Background: an optimization exercise with open tools, aiming at small area. Do not read the settings as production practice.
The RTL was checked by simulation tests, not by an equivalence proof against the original design.
Some runs may be left out. An edit can pass the tests and still lose a function that they never use.

$ cat design.v
module KeyPress(
	CLK,
	nRST,
	KEY_IN,
	KEY_FLAG,
	KEY_STATE
);
	input CLK;
	input nRST;
	input KEY_IN;
	output reg KEY_FLAG;			 
	output reg KEY_STATE;		 
	reg key_a, key_b;
	reg en_cnt, cnt_full;
	reg [3:0]state;
	reg [19:0]cnt;
	wire flag_H2L, flag_L2H;
	localparam
		Key_up			=	4'b0001,
		Filter_Up2Down	=	4'b0010,
		Key_down			=	4'b0100,
		Filter_Down2Up	=	4'b1000;
	always @(posedge CLK or negedge nRST)
		if(!nRST)
			begin
				key_a <= 1'b0;
				key_b <= 1'b0;
			end
		else
			begin
				key_a <= KEY_IN;
				key_b <= key_a;
			end
	assign flag_H2L = key_b && (!key_a);
	assign flag_L2H = (!key_b) && key_a;
	always @(posedge CLK or negedge nRST)
		if(!nRST)
			cnt <= 1'b0;
		else if(en_cnt)
			cnt <= cnt + 1'b1;
		else
			cnt <= 1'b0;
	always @(posedge CLK or negedge nRST)
		if(!nRST)
			cnt_full <= 1'b0;
		else if(cnt == 20'd39)
			cnt_full <= 1'b1;
		else
			cnt_full <= 1'b0;
	always @(posedge CLK or negedge nRST)
		if(!nRST)
			begin
				en_cnt <= 1'b0;
				state <= Key_up;
				KEY_FLAG <= 1'b0;
				KEY_STATE <= 1'b1;
			end
		else
			case(state)
				Key_up: begin
					KEY_FLAG <= 1'b0;
					if(flag_H2L) begin
						state <= Filter_Up2Down;
						en_cnt <= 1'b1;
					end
					else
						state <= Key_up;
				end
				Filter_Up2Down: begin
					if(cnt_full) begin
						en_cnt <= 1'b0;
						state <= Key_down;
						KEY_STATE <= 1'b0;
						KEY_FLAG <= 1'b1;
					end
					else if(flag_L2H) begin
						en_cnt <= 1'b0;
						state <= Key_up;
					end
					else
						state <= Filter_Up2Down;
				end
				Key_down: begin
					KEY_FLAG <= 1'b0;
					if(flag_L2H) begin
						state <= Filter_Down2Up;
						en_cnt <= 1'b1;
					end
					else
						state <= Key_down;
				end
				Filter_Down2Up: begin
					if(cnt_full) begin
						en_cnt <= 1'b0;
						state <= Key_up;
						KEY_FLAG <= 1'b1;
						KEY_STATE <= 1'b1;
					end
					else if(flag_H2L) begin
						en_cnt <= 1'b0;
						state <= Key_down;
					end
					else
						state <= Filter_Down2Up;
				end
				default: begin
					en_cnt <= 1'b0;
					state <= Key_up;
					KEY_FLAG <= 1'b0;
					KEY_STATE <= 1'b1;
				end
			endcase
endmodule
module KeyValue(
	CLK,
	nRST,
	KEY_ROW,
	KEY_COL,
	KEY_Value,
    KEY_Value1,
	Value_en
);
	input CLK;
	input nRST;
	input [3:0]KEY_COL;				 
	output reg Value_en;
	output reg [3:0]KEY_ROW;		 
	output reg [3:0]KEY_Value;		 
    output reg [3:0]KEY_Value1;		 
	wire [3:0]key_flag;
	wire [3:0]key_state;
	reg [4:0]state;
	reg row_flag;						 
	reg [1:0]rowIndex;
	reg [1:0]colIndex;
	wire [3:0]key_index;
	localparam
		NO_KEY		=	5'b00001,
		ROW_ONE		=	5'b00010,
		ROW_TWO		=	5'b00100,
		ROW_THREE	=	5'b01000,
		ROW_FOUR	=	5'b10000;
	KeyPress u0(
		.CLK(CLK),
		.nRST(nRST),
		.KEY_IN(KEY_COL[0]),
		.KEY_FLAG(key_flag[0]),
		.KEY_STATE(key_state[0])
	);
	KeyPress u1(
		.CLK(CLK),
		.nRST(nRST),
		.KEY_IN(KEY_COL[1]),
		.KEY_FLAG(key_flag[1]),
		.KEY_STATE(key_state[1])
	);
	KeyPress u2(
		.CLK(CLK),
		.nRST(nRST),
		.KEY_IN(KEY_COL[2]),
		.KEY_FLAG(key_flag[2]),
		.KEY_STATE(key_state[2])
	);
	KeyPress u3(
		.CLK(CLK),
		.nRST(nRST),
		.KEY_IN(KEY_COL[3]),
		.KEY_FLAG(key_flag[3]),
		.KEY_STATE(key_state[3])
	);
	always @(posedge CLK or negedge nRST)
		if(!nRST)
			begin
				state <= NO_KEY;
				row_flag <= 1'b0;
				KEY_ROW <= 4'b0000;
				rowIndex <= 2'd0;
			end
		else
			case(state)
				NO_KEY: begin
					row_flag <= 1'b0;
					KEY_ROW <= 4'b0000;
					if(key_flag != 4'b0000) begin
						state <= ROW_ONE;
						KEY_ROW <= 4'b1110;
					end
					else
						state <= NO_KEY;
				end
				ROW_ONE: begin
					if(KEY_COL != 4'b1111) begin
						state <= NO_KEY;
						rowIndex <= 2'd0;
						row_flag <= 1'b1;
					end
					else begin
						state <= ROW_TWO;
						KEY_ROW <= 4'b1101;
					end
				end
				ROW_TWO: begin
					if(KEY_COL != 4'b1111) begin
						state <= NO_KEY;
						rowIndex <= 2'd1;
						row_flag <= 1'b1;
					end
					else begin
						state <= ROW_THREE;
						KEY_ROW <= 4'b1011;
					end
				end
				ROW_THREE: begin
					if(KEY_COL != 4'b1111) begin
						state <= NO_KEY;
						rowIndex <= 2'd2;
						row_flag <= 1'b1;
					end
					else begin
						state <= ROW_FOUR;
						KEY_ROW <= 4'b0111;
					end
				end
				ROW_FOUR: begin
					if(KEY_COL != 4'b1111) begin
						rowIndex <= 2'd3;
						row_flag <= 1'b1;
					end
					state <= NO_KEY;
				end
			endcase
	always @(posedge CLK or negedge nRST)
		if(!nRST)
			colIndex <= 2'd0;
		else if(key_state != 4'b1111)
			case(key_state)
				4'b1110: colIndex <= 2'd0;
				4'b1101: colIndex <= 2'd1;
				4'b1011: colIndex <= 2'd2;
				4'b0111: colIndex <= 2'd3;
			endcase
	assign key_index = {rowIndex, colIndex};
	always @(posedge CLK or negedge nRST)
		if(!nRST)
			begin
				Value_en <= 1'b0;
				KEY_Value <= 4'h0;
				KEY_Value1 <= 4'h0;
			end
		else if(row_flag)
			begin
				Value_en <= 1'b1;
				KEY_Value1 <= key_index;
				case(key_index)
					4'd0:  KEY_Value <= 4'h1;
					4'd1:  KEY_Value <= 4'h2;
					4'd2:  KEY_Value <= 4'h3;
					4'd3:  KEY_Value <= 4'ha;
					4'd4:  KEY_Value <= 4'h4;
					4'd5:  KEY_Value <= 4'h5;
					4'd6:  KEY_Value <= 4'h6;
					4'd7:  KEY_Value <= 4'hb;
					4'd8:  KEY_Value <= 4'h7;
					4'd9:  KEY_Value <= 4'h8;
					4'd10: KEY_Value <= 4'h9;
					4'd11: KEY_Value <= 4'hc;
					4'd12: KEY_Value <= 4'he;
					4'd13: KEY_Value <= 4'h0;
					4'd14: KEY_Value <= 4'hf;
					default: KEY_Value <= 4'hd;
				endcase
			end
		else
			Value_en <= 1'b0;
endmodule
module smg_display(
    input wire clk,            
    input wire rst_n,          
    input wire [31:0] number,  
    output reg [7:0] seg,      
    output reg [2:0] sel       
);
reg [7:0] div_cnt;
wire scan_tick;
reg [3:0] display_data [7:0];
reg [2:0] scan_cnt;
always @(posedge clk or negedge rst_n) begin
    if (!rst_n)
        div_cnt <= 8'd0;
    else
        div_cnt <= div_cnt + 8'd1;
end
assign scan_tick = (div_cnt[4:0] == 5'b01111);
always @(posedge clk or negedge rst_n) begin
    if (!rst_n)
        scan_cnt <= 3'd0;
    else if (scan_tick)
        scan_cnt <= scan_cnt + 3'd1;
end
always @(posedge clk or negedge rst_n) begin
    if (!rst_n)
        sel <= 3'd1;
    else if (scan_tick)
        sel <= 3'd1 + scan_cnt;
end
always @(posedge clk or negedge rst_n) begin
    if (!rst_n) begin
        display_data[0] <= 4'hf;
        display_data[1] <= 4'hf;
        display_data[2] <= 4'hf;
        display_data[3] <= 4'hf;
        display_data[4] <= 4'hf;
        display_data[5] <= 4'hf;
        display_data[6] <= 4'hf;
        display_data[7] <= 4'hf;
    end else begin
        if (number == 32'hFFFFFFFF) begin
            display_data[0] <= 4'hf;
            display_data[1] <= 4'hf;
            display_data[2] <= 4'hf;
            display_data[3] <= 4'hf;
            display_data[4] <= 4'hf;
            display_data[5] <= 4'hf;
            display_data[6] <= 4'hf;
            display_data[7] <= 4'hf;
        end else begin
            display_data[0] <= number[31:28];
            display_data[1] <= number[27:24];
            display_data[2] <= number[23:20];
            display_data[3] <= number[19:16];
            display_data[4] <= number[15:12];
            display_data[5] <= number[11:8];
            display_data[6] <= number[7:4];
            display_data[7] <= number[3:0];
        end
    end
end
always @(*) begin
    case(display_data[scan_cnt])
        4'h0: seg = 8'b00111111;   
        4'h1: seg = 8'b00000110;   
        4'h2: seg = 8'b01011011;   
        4'h3: seg = 8'b01001111;   
        4'h4: seg = 8'b01100110;   
        4'h5: seg = 8'b01101101;   
        4'h6: seg = 8'b01111101;   
        4'h7: seg = 8'b00000111;   
        4'h8: seg = 8'b01111111;   
        4'h9: seg = 8'b01101111;   
        4'hf: seg = 8'b01000000;   
        default: seg = 8'b00000000;
    endcase
end
endmodule
module mm_lock(
    input wire clk,            
    input wire rst_n,          
    input wire [3:0] key_value,   
    input wire key_valid,      
    output reg [31:0] display_num,     
    output wire led1,          
    output wire led2,          
    output reg led3,           
    output reg [31:0] error_count,    
    output wire start_count4,  
    output wire start_count5   
);
    reg [3:0] input_count;           
    reg current_state;
    localparam LOCKED = 1'b0;
    localparam UNLOCKED = 1'b1;
    reg count5__begin;               
    reg [31:0] password;
    reg change_password_mode;
    reg [31:0] temp_password;        
    reg password_success;
    reg [24:0] flash_counter;
    wire led3_flash;
    reg [26:0] success_timer;
    reg [28:0] idle_timer;
    wire idle_timeout;
    localparam IDLE_TIMEOUT = 20_000 - 1;
    always @(posedge clk or negedge rst_n) begin
        if(!rst_n) begin
            display_num <= 32'hFFFFFFFF;
            input_count <= 0;
            current_state <= LOCKED;
            change_password_mode <= 0;
            error_count <= 0;
            temp_password <= 0;
            password_success <= 0;
            success_timer <= 0;
            idle_timer <= 0;
            count5__begin <= 0;
            password <= 32'h12345678;
        end else begin
            if(!key_valid) begin
                if(current_state == UNLOCKED) begin
                    idle_timer <= (idle_timer >= IDLE_TIMEOUT) ? 0 : idle_timer + 1;
                end else begin
                    idle_timer <= 0;
                end
                if(idle_timeout) begin
                    current_state <= LOCKED;
                    display_num <= 32'hFFFFFFFF;
                    input_count <= 0;
                    change_password_mode <= 0;
                    temp_password <= 0;
                    count5__begin <= 0;
                end
                if(password_success) begin
                    if(success_timer < 27'd2_000) begin
                        success_timer <= success_timer + 1;
                    end else begin
                        password_success <= 0;
                        success_timer <= 0;
                    end
                end
            end
            if(key_valid) begin
                idle_timer <= 0;
                case(key_value)
                    4'h0, 4'h1, 4'h2, 4'h3, 4'h4, 4'h5, 4'h6, 4'h7, 4'h8, 4'h9: begin
                        count5__begin <= 1;
                        if(input_count < 8) begin
                            display_num <= {display_num[27:0], key_value};
                            input_count <= input_count + 1;
                        end
                    end
                    4'hA: begin  
                        if(current_state == LOCKED) begin
                            if(display_num == password) begin
                                current_state <= UNLOCKED;
                                display_num <= 32'hFFFFFFFF;
                                error_count <= 0;
                            end else begin  
                                input_count <= 0;
                                error_count <= error_count + 1;
                                display_num <= error_count + 1;
                            end
                        end else if(change_password_mode) begin
                            if(temp_password == 0) begin  
                                temp_password <= display_num;
                                display_num <= 32'hFFFFFFFF;
                                input_count <= 0;
                            end else begin  
                                if(display_num == temp_password) begin
                                    password <= display_num;
                                    password_success <= 1;
                                end
                                change_password_mode <= 0;
                                temp_password <= 0;
                                display_num <= 32'hFFFFFFFF;
                                input_count <= 0;
                            end
                        end
                    end
                    4'hB: begin  
                        current_state <= LOCKED;
                        display_num <= 32'hFFFFFFFF;
                        input_count <= 0;
                        change_password_mode <= 0;
                        temp_password <= 0;
                        count5__begin <= 0;
                    end
                    4'hC: begin  
                        display_num <= 32'hFFFFFFFF;
                        input_count <= 0;
                    end
                    4'hD: begin  
                        if(current_state == UNLOCKED) begin
                            change_password_mode <= ~change_password_mode;
                            input_count <= 0;
                            display_num <= 32'hFFFFFFFF;
                            temp_password <= 0;
                        end
                    end
                    4'hE: begin  
                        if(current_state == UNLOCKED) begin
                            input_count <= 0;
                            display_num <= password;
                        end
                    end
                    default: ;
                endcase
            end
        end
    end
    always @(posedge clk or negedge rst_n) begin
        if(!rst_n) begin
            flash_counter <= 0;
        end else begin
            flash_counter <= (flash_counter == 25'd250) ? 0 : flash_counter + 1;
        end
    end
    assign led3_flash = (flash_counter < 25'd125);
    always @(*) begin
        if(password_success) begin
            led3 = led3_flash;
        end else begin
            led3 = change_password_mode;
        end
    end
    assign start_count4 = (current_state == LOCKED) && (error_count >= 1);
    assign start_count5 = (current_state == LOCKED) && (count5__begin > 0);
    assign led1 = (current_state == UNLOCKED);
    assign led2 = (current_state == LOCKED);
    assign idle_timeout = (idle_timer == IDLE_TIMEOUT);
endmodule
module warning(
    input wire clk,
    input wire rst_n,
    input wire [31:0] error_count,
    input wire start_count4,
    input wire start_count5,
    output reg led4,
    output reg led5
);
    parameter COUNT_1S = 2_000 - 1;
    parameter COUNT_5S = 5 * (COUNT_1S + 1) - 1;
    parameter COUNT_30S = 30 * (COUNT_1S + 1) - 1;
    parameter FLASH_PERIOD = (COUNT_1S + 1) / 8 -1;
    reg [31:0] counter4;
    reg [31:0] prev_error_count;
    reg counter4_reset_flag;
     always @(posedge clk or negedge rst_n) begin
        if (!rst_n) begin
            counter4 <= 0;
            led4 <= 0;
            prev_error_count <= 0;
            counter4_reset_flag <= 0;
        end else begin
            if (error_count != prev_error_count) begin
                counter4 <= 0;
                prev_error_count <= error_count;
                counter4_reset_flag <= 1;
            end else begin
                counter4_reset_flag <= 0;
            end
            if (start_count4) begin
                if (counter4_reset_flag) begin
                    counter4 <= 0;
                end
                case (error_count)
                    32'h1, 32'h2: begin
                        if (counter4 < COUNT_5S) begin
                            counter4 <= counter4 + 1;
                            led4 <= (counter4 % FLASH_PERIOD < FLASH_PERIOD/2);
                        end else begin
                            led4 <= 0;
                        end
                    end
                    32'h3: begin
                        if (counter4 < COUNT_30S) begin
                            counter4 <= counter4 + 1;
                            led4 <= (counter4 % FLASH_PERIOD < FLASH_PERIOD/2);
                        end else begin
                            led4 <= 0;
                        end
                    end
                    default: begin
                        if (error_count > 32'h3) begin
                            led4 <= 1;
                            counter4 <= 0;
                        end
                    end
                endcase
            end else begin
                counter4 <= 0;
                led4 <= 0;
            end
        end
    end
    reg [31:0] counter5;
    always @(posedge clk or negedge rst_n) begin
        if (!rst_n) begin
            counter5 <= 0;
            led5 <= 0;
        end else if (start_count5) begin
            counter5 <= counter5 + 1;
            if (counter5 < COUNT_30S) begin
                led5 <= 0;
            end else if (counter5 >= COUNT_30S && counter5 < 2 * COUNT_30S) begin
                led5 <= (counter5 % FLASH_PERIOD < FLASH_PERIOD/2);
            end else begin
                counter5 <= 0;
                led5 <= 0;
            end
        end else begin
            counter5 <= 0;
            led5 <= 0;
        end
    end
endmodule
module exp81(
    input wire clk,           
    input wire rst_n,         
    input wire [3:0] key_in,  
    output wire [3:0] key_out,  
    output wire [7:0] seg,    
    output wire [2:0] sel,    
    output wire led1,         
    output wire led2,         
    output wire led3,         
    output wire led4,         
    output wire led5          
);
    wire [3:0] key_value;
    wire key_valid;
    wire [31:0] display_num;
    wire [31:0] error_count;
    wire start_count4, start_count5;
    KeyValue key_inst(
       .CLK(clk),
       .nRST(rst_n),
       .KEY_COL(key_in),
       .KEY_ROW(key_out),
       .KEY_Value(key_value),
       .KEY_Value1(),
       .Value_en(key_valid)
    );
    smg_display smg_inst(
       .clk(clk),
       .rst_n(rst_n),
       .number(display_num),
       .seg(seg),
       .sel(sel)
    );
    mm_lock mm_lock_inst (
       .clk(clk),
       .rst_n(rst_n),
       .key_value(key_value),
       .key_valid(key_valid),
       .display_num(display_num),
       .led1(led1),
       .led2(led2),
       .led3(led3),
       .error_count(error_count),
       .start_count4(start_count4),
       .start_count5(start_count5)
    );
    warning warning_inst(
        .clk(clk),
        .rst_n(rst_n),
        .error_count(error_count),
        .start_count4(start_count4),
        .start_count5(start_count5),
        .led4(led4),
        .led5(led5)
    );
endmodule
$ cat constraint.sdc
create_clock -name core_clock -period 30.0 [get_ports {clk}]
set_input_delay 6.0000 -clock core_clock [delete_from_list [all_inputs] [get_ports {clk}]]
set_output_delay 6.0000 -clock core_clock [all_outputs]
set_load 0.01 [all_outputs]
$ cat run.sh
#!/bin/bash
# synth_recipe.tcl (not shown) runs the flow's synth.tcl, then flattens the netlist and writes it again
# the make line also repeats each setting of config.mk as NAME=value (left out here)
make -C /OpenROAD-flow-scripts/flow DESIGN_CONFIG=/design/flow/config.mk WORK_HOME=/design/flow/orfs CLKGATE_MAP_FILE= SYNTH_SCRIPT=/design/flow/synth_recipe.tcl finish
$ cat config.mk
export PLATFORM = sky130hd
export DESIGN_NAME = exp81
export DESIGN_NICKNAME = exp81
export VERILOG_FILES = /design/flow/design.v
export SDC_FILE = /design/flow/constraint.sdc
export NUM_CORES = 4
export LEC_CHECK = 0
export CAP_MARGIN = 20
export CORE_MARGIN = 2
export CORE_UTILIZATION = 40
export SLEW_MARGIN = 20
Run 1, floorplan with the power grid:
Bar = 100 um. Pins as bars on the die edge.
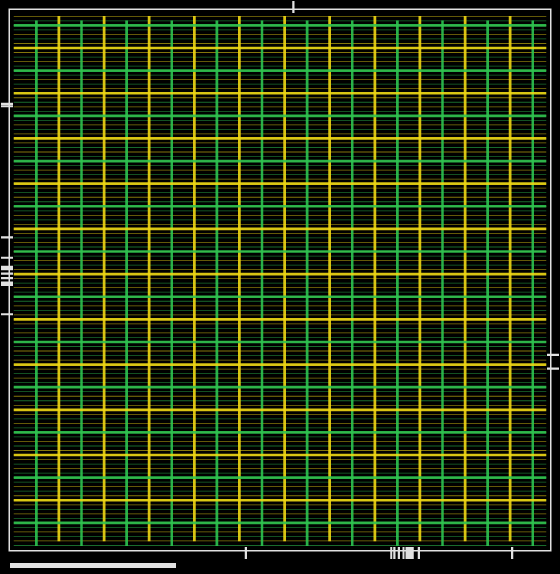
| colour | net |
|---|---|
| green | VSS |
| yellow | VDD |
met5 straps: 23
rows: 117

Run 1, placement by cell class:
Fill, decap, tap and diode cells in grey.
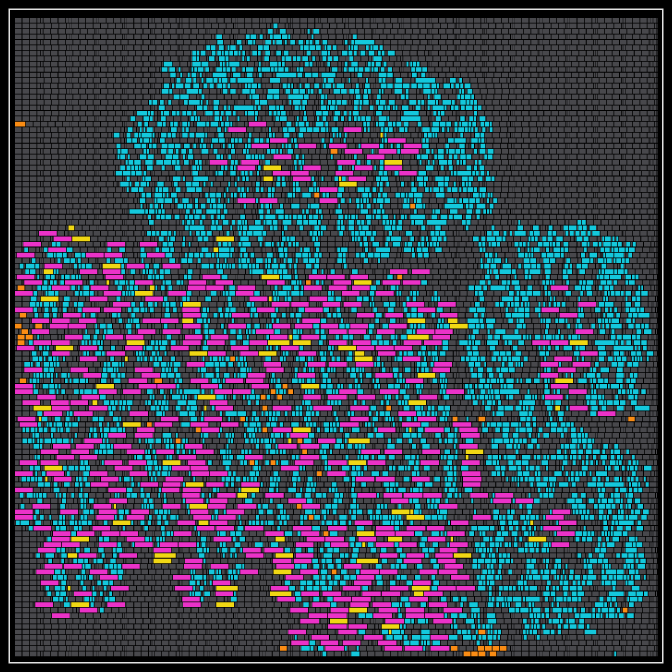
| colour | class | cells |
|---|---|---|
| cyan | remaining logic cells | 4162 |
| orange | remaining buffers and delay cells | 53 |
| magenta | registers | 496 |
| yellow | clock drivers and dummy loads | 95 |

Run 1, clock network drawn from the DEF:
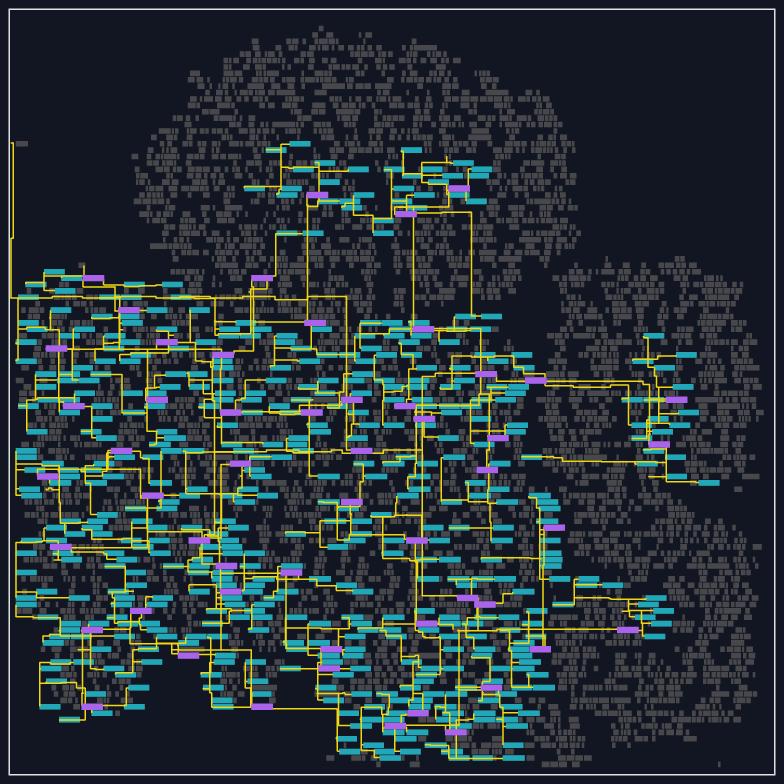
[purple] clock-net drivers | count: 53
[cyan] flip-flops | count: 496
[yellow] clock wires | length: 6910 um
routed clock nets: 54

==> reports/summary.txt, run 1 <==
Outcome: complete, no violations
Vias in the first global route: 34634
Fin crit period: 21.00 ns
Startpoint class of the critical path: flip-flop
Met3 wire len: 4320 um
Clk root buf: clkbuf_16
GRT busiest layer: met2
Final setup fails: 0
Non-clk bufs: 53
Reg2reg path depth: 64
DRT iter0 DRCs: 2867
Invs w/o clock: 122
Slew headroom: 26.9%
Filler cell count: 10146
N_diodes: 0
Hold_ws: 0.418 ns
Crit path max fanout: 19
Setup TNS: 0 ns
CLK BUF: 71
Seq/Total Area, Yosys: 30.4%
Synth top area cells: dfrtp_1, dfstp_2, xnor2_1, nor2_1, a21oi_1
Worst slew pin tran: 1.08 ns
Clk sinks: 496
Layout area overhead: 6.25%
Final period util: 70.0%
Tightest Hold Check Type: reg -> reg
DP HPWL: 75300 um
Initial Util: 40.4%
CTS tree: yes
Routing usage on met1: 27.6%
Area of the core: 0.102 mm2
Vias: 36868
Origin of the worst setup path: warning_inst.counter4[24]
Wire length on met2: 48600 um
Placed cells: 6079
Fin area: 0.0437 mm2
Synth Area in Adders: 1.88%
Cell area after synthesis: 0.0412 mm2
Synth cell types: 167
Multi-input gates: 4040
RR Endpoint: warning_inst.led4
FF+latch count, synth: 496
Clock-cell share: 4.16%
Ys flop type: dfrtp_1
CTS H-tree lvls: 2
==> run 1: cell usage after synthesis, types with 66 or more instances <==
cell      number
dfstp_2       87
nor2_1       453
a211oi_1      66
and2_1       111
o21ai_0      309
and3_1       110
xnor2_1      251
nor4_1        84
nand4_1       89
clkbuf_1     282
nor3_1       162
mux2_2        66
dfrtp_1      409
nand2_1      362
nand3_1      164
a21oi_1      316
inv_1        104
xor2_1        97
==> run 1: worst min-delay path by stage <==
| stage | cells past startpoint | slack [ns] | endpoint |
|---|---|---|---|
| after CTS | 0 | 0.43 | smg_inst.display_data[0][0] |
| after global routing | 0 | 0.42 | smg_inst.display_data[0][0] |
| after detailed placement | 0 | 0.42 | smg_inst.display_data[0][0] |
| after global placement | 0 | 0.41 | smg_inst.display_data[0][0] |
| final | 0 | 0.42 | smg_inst.display_data[0][0] |
| after floorplan | 0 | 0.35 | key_inst.Value_en |
==> run 2: a larger rewrite; changed files in full <==
==> design.v <==
module KeyPress(
	input  CLK,
	input  nRST,
	input  KEY_IN,
	output reg KEY_FLAG,	 
	output KEY_STATE	 
);
	reg key_a, key_b;
	reg lvl;		 
	reg filt;		 
	reg [5:0] cnt;		 
	wire flag_H2L = key_b & ~key_a;
	wire flag_L2H = ~key_b & key_a;
	wire full = (cnt == 6'd40);
	wire toward = lvl ? flag_H2L : flag_L2H;	 
	wire back   = lvl ? flag_L2H : flag_H2L;	 
	assign KEY_STATE = lvl;
	always @(posedge CLK or negedge nRST)
		if (!nRST) begin
			key_a <= 1'b0;
			key_b <= 1'b0;
		end else begin
			key_a <= KEY_IN;
			key_b <= key_a;
		end
	always @(posedge CLK)
		if (filt)
			cnt <= cnt + 6'd1;
		else
			cnt <= (cnt == 6'd39) ? 6'd40 : 6'd0;
	always @(posedge CLK or negedge nRST)
		if (!nRST) begin
			lvl <= 1'b1;
			filt <= 1'b0;
			KEY_FLAG <= 1'b0;
		end else begin
			KEY_FLAG <= filt & full;
			if (!filt) begin
				if (toward) filt <= 1'b1;
			end else if (full) begin
				filt <= 1'b0;
				lvl <= ~lvl;
			end else if (back)
				filt <= 1'b0;
		end
endmodule
module KeyValue(
	input  CLK,
	input  nRST,
	input  [3:0] KEY_COL,
	output [3:0] KEY_ROW,
	output reg [3:0] KEY_Value,	 
	output reg Value_en
);
	wire [3:0] key_flag;
	wire [3:0] key_state;
	reg [1:0] m;
	reg [1:0] r;
	reg [1:0] colIndex;
	KeyPress u0(.CLK(CLK), .nRST(nRST), .KEY_IN(KEY_COL[0]), .KEY_FLAG(key_flag[0]), .KEY_STATE(key_state[0]));
	KeyPress u1(.CLK(CLK), .nRST(nRST), .KEY_IN(KEY_COL[1]), .KEY_FLAG(key_flag[1]), .KEY_STATE(key_state[1]));
	KeyPress u2(.CLK(CLK), .nRST(nRST), .KEY_IN(KEY_COL[2]), .KEY_FLAG(key_flag[2]), .KEY_STATE(key_state[2]));
	KeyPress u3(.CLK(CLK), .nRST(nRST), .KEY_IN(KEY_COL[3]), .KEY_FLAG(key_flag[3]), .KEY_STATE(key_state[3]));
	assign KEY_ROW = (m == 2'd0) ? 4'b0000 : ~(4'b0001 << r);
	always @(posedge CLK or negedge nRST)
		if (!nRST) begin
			m <= 2'd0;
			r <= 2'd0;
		end else if (m != 2'd1) begin
			m <= (key_flag != 4'b0000) ? 2'd1 : 2'd0;
			r <= 2'd0;
		end else if (KEY_COL != 4'b1111)
			m <= 2'd2;
		else if (r == 2'd3)
			m <= 2'd3;
		else
			r <= r + 2'd1;
	always @(posedge CLK or negedge nRST)
		if (!nRST)
			colIndex <= 2'd0;
		else
			case (key_state)
				4'b1110: colIndex <= 2'd0;
				4'b1101: colIndex <= 2'd1;
				4'b1011: colIndex <= 2'd2;
				4'b0111: colIndex <= 2'd3;
				default: ;
			endcase
	always @(posedge CLK or negedge nRST)
		if (!nRST)
			Value_en <= 1'b0;
		else
			Value_en <= (m == 2'd2);
	always @(posedge CLK)
		if (m == 2'd2)
			case ({r, colIndex})
				4'd0:  KEY_Value <= 4'h1;
				4'd1:  KEY_Value <= 4'h2;
				4'd2:  KEY_Value <= 4'h3;
				4'd3:  KEY_Value <= 4'ha;
				4'd4:  KEY_Value <= 4'h4;
				4'd5:  KEY_Value <= 4'h5;
				4'd6:  KEY_Value <= 4'h6;
				4'd7:  KEY_Value <= 4'hb;
				4'd8:  KEY_Value <= 4'h7;
				4'd9:  KEY_Value <= 4'h8;
				4'd10: KEY_Value <= 4'h9;
				4'd11: KEY_Value <= 4'hc;
				4'd12: KEY_Value <= 4'he;
				4'd13: KEY_Value <= 4'h0;
				4'd14: KEY_Value <= 4'hf;
				default: KEY_Value <= 4'hd;
			endcase
endmodule
module smg_display(
    input  wire clk,
    input  wire rst_n,
    input  wire [31:0] number,
    output reg  [7:0] seg,
    output wire [2:0] sel
);
    reg [7:0] pos;
    reg started;
    wire [2:0] scan_cnt = pos[7:5];
    always @(posedge clk or negedge rst_n)
        if (!rst_n) begin
            pos <= 8'd16;
            started <= 1'b0;
        end else begin
            pos <= pos + 8'd1;
            if (pos[4:0] == 5'd31)
                started <= 1'b1;
        end
    assign sel = {scan_cnt[2:1], scan_cnt[0] | ~started};
    reg [3:0] digit;
    always @(*) begin
        case (scan_cnt)
            3'd0: digit = number[31:28];
            3'd1: digit = number[27:24];
            3'd2: digit = number[23:20];
            3'd3: digit = number[19:16];
            3'd4: digit = number[15:12];
            3'd5: digit = number[11:8];
            3'd6: digit = number[7:4];
            default: digit = number[3:0];
        endcase
        case (digit)
            4'h0: seg = 8'b00111111;
            4'h1: seg = 8'b00000110;
            4'h2: seg = 8'b01011011;
            4'h3: seg = 8'b01001111;
            4'h4: seg = 8'b01100110;
            4'h5: seg = 8'b01101101;
            4'h6: seg = 8'b01111101;
            4'h7: seg = 8'b00000111;
            4'h8: seg = 8'b01111111;
            4'h9: seg = 8'b01101111;
            4'hf: seg = 8'b01000000;
            default: seg = 8'b00000000;
        endcase
    end
endmodule
module mm_lock(
    input  wire clk,
    input  wire rst_n,
    input  wire [3:0] key_value,    
    input  wire key_valid,          
    input  wire led3_flash,         
    output reg  [31:0] display_num,  
    output wire led1,
    output wire led2,
    output wire led3,
    output reg  [31:0] n_error_count,  
    output wire error_changed,      
    output wire start_count4,
    output wire start_count5
);
    localparam IDLE_TIMEOUT = 15'd19_999;
    reg        ev;                  
    reg [3:0]  input_count;
    reg        unlocked;
    reg        count5__begin;
    reg [31:0] password;
    reg        change_password_mode;
    reg [31:0] temp_password;       
    reg        password_success;
    reg [10:0] success_timer;
    reg [14:0] idle_timer;
    reg [31:0] error_count;
    reg [31:0] n_display_num;
    reg [3:0]  n_input_count;
    reg        n_unlocked;
    reg        n_count5__begin;
    reg [31:0] n_password;
    reg        n_change_password_mode;
    reg [31:0] n_temp_password;
    reg        n_password_success;
    reg [10:0] n_success_timer;
    reg [14:0] n_idle_timer;
    wire [31:0] error_inc = error_count + 32'd1;
    wire idle_timeout = (idle_timer == IDLE_TIMEOUT);
    always @(*) begin
        n_display_num = display_num;
        n_input_count = input_count;
        n_unlocked = unlocked;
        n_count5__begin = count5__begin;
        n_password = password;
        n_change_password_mode = change_password_mode;
        n_temp_password = temp_password;
        n_password_success = password_success;
        n_success_timer = success_timer;
        n_idle_timer = idle_timer;
        n_error_count = error_count;
        if (!ev) begin
            if (unlocked)
                n_idle_timer = (idle_timer >= IDLE_TIMEOUT) ? 15'd0 : idle_timer + 15'd1;
            else
                n_idle_timer = 15'd0;
            if (idle_timeout) begin
                n_unlocked = 1'b0;
                n_display_num = 32'hFFFFFFFF;
                n_input_count = 4'd0;
                n_change_password_mode = 1'b0;
                n_count5__begin = 1'b0;
            end
            if (password_success) begin
                if (success_timer < 11'd2_000)
                    n_success_timer = success_timer + 11'd1;
                else begin
                    n_password_success = 1'b0;
                    n_success_timer = 11'd0;
                end
            end
        end else begin
            n_idle_timer = 15'd0;
            case (key_value)
                4'h0, 4'h1, 4'h2, 4'h3, 4'h4, 4'h5, 4'h6, 4'h7, 4'h8, 4'h9: begin
                    n_count5__begin = 1'b1;
                    if (input_count < 4'd8) begin
                        n_display_num = {display_num[27:0], key_value};
                        n_input_count = input_count + 4'd1;
                    end
                end
                4'hA: begin
                    if (!unlocked) begin
                        if (display_num == password) begin
                            n_unlocked = 1'b1;
                            n_display_num = 32'hFFFFFFFF;
                            n_error_count = 32'd0;
                        end else begin
                            n_input_count = 4'd0;
                            n_error_count = error_inc;
                            n_display_num = error_inc;
                        end
                    end else if (change_password_mode) begin
                        if (temp_password == 32'd0) begin
                            n_temp_password = display_num;
                            n_display_num = 32'hFFFFFFFF;
                            n_input_count = 4'd0;
                        end else begin
                            if (display_num == temp_password) begin
                                n_password = display_num;
                                n_password_success = 1'b1;
                            end
                            n_change_password_mode = 1'b0;
                            n_display_num = 32'hFFFFFFFF;
                            n_input_count = 4'd0;
                        end
                    end
                end
                4'hB: begin
                    n_unlocked = 1'b0;
                    n_display_num = 32'hFFFFFFFF;
                    n_input_count = 4'd0;
                    n_change_password_mode = 1'b0;
                    n_count5__begin = 1'b0;
                end
                4'hC: begin
                    n_display_num = 32'hFFFFFFFF;
                    n_input_count = 4'd0;
                end
                4'hD: begin
                    if (unlocked) begin
                        n_change_password_mode = ~change_password_mode;
                        n_input_count = 4'd0;
                        n_display_num = 32'hFFFFFFFF;
                        n_temp_password = 32'd0;
                    end
                end
                4'hE: begin
                    if (unlocked) begin
                        n_input_count = 4'd0;
                        n_display_num = password;
                    end
                end
                default: ;
            endcase
        end
    end
    always @(posedge clk or negedge rst_n) begin
        if (!rst_n) begin
            ev <= 1'b0;
            display_num <= 32'hFFFFFFFF;
            input_count <= 4'd0;
            unlocked <= 1'b0;
            change_password_mode <= 1'b0;
            error_count <= 32'd0;
            password_success <= 1'b0;
            success_timer <= 11'd0;
            idle_timer <= 15'd0;
            count5__begin <= 1'b0;
            password <= 32'h12345678;
        end else begin
            ev <= key_valid;
            display_num <= n_display_num;
            input_count <= n_input_count;
            unlocked <= n_unlocked;
            change_password_mode <= n_change_password_mode;
            error_count <= n_error_count;
            password_success <= n_password_success;
            success_timer <= n_success_timer;
            idle_timer <= n_idle_timer;
            count5__begin <= n_count5__begin;
            password <= n_password;
        end
    end
    always @(posedge clk)
        temp_password <= n_temp_password;
    assign error_changed = ev & (key_value == 4'hA) & ~unlocked &
                           ((display_num != password) | (error_count != 32'd0));
    assign led1 = n_unlocked;
    assign led2 = ~n_unlocked;
    assign led3 = n_password_success ? led3_flash : n_change_password_mode;
    assign start_count4 = ~n_unlocked & (n_error_count != 32'd0);
    assign start_count5 = ~n_unlocked & n_count5__begin;
endmodule
module warning(
    input  wire clk,
    input  wire rst_n,
    input  wire [31:0] error_count,
    input  wire error_changed,
    input  wire start_count4,
    input  wire start_count5,
    output reg  led4,
    output reg  led5
);
    reg [7:0] q4, r4;
    reg [8:0] q5;
    reg [7:0] r5;
    reg counter4_reset_flag;
    wire r4_wrap = (r4 == 8'd248);
    wire [7:0] q4_inc = r4_wrap ? q4 + 8'd1 : q4;
    wire [7:0] r4_inc = r4_wrap ? 8'd0 : r4 + 8'd1;
    wire lt_5s  = (q4 < 8'd40)  | ((q4 == 8'd40)  & (r4 < 8'd39));    
    wire lt_30s = (q4 < 8'd240) | ((q4 == 8'd240) & (r4 < 8'd239));   
    wire is12 = (error_count == 32'd1) | (error_count == 32'd2);
    wire is3  = (error_count == 32'd3);
    wire run4 = (is12 & lt_5s) | (is3 & lt_30s);
    always @(posedge clk or negedge rst_n)
        if (!rst_n)
            counter4_reset_flag <= 1'b0;
        else
            counter4_reset_flag <= error_changed;
    always @(posedge clk or negedge rst_n)
        if (!rst_n)
            led4 <= 1'b0;
        else if (!start_count4)
            led4 <= 1'b0;
        else if (is12 | is3)
            led4 <= run4 & (r4 < 8'd124);
        else
            led4 <= 1'b1;    
    always @(posedge clk)
        if (!start_count4 | !(is12 | is3) | (!run4 & (error_changed | counter4_reset_flag))) begin
            q4 <= 8'd0;
            r4 <= 8'd0;
        end else if (run4) begin
            q4 <= q4_inc;
            r4 <= r4_inc;
        end
    wire r5_wrap = (r5 == 8'd248);
    wire lt_a = (q5 < 9'd240) | ((q5 == 9'd240) & (r5 < 8'd239));    
    wire lt_b = (q5 < 9'd481) | ((q5 == 9'd481) & (r5 < 8'd229));    
    always @(posedge clk or negedge rst_n)
        if (!rst_n)
            led5 <= 1'b0;
        else
            led5 <= start_count5 & ~lt_a & lt_b & (r5 < 8'd124);
    always @(posedge clk)
        if (!start_count5 | !lt_b) begin
            q5 <= 9'd0;
            r5 <= 8'd0;
        end else begin
            q5 <= r5_wrap ? q5 + 9'd1 : q5;
            r5 <= r5_wrap ? 8'd0 : r5 + 8'd1;
        end
endmodule
module exp81(
    input wire clk,           
    input wire rst_n,         
    input wire [3:0] key_in,  
    output wire [3:0] key_out,  
    output wire [7:0] seg,    
    output wire [2:0] sel,    
    output wire led1,         
    output wire led2,         
    output wire led3,         
    output wire led4,         
    output wire led5          
);
    wire [3:0] key_value;
    wire key_valid;
    wire [31:0] display_num;
    wire [31:0] error_count;
    wire error_changed;
    wire start_count4, start_count5;
    reg [7:0] flash_counter;
    always @(posedge clk or negedge rst_n)
        if (!rst_n)
            flash_counter <= 8'd0;
        else
            flash_counter <= (flash_counter == 8'd250) ? 8'd0 : flash_counter + 8'd1;
    KeyValue key_inst(
       .CLK(clk),
       .nRST(rst_n),
       .KEY_COL(key_in),
       .KEY_ROW(key_out),
       .KEY_Value(key_value),
       .Value_en(key_valid)
    );
    mm_lock mm_lock_inst (
       .clk(clk),
       .rst_n(rst_n),
       .key_value(key_value),
       .key_valid(key_valid),
       .led3_flash(flash_counter < 8'd125),
       .display_num(display_num),
       .led1(led1),
       .led2(led2),
       .led3(led3),
       .n_error_count(error_count),
       .error_changed(error_changed),
       .start_count4(start_count4),
       .start_count5(start_count5)
    );
    smg_display smg_inst(
       .clk(clk),
       .rst_n(rst_n),
       .number(display_num),
       .seg(seg),
       .sel(sel)
    );
    warning warning_inst(
        .clk(clk),
        .rst_n(rst_n),
        .error_count(error_count),
        .error_changed(error_changed),
        .start_count4(start_count4),
        .start_count5(start_count5),
        .led4(led4),
        .led5(led5)
    );
endmodule
==> run 2 against run 1 <==
Compared with the run above:
- global-route usage rose by 0.051 points
- highest routed layer unchanged
- fmax grew 110%
- critical path type is now reg -> out
- register-to-register slack better by 17 ns
- still clean on timing, DRC and antenna
- via count shrank 69%
- wire length fell by 65%
- sequential share of layout area up 12 points
- first-iteration DRC count is 64% lower
- non-clock buffer count decreased by 20
- worst setup slack improved by 11 ns
- sequential cell count is 225 lower
==> reports/summary.txt, run 2 <==
Outcome: complete, no violations
Crit path max fanout: 10
Fin cells: 2017
Vias: 11589
CTS H-tree lvls: 1
Worst path depth: 8
Layout area overhead: 9.21%
N_diodes: 0
Post-CTS Setup Inserts: 0
Final setup fails: 0
Io pins: 26
Post-DRT Antenna Nets: 0
Fin crit period: 9.88 ns
CP max stage delay: 0.64 ns
Final RePlAce weighted congestion: 0.939
Most common cell after layout, fill and taps aside: nand2_1
FF+latch count, synth: 271
Hold_sp: key_inst.Value_en
Multi-input gates: 1131
Synth cell types: 90
Hold depth: 0
Area of the multi-input gates: 0.00756 mm2
Register Area: 0.00674 mm2
RR Endpoint: warning_inst.r4[3]
Global route overflow: 0
Initial antenna violation count: 0
Setup TNS: 0 ns
WP data required: 24.00 ns
Origin of the worst setup path: mm_lock_inst.display_num[24]
Filler cell count: 3546
Critical path capture point type: output port
Max Clock Freq: 0.101 GHz
CTS tree: yes
Sequential cell count: 271
Worst Path Arrival: 3.88 ns
Final core utilization: 44.6%
Vias in the first global route: 11015
Number of flops mapped to enable cells by yosys: 36
Layout cells sized above 1: 11.0%
Tightest Hold Check Type: reg -> reg
DRC: 0
DP HPWL: 25800 um
Final WL: 37600 um
Ys flop type: dfrtp_1
Synth top cells by count: nand2_1, dfrtp_1, nor2_1
Cell area after synthesis: 0.0150 mm2
Multi-input combinational area share: 46.1%
R2R Setup Slk: 25.74 ns
First-pass GRT wire length: 61200 um
Largest net degree at the start of global routing: 107
Chip height: 198 um
WL/cell: 18.7 um
Synth top area cells: dfrtp_1, dfstp_2, dfxtp_1, edfxtp_1, xor2_1
NonClk Buf Share: 1.90%
Synth area leader: dfrtp_1
Startpoint class of the critical path: flip-flop
Placed cells: 1961
Syn avg cell area: 9.57 um2
DRT Pass-1 Iters: 5
Slowest CP cell: dfstp_2
DIE AREA: 0.0391 mm2
Avg Vias per Cell: 5.75
Yosys Warn Count: 6
Worst slew pin tran: 1.10 ns
Area of the core: 0.0368 mm2
Crit-path cells: xor2_1 > nor4_1 > and4_1 > nand2_1 > o21ai_0 > a21oi_1 > inv_1 > clkdlybuf4s50_1
Final period util: 32.9%
Min-Delay Endpoint: mm_lock_inst.ev
CLK BUF: 47
CTS resizes: 0
Seq/Total Area, Yosys: 44.9%
Setup WS pre-CTS: 20.77 ns
Crit Path Category: reg -> out
DRT iter0 DRCs: 1024
Count leader, synth: nand2_1
Clk sinks: 271
Reg2reg path depth: 9
Leading cell types in the layout, fill and taps excluded: nand2_1, dfrtp_1, nor2_1, xor2_1, o21ai_0
Area share of the largest cell type after synthesis: 21.3%
Invs w/o clock: 58
Slew headroom: 26.5%
Max Root-Sink Buffers: 3
Asr flop ratio synth: 65.7%
Critical R2R Launch: mm_lock_inst.error_count[0]
Clk slew on worst S/H paths: 0.06 ns
Clock-cell share: 6.03%
Initial Util: 40.8%
Clock skew: 0.0132 ns
Clk root buf: clkbuf_16
Row Count: 70
Final hold violations: 0
Mapped Cells: 1570
RSZ-0062 raised after global routing: false
Input/output buffers: 24
Gr usage total: 19.4%
Non-clk bufs: 33
Die width: 198 um
==> run 2: through the flow <==
step,hold WS (ns),area (um2)
floorplan,0.331,15000
global placement,0.337,15400
detailed placement,0.340,15400
CTS,0.355,16400
global route,0.357,16400
finish,0.352,16400
==> run 2: cells by family after synthesis <==
logic type	share of synthesized area, %
flip-flops	44.9
other	0.0250
multiplexers	3.65
AND/OR/NAND/NOR	19.6
XOR/XNOR	8.46
AO/OA/AOI/OAI	14.8
adder cells (fa/ha/maj)	3.58
buffers and inverters	4.96
==> run 2: layer usage <==
layer | vias to the layer above | share of wire [%] | GRT usage [%]
met2 | 326 | 45 | 31.1
met4 | 0 | 2.7 | 5.43
met1 | 5714 | 46 | 27.4
met5 | - | 0 | 0
li1 | 5489 | - | -
met3 | 60 | 5.8 | 2.81
Run 2, metal layers overlaid:
Bar = 50 um. Only two layers are drawn.
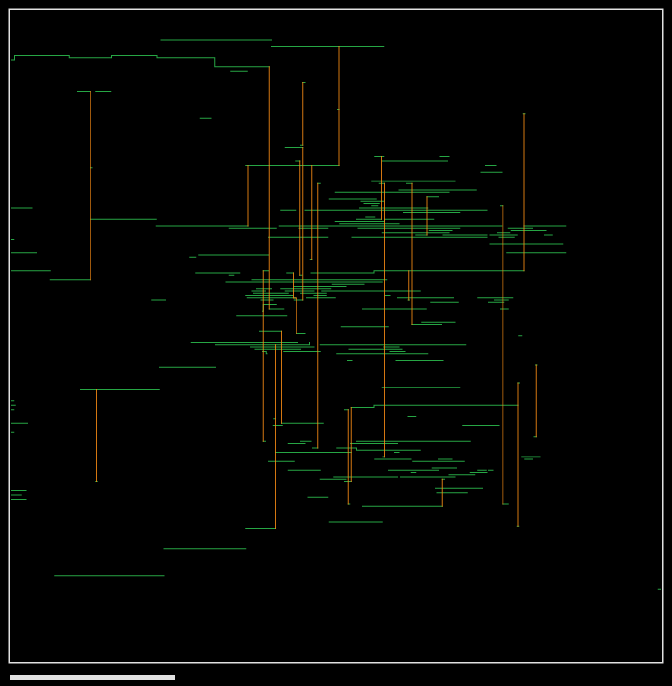
| colour | layer | wire length |
|---|---|---|
| orange | M4 | 1000 um |
| green | M3 | 2190 um |

Run 2, placement by cell class:
Fill, decap, tap and diode cells in grey.
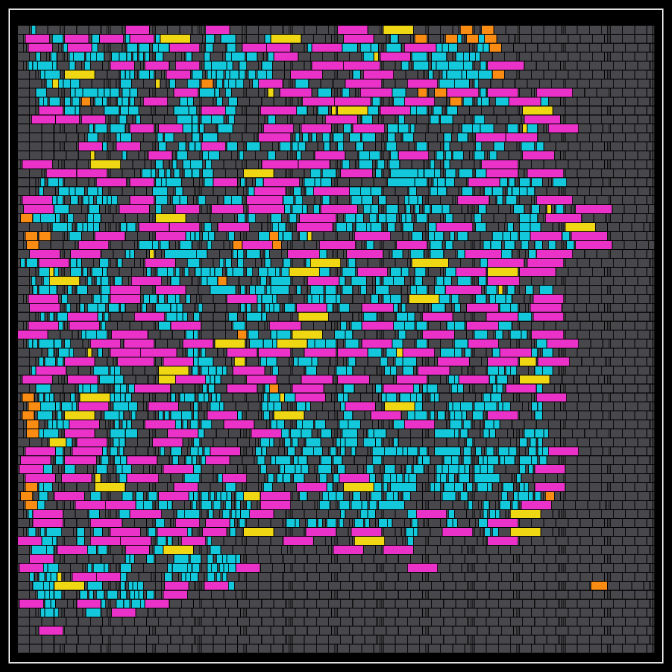
| colour | class | cells |
|---|---|---|
| orange | remaining buffers and delay cells | 33 |
| yellow | clock drivers and dummy loads | 56 |
| cyan | remaining logic cells | 1189 |
| magenta | registers | 271 |

Run 2, floorplan with the power grid:
Bar = 50 um. Pins as bars on the die edge.
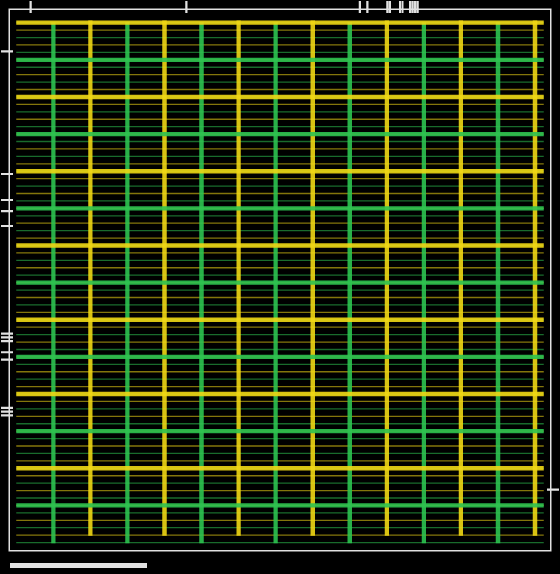
| colour | net |
|---|---|
| green | VSS |
| yellow | VDD |
met1 rails: 71
rows: 70
met4 straps: 14

==> run 3, diff against run 2 <==
--- a/design.v
+++ b/design.v
@@ -11,7 +11,9 @@
 	reg [5:0] cnt;		 
 	wire flag_H2L = key_b & ~key_a;
 	wire flag_L2H = ~key_b & key_a;
-	wire full = (cnt == 6'd40);
+	localparam [5:0] C39 = 6'd45, C40 = 6'd26;
+	wire [5:0] cnt_step = {cnt[4:0], ~(cnt[5] ^ cnt[4])};
+	wire full = (cnt == C40);
 	wire toward = lvl ? flag_H2L : flag_L2H;	 
 	wire back   = lvl ? flag_L2H : flag_H2L;	 
 	assign KEY_STATE = lvl;
@@ -25,9 +27,9 @@
 		end
 	always @(posedge CLK)
 		if (filt)
-			cnt <= cnt + 6'd1;
+			cnt <= cnt_step;
 		else
-			cnt <= (cnt == 6'd39) ? 6'd40 : 6'd0;
+			cnt <= (cnt == C39) ? C40 : 6'd0;
 	always @(posedge CLK or negedge nRST)
 		if (!nRST) begin
 			lvl <= 1'b1;
@@ -175,7 +177,8 @@
     output wire start_count4,
     output wire start_count5
 );
-    localparam IDLE_TIMEOUT = 15'd19_999;
+    localparam [14:0] IDLE_TIMEOUT = 15'd8947;
+    localparam [10:0] SUCCESS_END = 11'd935;
     reg        ev;                  
     reg [3:0]  input_count;
     reg        unlocked;
@@ -183,6 +186,7 @@
     reg [31:0] password;
     reg        change_password_mode;
     reg [31:0] temp_password;       
+    reg        temp_valid;          
     reg        password_success;
     reg [10:0] success_timer;
     reg [14:0] idle_timer;
@@ -194,6 +198,7 @@
     reg [31:0] n_password;
     reg        n_change_password_mode;
     reg [31:0] n_temp_password;
+    reg        n_temp_valid;
     reg        n_password_success;
     reg [10:0] n_success_timer;
     reg [14:0] n_idle_timer;
@@ -207,13 +212,14 @@
         n_password = password;
         n_change_password_mode = change_password_mode;
         n_temp_password = temp_password;
+        n_temp_valid = temp_valid;
         n_password_success = password_success;
         n_success_timer = success_timer;
         n_idle_timer = idle_timer;
         n_error_count = error_count;
         if (!ev) begin
             if (unlocked)
-                n_idle_timer = (idle_timer >= IDLE_TIMEOUT) ? 15'd0 : idle_timer + 15'd1;
+                n_idle_timer = idle_timeout ? 15'd0 : {idle_timer[13:0], ~(idle_timer[14] ^ idle_timer[13])};
             else
                 n_idle_timer = 15'd0;
             if (idle_timeout) begin
@@ -224,8 +230,8 @@
                 n_count5__begin = 1'b0;
             end
             if (password_success) begin
-                if (success_timer < 11'd2_000)
-                    n_success_timer = success_timer + 11'd1;
+                if (success_timer != SUCCESS_END)
+                    n_success_timer = {success_timer[9:0], ~(success_timer[10] ^ success_timer[8])};
                 else begin
                     n_password_success = 1'b0;
                     n_success_timer = 11'd0;
@@ -253,8 +259,9 @@
                             n_display_num = error_inc;
                         end
                     end else if (change_password_mode) begin
-                        if (temp_password == 32'd0) begin
+                        if (!temp_valid) begin  
                             n_temp_password = display_num;
+                            n_temp_valid = (display_num != 32'd0);
                             n_display_num = 32'hFFFFFFFF;
                             n_input_count = 4'd0;
                         end else begin
@@ -284,7 +291,7 @@
                         n_change_password_mode = ~change_password_mode;
                         n_input_count = 4'd0;
                         n_display_num = 32'hFFFFFFFF;
-                        n_temp_password = 32'd0;
+                        n_temp_valid = 1'b0;
                     end
                 end
                 4'hE: begin
@@ -324,8 +331,10 @@
             password <= n_password;
         end
     end
-    always @(posedge clk)
+    always @(posedge clk) begin
         temp_password <= n_temp_password;
+        temp_valid <= n_temp_valid;
+    end
     assign error_changed = ev & (key_value == 4'hA) & ~unlocked &
                            ((display_num != password) | (error_count != 32'd0));
     assign led1 = n_unlocked;
@@ -344,18 +353,27 @@
     output reg  led4,
     output reg  led5
 );
-    reg [7:0] q4, r4;
-    reg [8:0] q5;
-    reg [7:0] r5;
+    localparam [6:0] S39 = 7'd105, S105 = 7'd81, S114 = 7'd51, S115 = 7'd102,
+                     S123 = 7'd40, S124 = 7'd80;
+    localparam [7:0] Q40 = 8'd218, Q240 = 8'd26, Q241 = 8'd53;
+    reg [7:0] q4;
+    reg       p4;
+    reg [6:0] s4;
+    reg [7:0] q5;
+    reg       h5, p5;
+    reg [6:0] s5;
     reg counter4_reset_flag;
-    wire r4_wrap = (r4 == 8'd248);
-    wire [7:0] q4_inc = r4_wrap ? q4 + 8'd1 : q4;
-    wire [7:0] r4_inc = r4_wrap ? 8'd0 : r4 + 8'd1;
-    wire lt_5s  = (q4 < 8'd40)  | ((q4 == 8'd40)  & (r4 < 8'd39));    
-    wire lt_30s = (q4 < 8'd240) | ((q4 == 8'd240) & (r4 < 8'd239));   
+    wire [6:0] s4_step = {s4[5:0], ~(s4[6] ^ s4[5])};
+    wire [7:0] q4_step = {q4[6:0], ~(q4[7] ^ q4[5] ^ q4[4] ^ q4[3])};
+    wire [6:0] s5_step = {s5[5:0], ~(s5[6] ^ s5[5])};
+    wire [7:0] q5_step = {q5[6:0], ~(q5[7] ^ q5[5] ^ q5[4] ^ q5[3])};
+    wire s4_end = (s4 == (p4 ? S124 : S123));
+    wire s5_end = (s5 == (p5 ? S124 : S123));
+    wire at_5s  = (q4 == Q40)  & ~p4 & (s4 == S39);     
+    wire at_30s = (q4 == Q240) &  p4 & (s4 == S115);    
     wire is12 = (error_count == 32'd1) | (error_count == 32'd2);
     wire is3  = (error_count == 32'd3);
-    wire run4 = (is12 & lt_5s) | (is3 & lt_30s);
+    wire run4 = (is12 & ~at_5s) | (is3 & ~at_30s);
     always @(posedge clk or negedge rst_n)
         if (!rst_n)
             counter4_reset_flag <= 1'b0;
@@ -367,32 +385,48 @@
         else if (!start_count4)
             led4 <= 1'b0;
         else if (is12 | is3)
-            led4 <= run4 & (r4 < 8'd124);
+            led4 <= run4 & ~p4;
         else
             led4 <= 1'b1;    
     always @(posedge clk)
         if (!start_count4 | !(is12 | is3) | (!run4 & (error_changed | counter4_reset_flag))) begin
             q4 <= 8'd0;
-            r4 <= 8'd0;
+            p4 <= 1'b0;
+            s4 <= 7'd0;
         end else if (run4) begin
-            q4 <= q4_inc;
-            r4 <= r4_inc;
+            if (s4_end) begin
+                s4 <= 7'd0;
+                p4 <= ~p4;
+                if (p4)
+                    q4 <= q4_step;
+            end else
+                s4 <= s4_step;
         end
-    wire r5_wrap = (r5 == 8'd248);
-    wire lt_a = (q5 < 9'd240) | ((q5 == 9'd240) & (r5 < 8'd239));    
-    wire lt_b = (q5 < 9'd481) | ((q5 == 9'd481) & (r5 < 8'd229));    
+    wire at_mid = ~h5 & (q5 == Q240) & p5 & (s5 == S114);    
+    wire at_end =  h5 & (q5 == Q241) & p5 & (s5 == S105);    
     always @(posedge clk or negedge rst_n)
         if (!rst_n)
             led5 <= 1'b0;
         else
-            led5 <= start_count5 & ~lt_a & lt_b & (r5 < 8'd124);
+            led5 <= start_count5 & h5 & ~at_end & ~p5;
     always @(posedge clk)
-        if (!start_count5 | !lt_b) begin
-            q5 <= 9'd0;
-            r5 <= 8'd0;
+        if (!start_count5 | at_end) begin
+            q5 <= 8'd0;
+            h5 <= 1'b0;
+            p5 <= 1'b0;
+            s5 <= 7'd0;
         end else begin
-            q5 <= r5_wrap ? q5 + 9'd1 : q5;
-            r5 <= r5_wrap ? 8'd0 : r5 + 8'd1;
+            if (s5_end) begin
+                s5 <= 7'd0;
+                p5 <= ~p5;
+                if (p5)
+                    q5 <= q5_step;
+            end else
+                s5 <= s5_step;
+            if (at_mid) begin
+                h5 <= 1'b1;
+                q5 <= 8'd0;
+            end
         end
 endmodule
 module exp81(
@@ -414,12 +448,17 @@
     wire [31:0] error_count;
     wire error_changed;
     wire start_count4, start_count5;
-    reg [7:0] flash_counter;
+    reg flash_off;
+    reg [6:0] flash_pos;
     always @(posedge clk or negedge rst_n)
-        if (!rst_n)
-            flash_counter <= 8'd0;
-        else
-            flash_counter <= (flash_counter == 8'd250) ? 8'd0 : flash_counter + 8'd1;
+        if (!rst_n) begin
+            flash_off <= 1'b0;
+            flash_pos <= 7'd0;
+        end else if (flash_pos == (flash_off ? 7'd32 : 7'd80)) begin
+            flash_off <= ~flash_off;
+            flash_pos <= 7'd0;
+        end else
+            flash_pos <= {flash_pos[5:0], ~(flash_pos[6] ^ flash_pos[5])};
     KeyValue key_inst(
        .CLK(clk),
        .nRST(rst_n),
@@ -433,7 +472,7 @@
        .rst_n(rst_n),
        .key_value(key_value),
        .key_valid(key_valid),
-       .led3_flash(flash_counter < 8'd125),
+       .led3_flash(~flash_off),
        .display_num(display_num),
        .led1(led1),
        .led2(led2),
--- a/config.mk
+++ b/config.mk
@@ -5,6 +5,7 @@
 export SDC_FILE = /design/flow/constraint.sdc
 export NUM_CORES = 4
 export LEC_CHECK = 0
+export ABC_AREA = 1
 export CAP_MARGIN = 20
 export CORE_MARGIN = 2
 export CORE_UTILIZATION = 40
==> run 3 against run 2 <==
Compared with the run above:
- first-iteration DRC count fell by 8.4%
- non-clock buffer count grew 1
- synthesized cell count grew 12%
- clock skew is 0.014 ns higher
- critical path type unchanged
- core utilization grew 0.31 points
- via count fell by 0.29%
- still clean
- area after synthesis shrank 5.1%
- final cell count is 11% higher
- register-to-register slack better by 0.46 ns
==> reports/summary.txt, run 3 <==
Outcome: complete, no violations
Number of flops mapped to enable cells by yosys: 37
Final setup fails: 0
Synth cell types: 56
Final hold violations: 0
Initial antenna violation count: 0
Final WL: 36200 um
Tightest Hold Check Type: reg -> reg
Gr usage total: 19.9%
WL met1: 16800 um
Synth Area in Adders: 2.63%
CTS tree: yes
Vias: 11555
Synth top cells by count: nand2_1, inv_1, nor2_1
Reg2reg path depth: 16
Seq/Total Area, Yosys: 47.5%
Hold depth: 0
Grt met3 use: 3.02%
Syn avg cell area: 8.12 um2
Worst path depth: 12
Min-Delay Endpoint: mm_lock_inst.ev
Max Root-Sink Buffers: 3
Area share of the largest cell type after synthesis: 22.5%
FF+latch count, synth: 272
Filler cell count: 3505
Avg Vias per Cell: 5.14
First-pass GRT wire length: 59000 um
DP HPWL: 25900 um
Input/output buffers: 24
Synth area leader: dfrtp_1
Origin of the worst setup path: mm_lock_inst.display_num[6]
RR Endpoint: warning_inst.q4[0]
Layout cells sized above 1: 10.9%
Hold_sp: key_inst.Value_en
Wire length on met2: 16700 um
Largest net degree at the start of global routing: 66
Placed cells: 2190
Post-DRT Antenna Nets: 0
Crit-path cells: xnor2_1 > nand2_1 > nor2_1 > nand2_1 > nor2_1 > nand2_2 > inv_1 > nor2_1 > inv_1 > o21ai_0 > inv_1 > clkdlybuf4s50_1
Mapped Cells: 1755
XOR/XNOR Fraction of Synth Area: 4.49%
-- run 3: cell types whose count changed after synthesis, moves of 31 or more --
cell / previous run / this run
and2_1: 44 / 1
buf_2: 33 / 2
inv_1: 56 / 229
mux2_2: 34 / 0
nand2_1: 135 / 364
nand3_1: 56 / 89
nor2_1: 112 / 155
o21ai_0: 81 / 147
o22a_1: 31 / 0
xor2_1: 99 / 42
-- run 3: layout make-up --
class	count	area, um2	share of cell area (%)
inverters	249	940	5.93
flip-flops and latches	272	6770	42.7
multi-input cells	1174	6270	39.6
well taps	461	577	3.64
repair buffers	34	319	2.01
clock buffers	43	862	5.44
clock inverters	13	110	0.695
-- run 3: cell families after synthesis --
| family | after synthesis |
|---|---|
| XOR/XNOR | 73 |
| AND/OR/NAND/NOR | 769 |
| adder cells (fa/ha/maj) | 30 |
| buffers and inverters | 309 |
| AO/OA/AOI/OAI | 301 |
| flip-flops | 272 |
| other | 1 |
-- run 3: per-stage QoR --
step | setup WS, ns | cell area (um2)
global placement | 20.52 | 14900
detailed placement | 20.40 | 14900
floorplan | 21.80 | 14300
finish | 19.82 | 15900
CTS | 19.74 | 15900
global route | 19.36 | 15900
Run 3, metal layers overlaid:
Bar = 50 um. Only two layers are drawn.
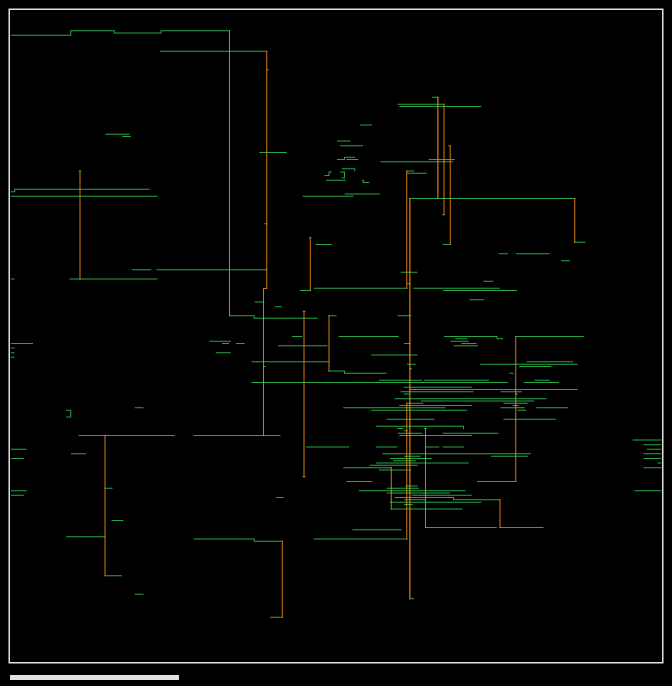
| colour | layer | wire length |
|---|---|---|
| orange | M4 | 766 um |
| green | M3 | 1950 um |

Run 3, worst path highlighted:
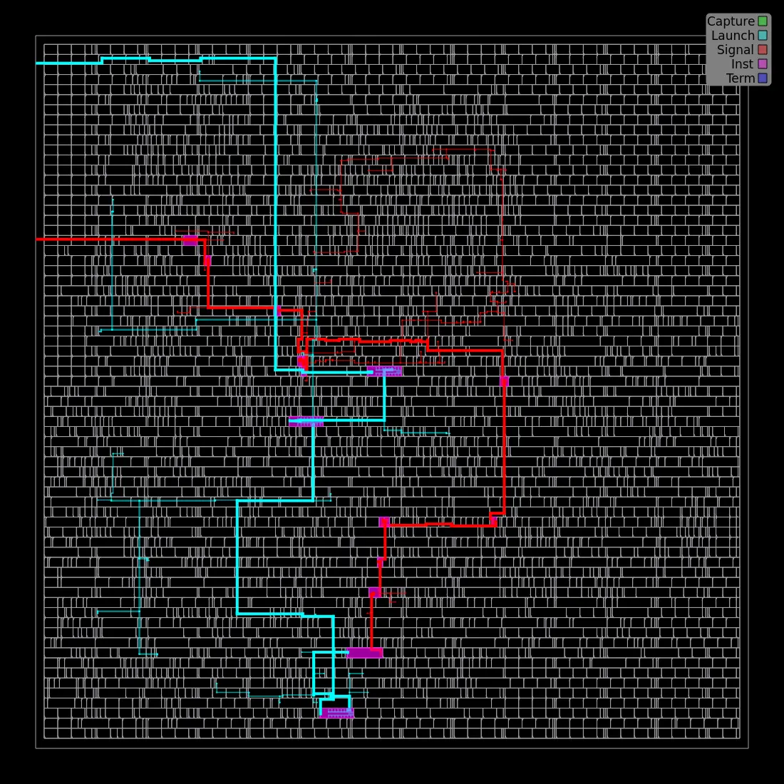
fin cells: 2246
Setup TNS: 0 ns
fin crit period: 10.18 ns
final core utilization: 44.9%
worst setup margin: 19.82 ns

Run 3, placement by cell class:
Fill, decap, tap and diode cells in grey.
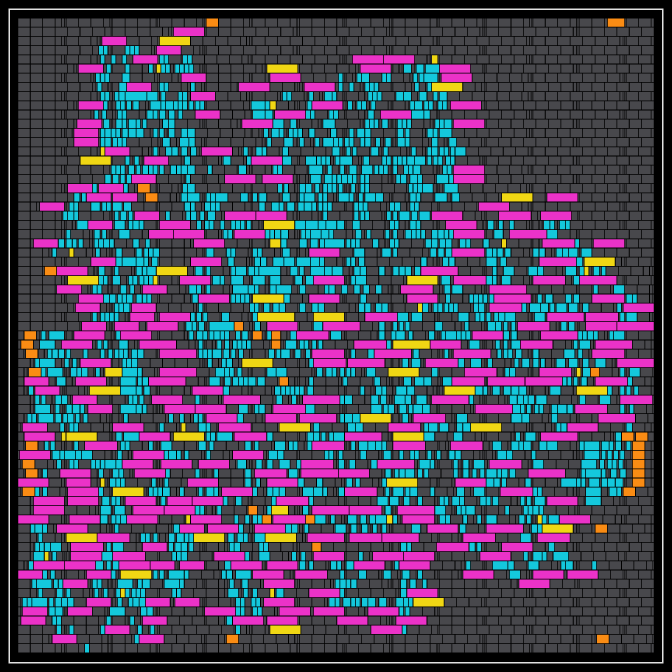
| colour | class | cells |
|---|---|---|
| yellow | clock drivers and dummy loads | 56 |
| magenta | registers | 272 |
| orange | remaining buffers and delay cells | 34 |
| cyan | remaining logic cells | 1423 |

==> run 4, diff against run 3 <==
--- a/config.mk
+++ b/config.mk
@@ -8,5 +8,7 @@
 export ABC_AREA = 1
 export CAP_MARGIN = 20
 export CORE_MARGIN = 2
-export CORE_UTILIZATION = 40
+export CORE_UTILIZATION = 70
+export CTS_BUF_LIST = sky130_fd_sc_hd__clkbuf_4
+export PLACE_DENSITY = 0.8
 export SLEW_MARGIN = 20
Run 4, metal layers overlaid:
Bar = 50 um. Only two layers are drawn.
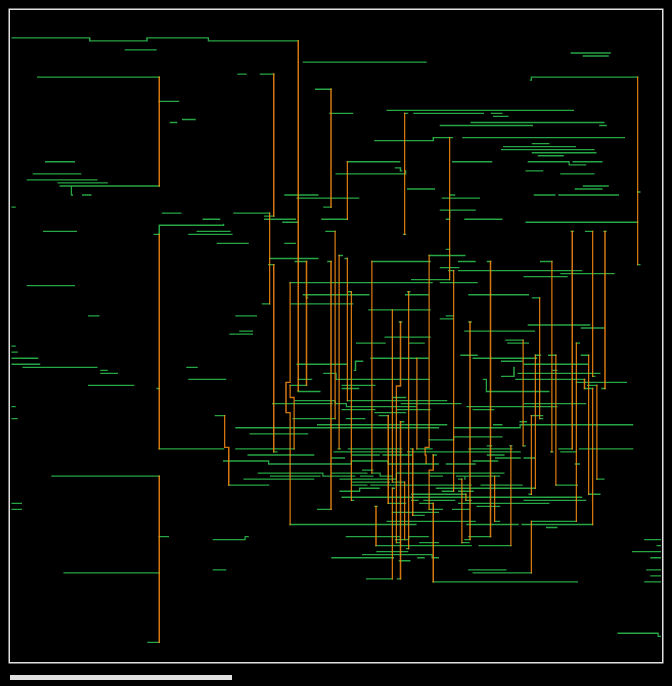
| colour | layer | wire length |
|---|---|---|
| orange | M4 | 1800 um |
| green | M3 | 2560 um |

Run 4, floorplan with the power grid:
Bar = 50 um. Pins as bars on the die edge.
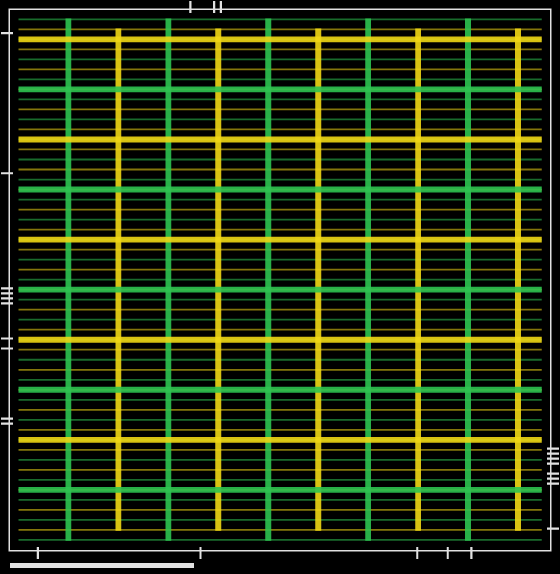
| colour | net |
|---|---|
| yellow | VDD |
| green | VSS |
met4 straps: 10
signal pins: 26

Run 4, worst path highlighted:
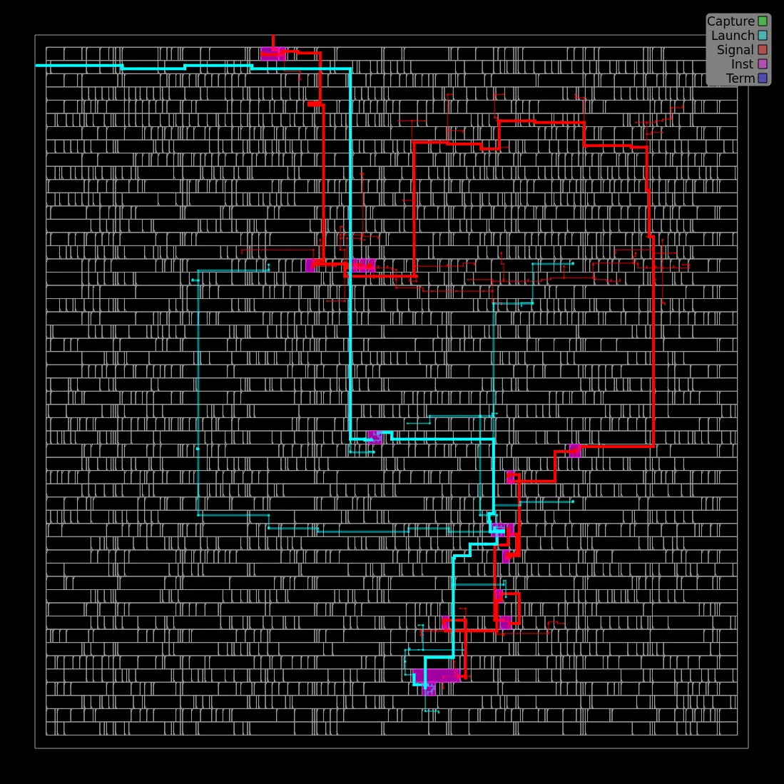
final core utilization: 77.6%
fin cells: 2131
fin crit period: 10.30 ns

==> run 4 against run 3 <==
Compared with the run above:
- still clean
- first-iteration DRC count rose by 5.5%
- clock-buffer cell count rose by 64
- die area fell by 42%
- final area fell by 1.6%
- worst setup slack got worse by 0.12 ns
- register-to-register slack got worse by 0.05 ns
- wire length fell by 3.3%
- synthesized cell count did not move
- via count rose by 5.9%
- critical path type unchanged
- critical endpoint unchanged
- highest routed layer unchanged
==> reports/summary.txt, run 4 <==
Outcome: complete, no violations
Multiplexer area fraction after synthesis: 0%
Synth area leader: dfrtp_1
First-pass GRT wire length: 58100 um
CLK BUF: 107
Asr flop ratio synth: 65.4%
Crit Path Category: reg -> out
Filler cell count: 1444
NonClk Buf Share: 1.91%
Reg2reg path depth: 17
Synth Area in Adders: 2.63%
Non-clk bufs: 31
Multi-input gates: 1174
Seq/Total Area, Yosys: 47.5%
Area of the multi-input gates: 0.00627 mm2
Layout area overhead: 9.43%
Synth top cells by count: nand2_1, inv_1, nor2_1
Final period util: 34.3%
Post-CTS Setup Inserts: 0
FF+latch count, synth: 272
Yosys Warn Count: 6
CTS resizes: 0
Cell area after synthesis: 0.0143 mm2
Worst slew pin tran: 0.993 ns
Clk slew on worst S/H paths: 0.07 ns
RR Endpoint: warning_inst.q4[7]
Max Root-Sink Buffers: 3
Critical R2R Launch: mm_lock_inst.display_num[15]
DP HPWL: 24300 um
Clock skew: 0.0366 ns
DRT Pass-1 Iters: 6
Slew headroom: 33.2%
Number of flops mapped to enable cells by yosys: 37
DRC: 0
Final RePlAce weighted congestion: 0.996
Syn avg cell area: 8.12 um2
Hold_ws: 0.346 ns
CP max stage delay: 0.58 ns
Synth top area cells: dfrtp_1, nand2_1, dfstp_2, dfxtp_1, edfxtp_1
Min-Delay Endpoint: mm_lock_inst.ev
Input/output buffers: 24
Sequential cell count: 272
Largest contributor to cell area by class: registers
Gr usage total: 33.7%
Placed cells: 1996
Startpoint class of the critical path: flip-flop
Vias in the first global route: 12082
Synth cell types: 56
Hold_sp: key_inst.Value_en
Slowest CP cell: dfstp_2
Final hold violations: 0
Multi-input combinational area share: 40.2%
Setup TNS: 0 ns
Largest net degree at the start of global routing: 92
Crit path max fanout: 35
Area share of the largest cell type after synthesis: 22.5%
Most common cell after layout, fill and taps aside: nand2_1
Row Count: 52
Layout cells sized above 1: 14.3%
Combinational family with the most area after synthesis: simple AND/OR/NAND/NOR gates
CTS tree: yes
N_diodes: 1
Synth Area in Compound Gates: 12.3%
Hold depth: 0
Post-Synth Simple-Gate Area: 24.4%
Mapped Cells: 1755
Worst setup margin: 19.70 ns
Clock-cell share: 6.25%
Final WL: 35000 um
XOR/XNOR Fraction of Synth Area: 4.49%
Global route overflow: 0
Clk root buf: clkbuf_4
Clk sinks: 272
DIE AREA: 0.0215 mm2
Die width: 147 um
WP data required: 24.00 ns
RSZ-0062 raised after global routing: false
DP Area: 0.0146 mm2
Final setup fails: 0
Chip height: 147 um
Initial Util: 70.9%
Leading cell types in the layout, fill and taps excluded: nand2_1, inv_1, nor2_1, o21ai_0, dfrtp_1
## run 4: layer usage
layer,global-route usage (%),wire [um],up-vias
li1,-,-,5896
met1,42.2,14100,5709
met2,54.4,16500,506
met3,7.48,2560,129
met4,19.4,1800,0
met5,0,0,-
## run 4: worst max path at each step
| stage | endpoint | depth (start not counted) | from | slack [ns] |
|---|---|---|---|---|
| 2_1_floorplan | seg[3] | 9 | smg_inst.pos[5] | 21.80 |
| 3_3_place_gp | led1 | 13 | mm_lock_inst.display_num[14] | 20.68 |
| 3_5_place_dp | led1 | 12 | mm_lock_inst.display_num[6] | 20.53 |
| 4_1_cts | led1 | 12 | mm_lock_inst.display_num[6] | 19.78 |
| 5_1_grt | led1 | 13 | mm_lock_inst.display_num[14] | 19.32 |
| 6_report | led1 | 13 | mm_lock_inst.display_num[15] | 19.70 |
## run 4: cell families after synthesis
group	count (synthesis)
other	1
AND/OR/NAND/NOR	769
adder cells (fa/ha/maj)	30
XOR/XNOR	73
buffers and inverters	309
AO/OA/AOI/OAI	301
flip-flops	272
Run 4, clock network drawn from the DEF:
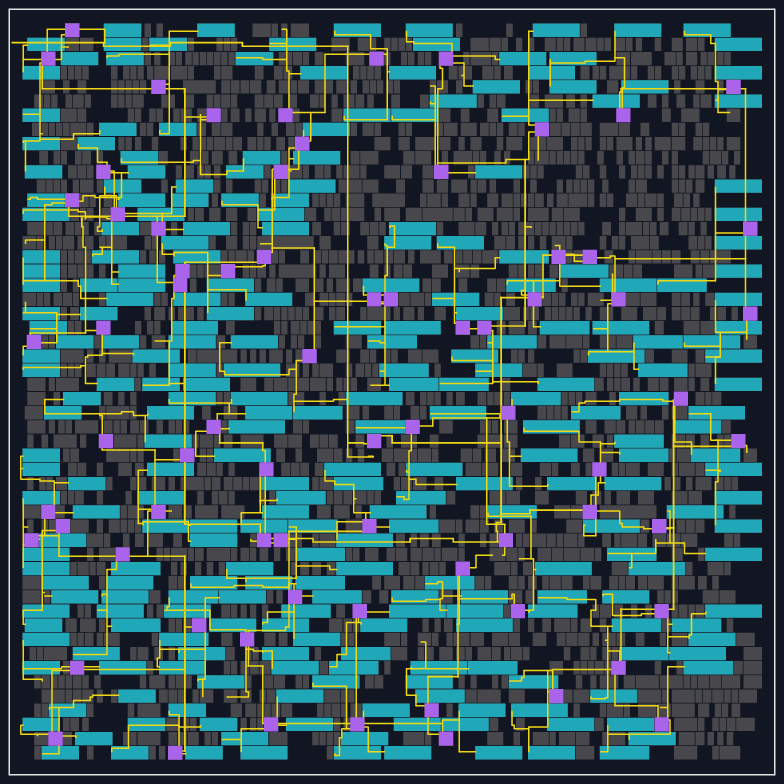

==> run 5, diff against run 4 <==
--- a/design.v
+++ b/design.v
@@ -168,6 +168,9 @@
     input  wire [3:0] key_value,    
     input  wire key_valid,          
     input  wire led3_flash,         
+    input  wire idle_timeout,       
+    output reg  ev,                 
+    output reg  unlocked,           
     output reg  [31:0] display_num,  
     output wire led1,
     output wire led2,
@@ -177,33 +180,28 @@
     output wire start_count4,
     output wire start_count5
 );
-    localparam [14:0] IDLE_TIMEOUT = 15'd8947;
     localparam [10:0] SUCCESS_END = 11'd935;
-    reg        ev;                  
     reg [3:0]  input_count;
-    reg        unlocked;
     reg        count5__begin;
     reg [31:0] password;
     reg        change_password_mode;
-    reg [31:0] temp_password;       
+    reg [31:0] ec_temp;             
     reg        temp_valid;          
     reg        password_success;
     reg [10:0] success_timer;
-    reg [14:0] idle_timer;
-    reg [31:0] error_count;
     reg [31:0] n_display_num;
     reg [3:0]  n_input_count;
     reg        n_unlocked;
     reg        n_count5__begin;
     reg [31:0] n_password;
     reg        n_change_password_mode;
-    reg [31:0] n_temp_password;
+    reg [31:0] n_ec_temp;
     reg        n_temp_valid;
     reg        n_password_success;
     reg [10:0] n_success_timer;
-    reg [14:0] n_idle_timer;
+    wire [31:0] error_count = ec_temp;      
+    wire [31:0] temp_password = ec_temp;    
     wire [31:0] error_inc = error_count + 32'd1;
-    wire idle_timeout = (idle_timer == IDLE_TIMEOUT);
     always @(*) begin
         n_display_num = display_num;
         n_input_count = input_count;
@@ -211,17 +209,12 @@
         n_count5__begin = count5__begin;
         n_password = password;
         n_change_password_mode = change_password_mode;
-        n_temp_password = temp_password;
         n_temp_valid = temp_valid;
         n_password_success = password_success;
         n_success_timer = success_timer;
-        n_idle_timer = idle_timer;
         n_error_count = error_count;
+        n_ec_temp = ec_temp;
         if (!ev) begin
-            if (unlocked)
-                n_idle_timer = idle_timeout ? 15'd0 : {idle_timer[13:0], ~(idle_timer[14] ^ idle_timer[13])};
-            else
-                n_idle_timer = 15'd0;
             if (idle_timeout) begin
                 n_unlocked = 1'b0;
                 n_display_num = 32'hFFFFFFFF;
@@ -238,7 +231,6 @@
                 end
             end
         end else begin
-            n_idle_timer = 15'd0;
             case (key_value)
                 4'h0, 4'h1, 4'h2, 4'h3, 4'h4, 4'h5, 4'h6, 4'h7, 4'h8, 4'h9: begin
                     n_count5__begin = 1'b1;
@@ -260,7 +252,7 @@
                         end
                     end else if (change_password_mode) begin
                         if (!temp_valid) begin  
-                            n_temp_password = display_num;
+                            n_ec_temp = display_num;
                             n_temp_valid = (display_num != 32'd0);
                             n_display_num = 32'hFFFFFFFF;
                             n_input_count = 4'd0;
@@ -303,6 +295,10 @@
                 default: ;
             endcase
         end
+        if (!unlocked)
+            n_ec_temp = n_error_count;
+        else if (!n_unlocked)
+            n_ec_temp = 32'd0;       
     end
     always @(posedge clk or negedge rst_n) begin
         if (!rst_n) begin
@@ -311,10 +307,9 @@
             input_count <= 4'd0;
             unlocked <= 1'b0;
             change_password_mode <= 1'b0;
-            error_count <= 32'd0;
+            ec_temp <= 32'd0;
             password_success <= 1'b0;
             success_timer <= 11'd0;
-            idle_timer <= 15'd0;
             count5__begin <= 1'b0;
             password <= 32'h12345678;
         end else begin
@@ -323,24 +318,21 @@
             input_count <= n_input_count;
             unlocked <= n_unlocked;
             change_password_mode <= n_change_password_mode;
-            error_count <= n_error_count;
+            ec_temp <= n_ec_temp;
             password_success <= n_password_success;
             success_timer <= n_success_timer;
-            idle_timer <= n_idle_timer;
             count5__begin <= n_count5__begin;
             password <= n_password;
         end
     end
-    always @(posedge clk) begin
-        temp_password <= n_temp_password;
+    always @(posedge clk)
         temp_valid <= n_temp_valid;
-    end
     assign error_changed = ev & (key_value == 4'hA) & ~unlocked &
                            ((display_num != password) | (error_count != 32'd0));
     assign led1 = n_unlocked;
     assign led2 = ~n_unlocked;
     assign led3 = n_password_success ? led3_flash : n_change_password_mode;
-    assign start_count4 = ~n_unlocked & (n_error_count != 32'd0);
+    assign start_count4 = ~n_unlocked & ~unlocked & (n_error_count != 32'd0);
     assign start_count5 = ~n_unlocked & n_count5__begin;
 endmodule
 module warning(
@@ -350,6 +342,9 @@
     input  wire error_changed,
     input  wire start_count4,
     input  wire start_count5,
+    input  wire unlocked_lag,       
+    input  wire key_lag,            
+    output wire idle_timeout,       
     output reg  led4,
     output reg  led5
 );
@@ -359,9 +354,13 @@
     reg [7:0] q4;
     reg       p4;
     reg [6:0] s4;
-    reg [7:0] q5;
-    reg       h5, p5;
-    reg [6:0] s5;
+    localparam [14:0] IDLE_TIMEOUT = 15'd8947;
+    reg [16:0] x;
+    wire [7:0] q5 = x[16:9];
+    wire       h5 = x[8];
+    wire       p5 = x[7];
+    wire [6:0] s5 = x[6:0];
+    wire [14:0] idle_timer = x[14:0];
     reg counter4_reset_flag;
     wire [6:0] s4_step = {s4[5:0], ~(s4[6] ^ s4[5])};
     wire [7:0] q4_step = {q4[6:0], ~(q4[7] ^ q4[5] ^ q4[4] ^ q4[3])};
@@ -409,25 +408,35 @@
             led5 <= 1'b0;
         else
             led5 <= start_count5 & h5 & ~at_end & ~p5;
-    always @(posedge clk)
-        if (!start_count5 | at_end) begin
-            q5 <= 8'd0;
-            h5 <= 1'b0;
-            p5 <= 1'b0;
-            s5 <= 7'd0;
-        end else begin
-            if (s5_end) begin
-                s5 <= 7'd0;
-                p5 <= ~p5;
-                if (p5)
-                    q5 <= q5_step;
-            end else
-                s5 <= s5_step;
-            if (at_mid) begin
-                h5 <= 1'b1;
-                q5 <= 8'd0;
-            end
+    assign idle_timeout = unlocked_lag & (idle_timer == IDLE_TIMEOUT);
+    wire idle_run = unlocked_lag & ~key_lag & ~idle_timeout;
+    wire c5_run = start_count5 & ~at_end;
+    reg [7:0] nq5;
+    reg       nh5, np5;
+    reg [6:0] ns5;
+    always @(*) begin
+        nq5 = q5;
+        nh5 = h5;
+        np5 = p5;
+        ns5 = s5_step;
+        if (s5_end) begin
+            ns5 = 7'd0;
+            np5 = ~p5;
+            if (p5)
+                nq5 = q5_step;
+        end
+        if (at_mid) begin
+            nh5 = 1'b1;
+            nq5 = 8'd0;
         end
+    end
+    always @(posedge clk)
+        if (idle_run)
+            x <= {2'b00, idle_timer[13:0], ~(idle_timer[14] ^ idle_timer[13])};
+        else if (c5_run)
+            x <= {nq5, nh5, np5, ns5};
+        else
+            x <= 17'd0;
 endmodule
 module exp81(
     input wire clk,           
@@ -448,6 +457,7 @@
     wire [31:0] error_count;
     wire error_changed;
     wire start_count4, start_count5;
+    wire unlocked_lag, key_lag, idle_timeout;
     reg flash_off;
     reg [6:0] flash_pos;
     always @(posedge clk or negedge rst_n)
@@ -473,6 +483,9 @@
        .key_value(key_value),
        .key_valid(key_valid),
        .led3_flash(~flash_off),
+       .idle_timeout(idle_timeout),
+       .ev(key_lag),
+       .unlocked(unlocked_lag),
        .display_num(display_num),
        .led1(led1),
        .led2(led2),
@@ -496,6 +509,9 @@
         .error_changed(error_changed),
         .start_count4(start_count4),
         .start_count5(start_count5),
+        .unlocked_lag(unlocked_lag),
+        .key_lag(key_lag),
+        .idle_timeout(idle_timeout),
         .led4(led4),
         .led5(led5)
     );
--- a/config.mk
+++ b/config.mk
@@ -9,6 +9,8 @@
 export CAP_MARGIN = 20
 export CORE_MARGIN = 2
 export CORE_UTILIZATION = 70
-export CTS_BUF_LIST = sky130_fd_sc_hd__clkbuf_4
+export CTS_BUF_LIST = sky130_fd_sc_hd__clkbuf_16
+export CTS_CLUSTER_DIAMETER = 80
+export CTS_CLUSTER_SIZE = 30
 export PLACE_DENSITY = 0.8
 export SLEW_MARGIN = 20
Run 5, clock network drawn from the DEF:
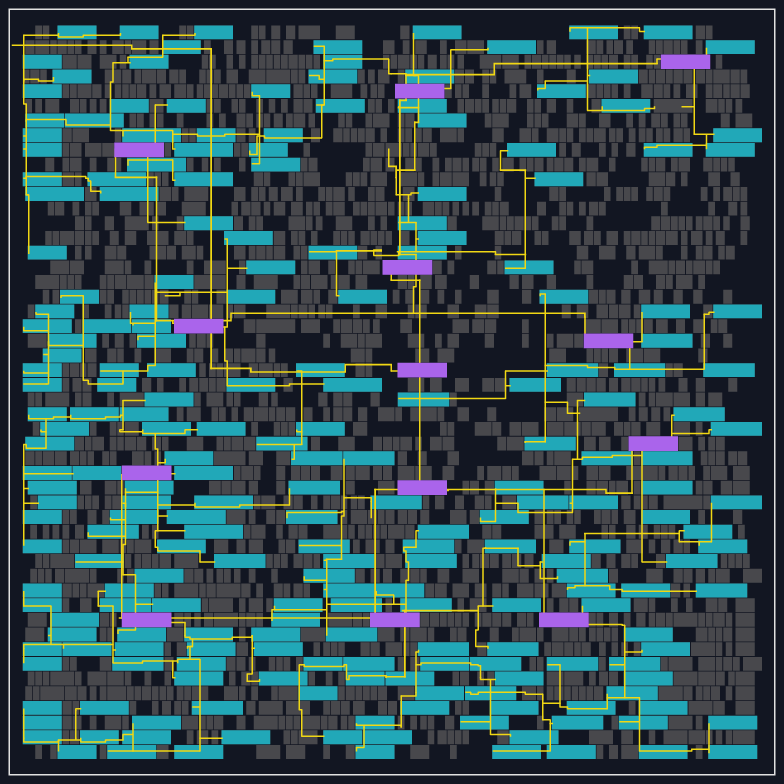
[cyan] flip-flops | count: 225
[purple] clock-net drivers | count: 13
[yellow] clock wires | length: 2520 um
flops lie: spread over the die
routed clock nets: 14

Run 5, floorplan with the power grid:
Bar = 50 um. Pins as bars on the die edge.
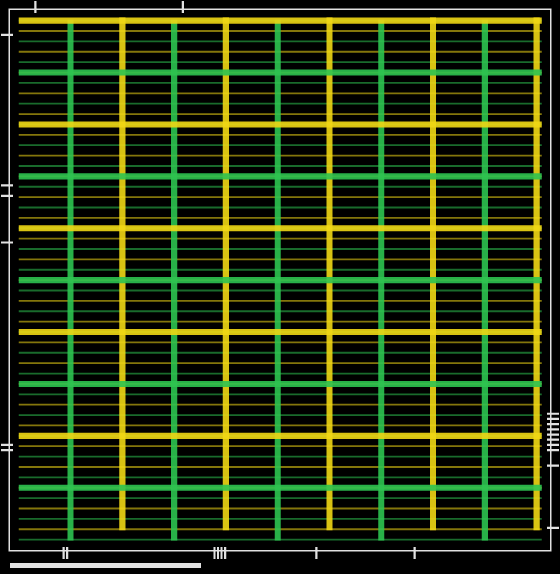
| colour | net |
|---|---|
| yellow | VDD |
| green | VSS |
signal pins: 26
met4 straps: 10
met5 straps: 10
met1 rails: 51
rows: 50

Run 5, metal layers overlaid:
Bar = 50 um. Only two layers are drawn.
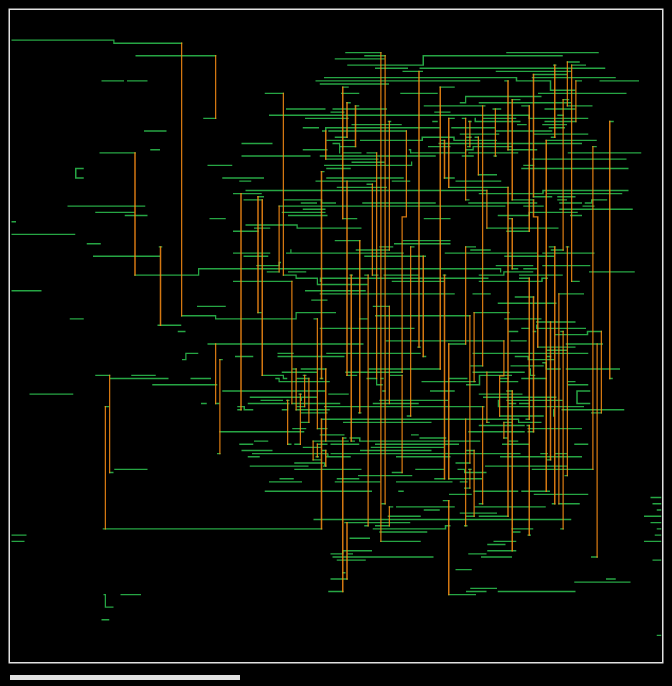
| colour | layer | wire length |
|---|---|---|
| green | M3 | 3740 um |
| orange | M4 | 2710 um |

==> run 5 against run 4 <==
Compared with the run above:
- still clean
- final area shrank 11%
- synthesized cell count grew 1.7%
- sequential share of layout area shrank 3.9 points
- die area shrank 6.9%
- final cell count shrank 6.3%
- register-to-register slack lost 0.14 ns
- hold slack gained 0.021 ns
- critical endpoint is now led3
==> reports/summary.txt, run 5 <==
FF+latch count, synth: 225
DRC: 0
Synth top area cells: dfrtp_1, nand2_1, dfstp_2, dfxtp_1, o21ai_0
Multiplexer area fraction after synthesis: 0.0851%
Non-clk bufs: 34
Register Area: 0.00551 mm2
Number of flops mapped to enable cells by yosys: 13
Crit Path Category: reg -> out
Filler cell count: 1411
Worst slew pin tran: 1.09 ns
Fin crit period: 10.06 ns
First-pass GRT wire length: 62700 um
Slowest CP cell: nand2_2
Cell area after synthesis: 0.0132 mm2
Tightest Hold Check Type: reg -> reg
Wire length on met2: 18300 um
Hold_sp: key_inst.Value_en
CLK BUF: 13
Multi-input gates: 1210
Outcome: complete, no violations
CTS resizes: 0
Vias: 12637
DP HPWL: 28600 um
Hold_ws: 0.366 ns
Reg2reg path depth: 19
Max Root-Sink Buffers: 3
Max Clock Freq: 0.0994 GHz
Global route overflow: 0
Initial antenna violation count: 0
Asr flop ratio synth: 72.4%
Largest contributor to cell area by class: multi-input combinational cells
Startpoint class of the critical path: flip-flop
Post-CTS Setup Inserts: 0
Largest net degree at the start of global routing: 89
N_diodes: 0
XOR/XNOR Fraction of Synth Area: 5.09%
NonClk Buf Share: 2.36%
Final hold violations: 0
Synth top cells by count: nand2_1, inv_1, o21ai_0
Layout cells sized above 1: 7.09%
Met3 wire len: 3740 um
Leading cell types in the layout, fill and taps excluded: nand2_1, inv_1, o21ai_0, nor2_1, dfrtp_1
Area share of the largest cell type after synthesis: 21.4%
R2R Setup Slk: 26.01 ns
Clock skew: 0.0201 ns
Io pins: 26
Area of the core: 0.0186 mm2
Vias in the first global route: 11980
Slew headroom: 26.9%
RSZ-0062 raised after global routing: false
WP data required: 24.00 ns
Row Count: 50
Hold depth: 0
Post-DRT Antenna Nets: 0
DRT Pass-1 Iters: 7
Final period util: 33.5%
Clk slew on worst S/H paths: 0.11 ns
Clock-cell share: 2.92%
Synth cell types: 53
Worst Path Arrival: 4.06 ns
Multi-input combinational area share: 45.7%
Seq/Total Area, Yosys: 41.6%
Most common cell after layout, fill and taps aside: nand2_1
DRT iter0 DRCs: 1370
Final setup fails: 0
Chip height: 142 um
Input/output buffers: 24
Invs w/o clock: 273
Yosys Warn Count: 6
Synth Area in Adders: 3.02%
Setup TNS: 0 ns
Crit path max fanout: 65
DIE AREA: 0.0200 mm2
RR Endpoint: warning_inst.s4[5]
Routing usage on met1: 49.6%
CTS tree: yes
GRT busiest layer: met2
WL met1: 14800 um
Post-Synth Simple-Gate Area: 23.2%
Seq area share: 39.5%
CP max stage delay: 0.61 ns
## run 5: per-stage QoR
stage | utilization, % | cells | instance area, um2 | worst slack, ns
2_1_floorplan | - | 1785 | 13200 | 21.95
3_3_place_gp | 72.5 | 1975 | 13500 | 20.68
3_5_place_dp | 72.5 | 1975 | 13500 | 20.60
4_1_cts | 74.7 | 1996 | 13900 | 20.04
5_1_grt | 74.8 | 1997 | 13900 | 19.70
6_report | 74.8 | 1997 | 13900 | 19.94
## run 5: how the worst max path moves through the flow
stage,startpoint,endpoint,slack [ns],cells past startpoint
4_1_cts,key_inst.KEY_Value[1],led3,20.04,12
6_report,key_inst.KEY_Value[1],led3,19.94,12
5_1_grt,mm_lock_inst.ev,led3,19.70,11
2_1_floorplan,mm_lock_inst.ev,led3,21.95,12
3_3_place_gp,key_inst.KEY_Value[1],led3,20.68,12
3_5_place_dp,key_inst.KEY_Value[1],led3,20.60,12
## run 5: worst max-delay path, delay by kind of cell (launching register included)
kind                   cells  cell delay (ns)
DFF                        1             0.51
AOI/OAI and AO/OA          1             0.15
and+or+nand+nor            7             1.71
buffers and inverters      4             1.16
Run 5, placement by cell class:
Fill, decap, tap and diode cells in grey.
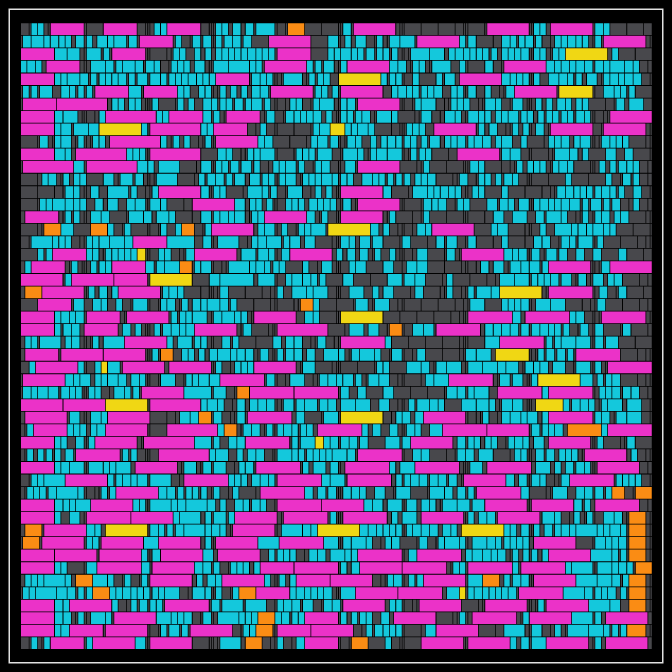

==> run 6, diff against run 5 <==
--- a/config.mk
+++ b/config.mk
@@ -9,8 +9,8 @@
 export CAP_MARGIN = 20
 export CORE_MARGIN = 2
 export CORE_UTILIZATION = 70
-export CTS_BUF_LIST = sky130_fd_sc_hd__clkbuf_16
-export CTS_CLUSTER_DIAMETER = 80
-export CTS_CLUSTER_SIZE = 30
+export CTS_BUF_LIST = sky130_fd_sc_hd__clkbuf_8
+export CTS_CLUSTER_DIAMETER = 60
+export CTS_CLUSTER_SIZE = 15
 export PLACE_DENSITY = 0.8
 export SLEW_MARGIN = 20
Run 6, placement by cell class:
Fill, decap, tap and diode cells in grey.
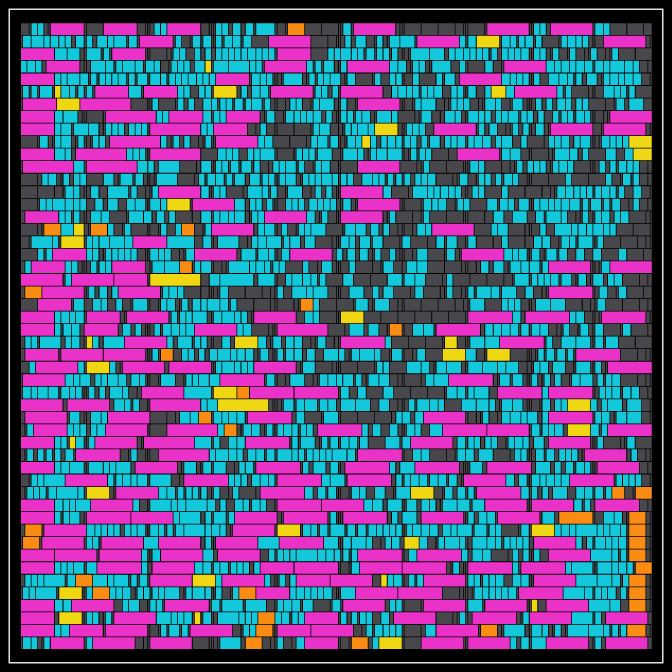
| colour | class | cells |
|---|---|---|
| magenta | registers | 225 |
| orange | remaining buffers and delay cells | 34 |
| yellow | clock drivers and dummy loads | 38 |
| cyan | remaining logic cells | 1483 |

Run 6, worst path highlighted:
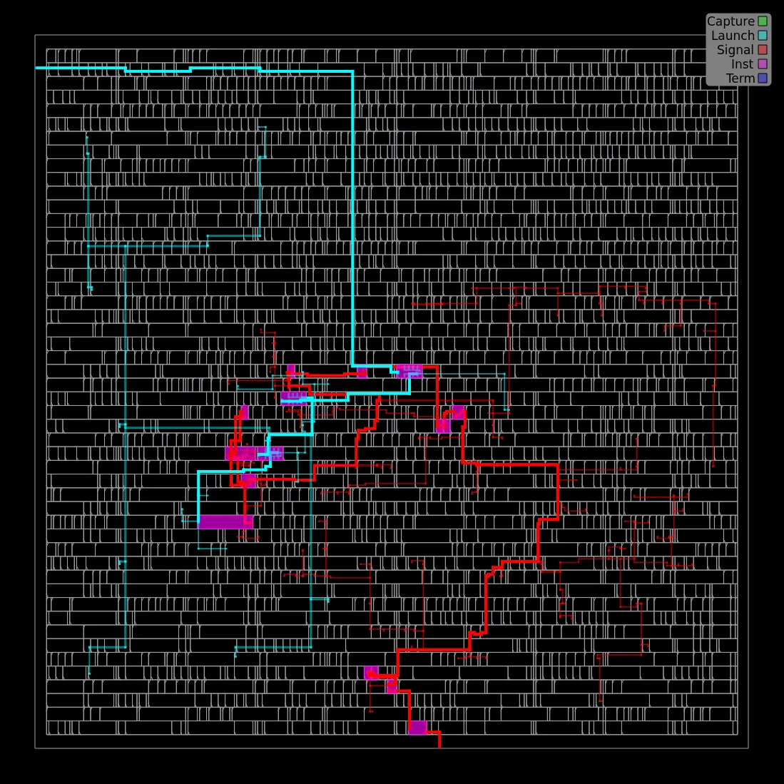
fin cells: 2014
fin crit period: 10.11 ns
final core utilization: 75.0%
worst setup margin: 19.89 ns

==> run 6 against run 5 <==
Compared with the run above:
- non-clock buffer count stayed put
- global-route usage is 0.13 points lower
- critical endpoint unchanged
- highest routed layer unchanged
==> reports/summary.txt, run 6 <==
Layout area overhead: 5.70%
Final WL: 39300 um
Reg2reg path depth: 19
Input/output buffers: 24
Final RePlAce weighted congestion: 1.06
Cell area after synthesis: 0.0132 mm2
Post-CTS Setup Inserts: 0
Grt met3 use: 7.76%
Startpoint class of the critical path: flip-flop
FF+latch count, synth: 225
Critical path capture point type: output port
Max Root-Sink Buffers: 3
Ys flop type: dfrtp_1
Area of the core: 0.0186 mm2
Area share of the largest cell type after synthesis: 21.4%
First-pass GRT wire length: 62300 um
GRT met2 Usage: 63.9%
Synth top area cells: dfrtp_1, nand2_1, dfstp_2, dfxtp_1, o21ai_0
Gr usage total: 39.5%
Die width: 142 um
Max Clock Freq: 0.0989 GHz
XOR/XNOR Fraction of Synth Area: 5.09%
Filler cell count: 1409
Slew headroom: 26.7%
DIE AREA: 0.0200 mm2
Hold_ws: 0.369 ns
Worst Path Arrival: 4.11 ns
Synth area leader: dfrtp_1
Syn avg cell area: 7.42 um2
Clock buffer count from CTS: 21
Initial antenna violation count: 0
Synth cell types: 53
DP Area: 0.0135 mm2
Number of flops mapped to enable cells by yosys: 13
Clk sinks: 225
Crit Path Category: reg -> out
CTS H-tree lvls: 1
Placed cells: 1975
Clock skew: 0.0251 ns
Synth Area in Compound Gates: 16.6%
Leading cell types in the layout, fill and taps excluded: nand2_1, inv_1, o21ai_0, nor2_1, dfrtp_1
Hold depth: 0
Synth Area in Adders: 3.02%
Layout cells sized above 1: 7.70%
Asr flop ratio synth: 72.4%
Vias in the first global route: 11926
Largest net degree at the start of global routing: 89
Area of the multi-input gates: 0.00638 mm2
Mapped Cells: 1785
GRT busiest layer: met2
Avg Vias per Cell: 6.24
N_diodes: 0
Outcome: complete, no violations
Clk root buf: clkbuf_8
Crit path max fanout: 65
Fin area: 0.0140 mm2
Synth top cells by count: nand2_1, inv_1, o21ai_0
Setup WS pre-CTS: 20.60 ns
Combinational family with the most area after synthesis: simple AND/OR/NAND/NOR gates
Multiplexer area fraction after synthesis: 0.0851%
Origin of the worst setup path: key_inst.KEY_Value[1]
Io pins: 26
DRC: 0
Most common cell after layout, fill and taps aside: nand2_1
Hold_sp: key_inst.Value_en
DP HPWL: 28600 um
CTS tree: yes
WL/cell: 19.5 um
Post-Synth Simple-Gate Area: 23.2%
Critical R2R Launch: key_inst.KEY_Value[1]
Global route overflow: 0
Routing usage on met1: 49.3%
Chip height: 142 um
Post-DRT Antenna Nets: 0
Yosys Warn Count: 6
Final period util: 33.7%
Seq/Total Area, Yosys: 41.6%
Final-report max-slew violation count: 0
Clk slew on worst S/H paths: 0.10 ns
Worst slew pin tran: 1.10 ns
DRT Pass-1 Iters: 9
Final hold violations: 0
Vias: 12570
Initial Util: 71.0%
CTS resizes: 0
Count leader, synth: nand2_1
Row Count: 50
RSZ-0062 raised after global routing: false
Setup TNS: 0 ns
DRT iter0 DRCs: 1459
Tightest Hold Check Type: reg -> reg
WP data required: 24.00 ns
Run 6, clock network drawn from the DEF:
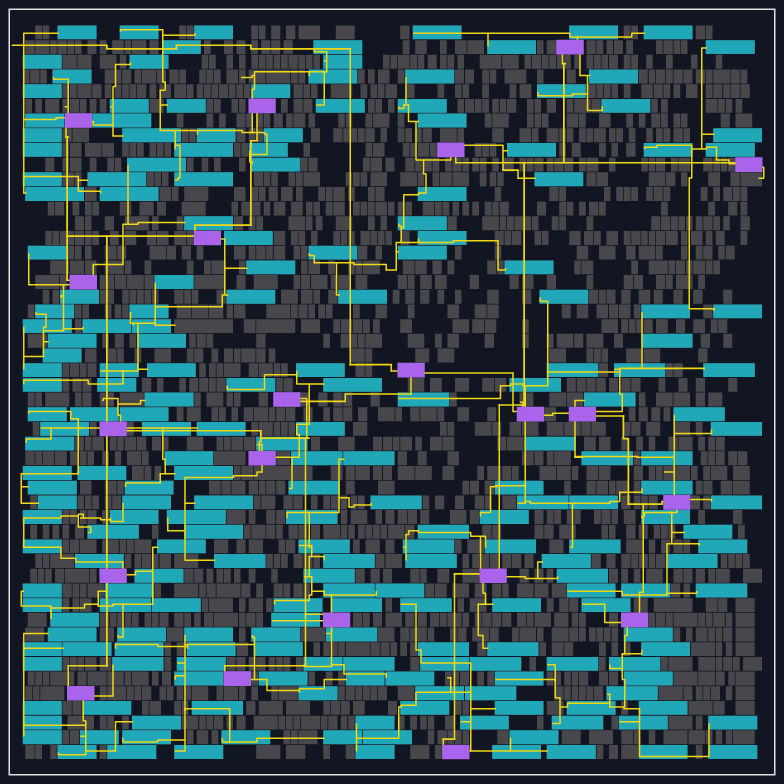
[yellow] clock wires | length: 2740 um
[cyan] flip-flops | count: 225
[purple] clock-net drivers | count: 21
routed clock nets: 22
flops lie: spread over the die

run 6: cell counts after synthesis:
Identical to the previous run, type by type.
run 6: final timing paths:
kind                                                      to  slack (ns)
worst min-delay path                         mm_lock_inst.ev        0.37
worst max-delay path                                    led3       19.89
max in group asynchronous       mm_lock_inst.display_num[11]       23.18
worst min register to register               mm_lock_inst.ev        0.37
min in group asynchronous                    smg_inst.pos[3]        5.46
worst max register to register            warning_inst.s4[5]       26.01
run 6: worst max-delay path: stages (launching register included):
cell and delay [ns]:
edfxtp_1 0.50, inv_2 0.10, nor3_4 0.18, buf_4 0.36, inv_1 0.15, nor3_1 0.30
nand2_1 0.08, nor2_1 0.12, nand2_2 0.63, nand2_1 0.33, nor2_1 0.07, a21oi_1 0.15
clkdlybuf4s50_1 0.55
run 6: layout make-up:
cell class	instances	area share (%)
timing repair buffer	34	2.35
sequential	225	39.4
inverter	273	7.32
clock buffer	23	2.26
clock inverter	15	0.957
multi-input combinational	1210	45.6
tap	234	2.09
run 6: metal layers:
metal / routed length, um / up-vias
li1: - / 5812
met1: 14800 / 5807
met2: 18000 / 743
met3: 3660 / 208
met4: 2920 / 0
met5: 0 / -

==> gallery <==
Worst path highlighted.
panel A
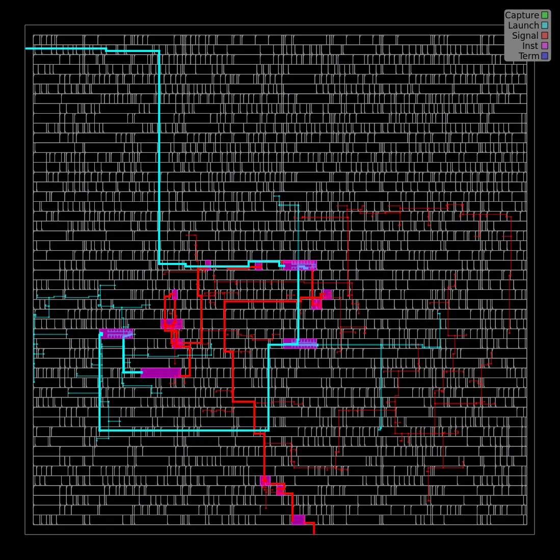
panel B
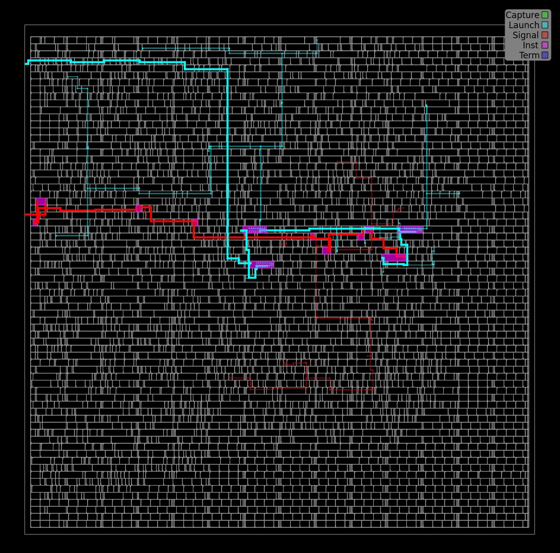
panel C
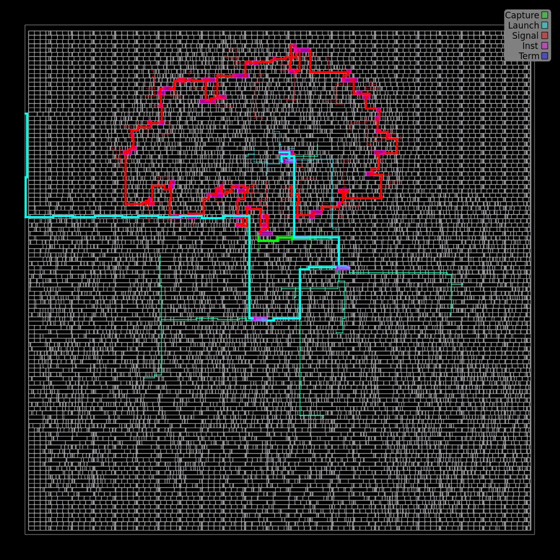
Panel C comes from run 1.
Panel B comes from run 2.
Panel A comes from run 5.
Of these, highest utilization: panel A

## afterwards: timing with drivers on the ports
How much do the figures lean on ideal ports? The routed layouts below were timed once more, with nothing changed but the port constraints. Step 1 sets driving cells, clkbuf_16 on the clock port and buf_2 on the other inputs (assumed; they add their load-dependent delay and slew). Step 2, shift: input delay + t, output delay - t, t = (earliest + latest rising clock arrival at the registers) / 2. This alone moves slack from input paths to output paths. Slacks: no drivers / after step 1 / after step 2; pairs: no drivers / after step 1.
run	t, ns	setup slack, ns	hold slack, ns	worst setup path after step 2
run 1	0.681	9.001 / 9.001 / 9.001	0.418 / 0.418 / 0.418	register to register
run 2	0.601	20.117 / 20.065 / 20.665	0.352 / 0.352 / 0.352	register to output
run 3	0.616	19.819 / 19.770 / 20.386	0.355 / 0.355 / 0.355	register to output
run 4	0.722	19.701 / 19.655 / 20.378	0.346 / 0.346 / 0.346	register to output
run 5	0.532	19.938 / 19.889 / 20.421	0.366 / 0.366 / 0.366	register to output
run 6	0.599	19.890 / 19.845 / 20.444	0.369 / 0.369 / 0.369	register to output
After both steps every run listed still meets setup and hold.
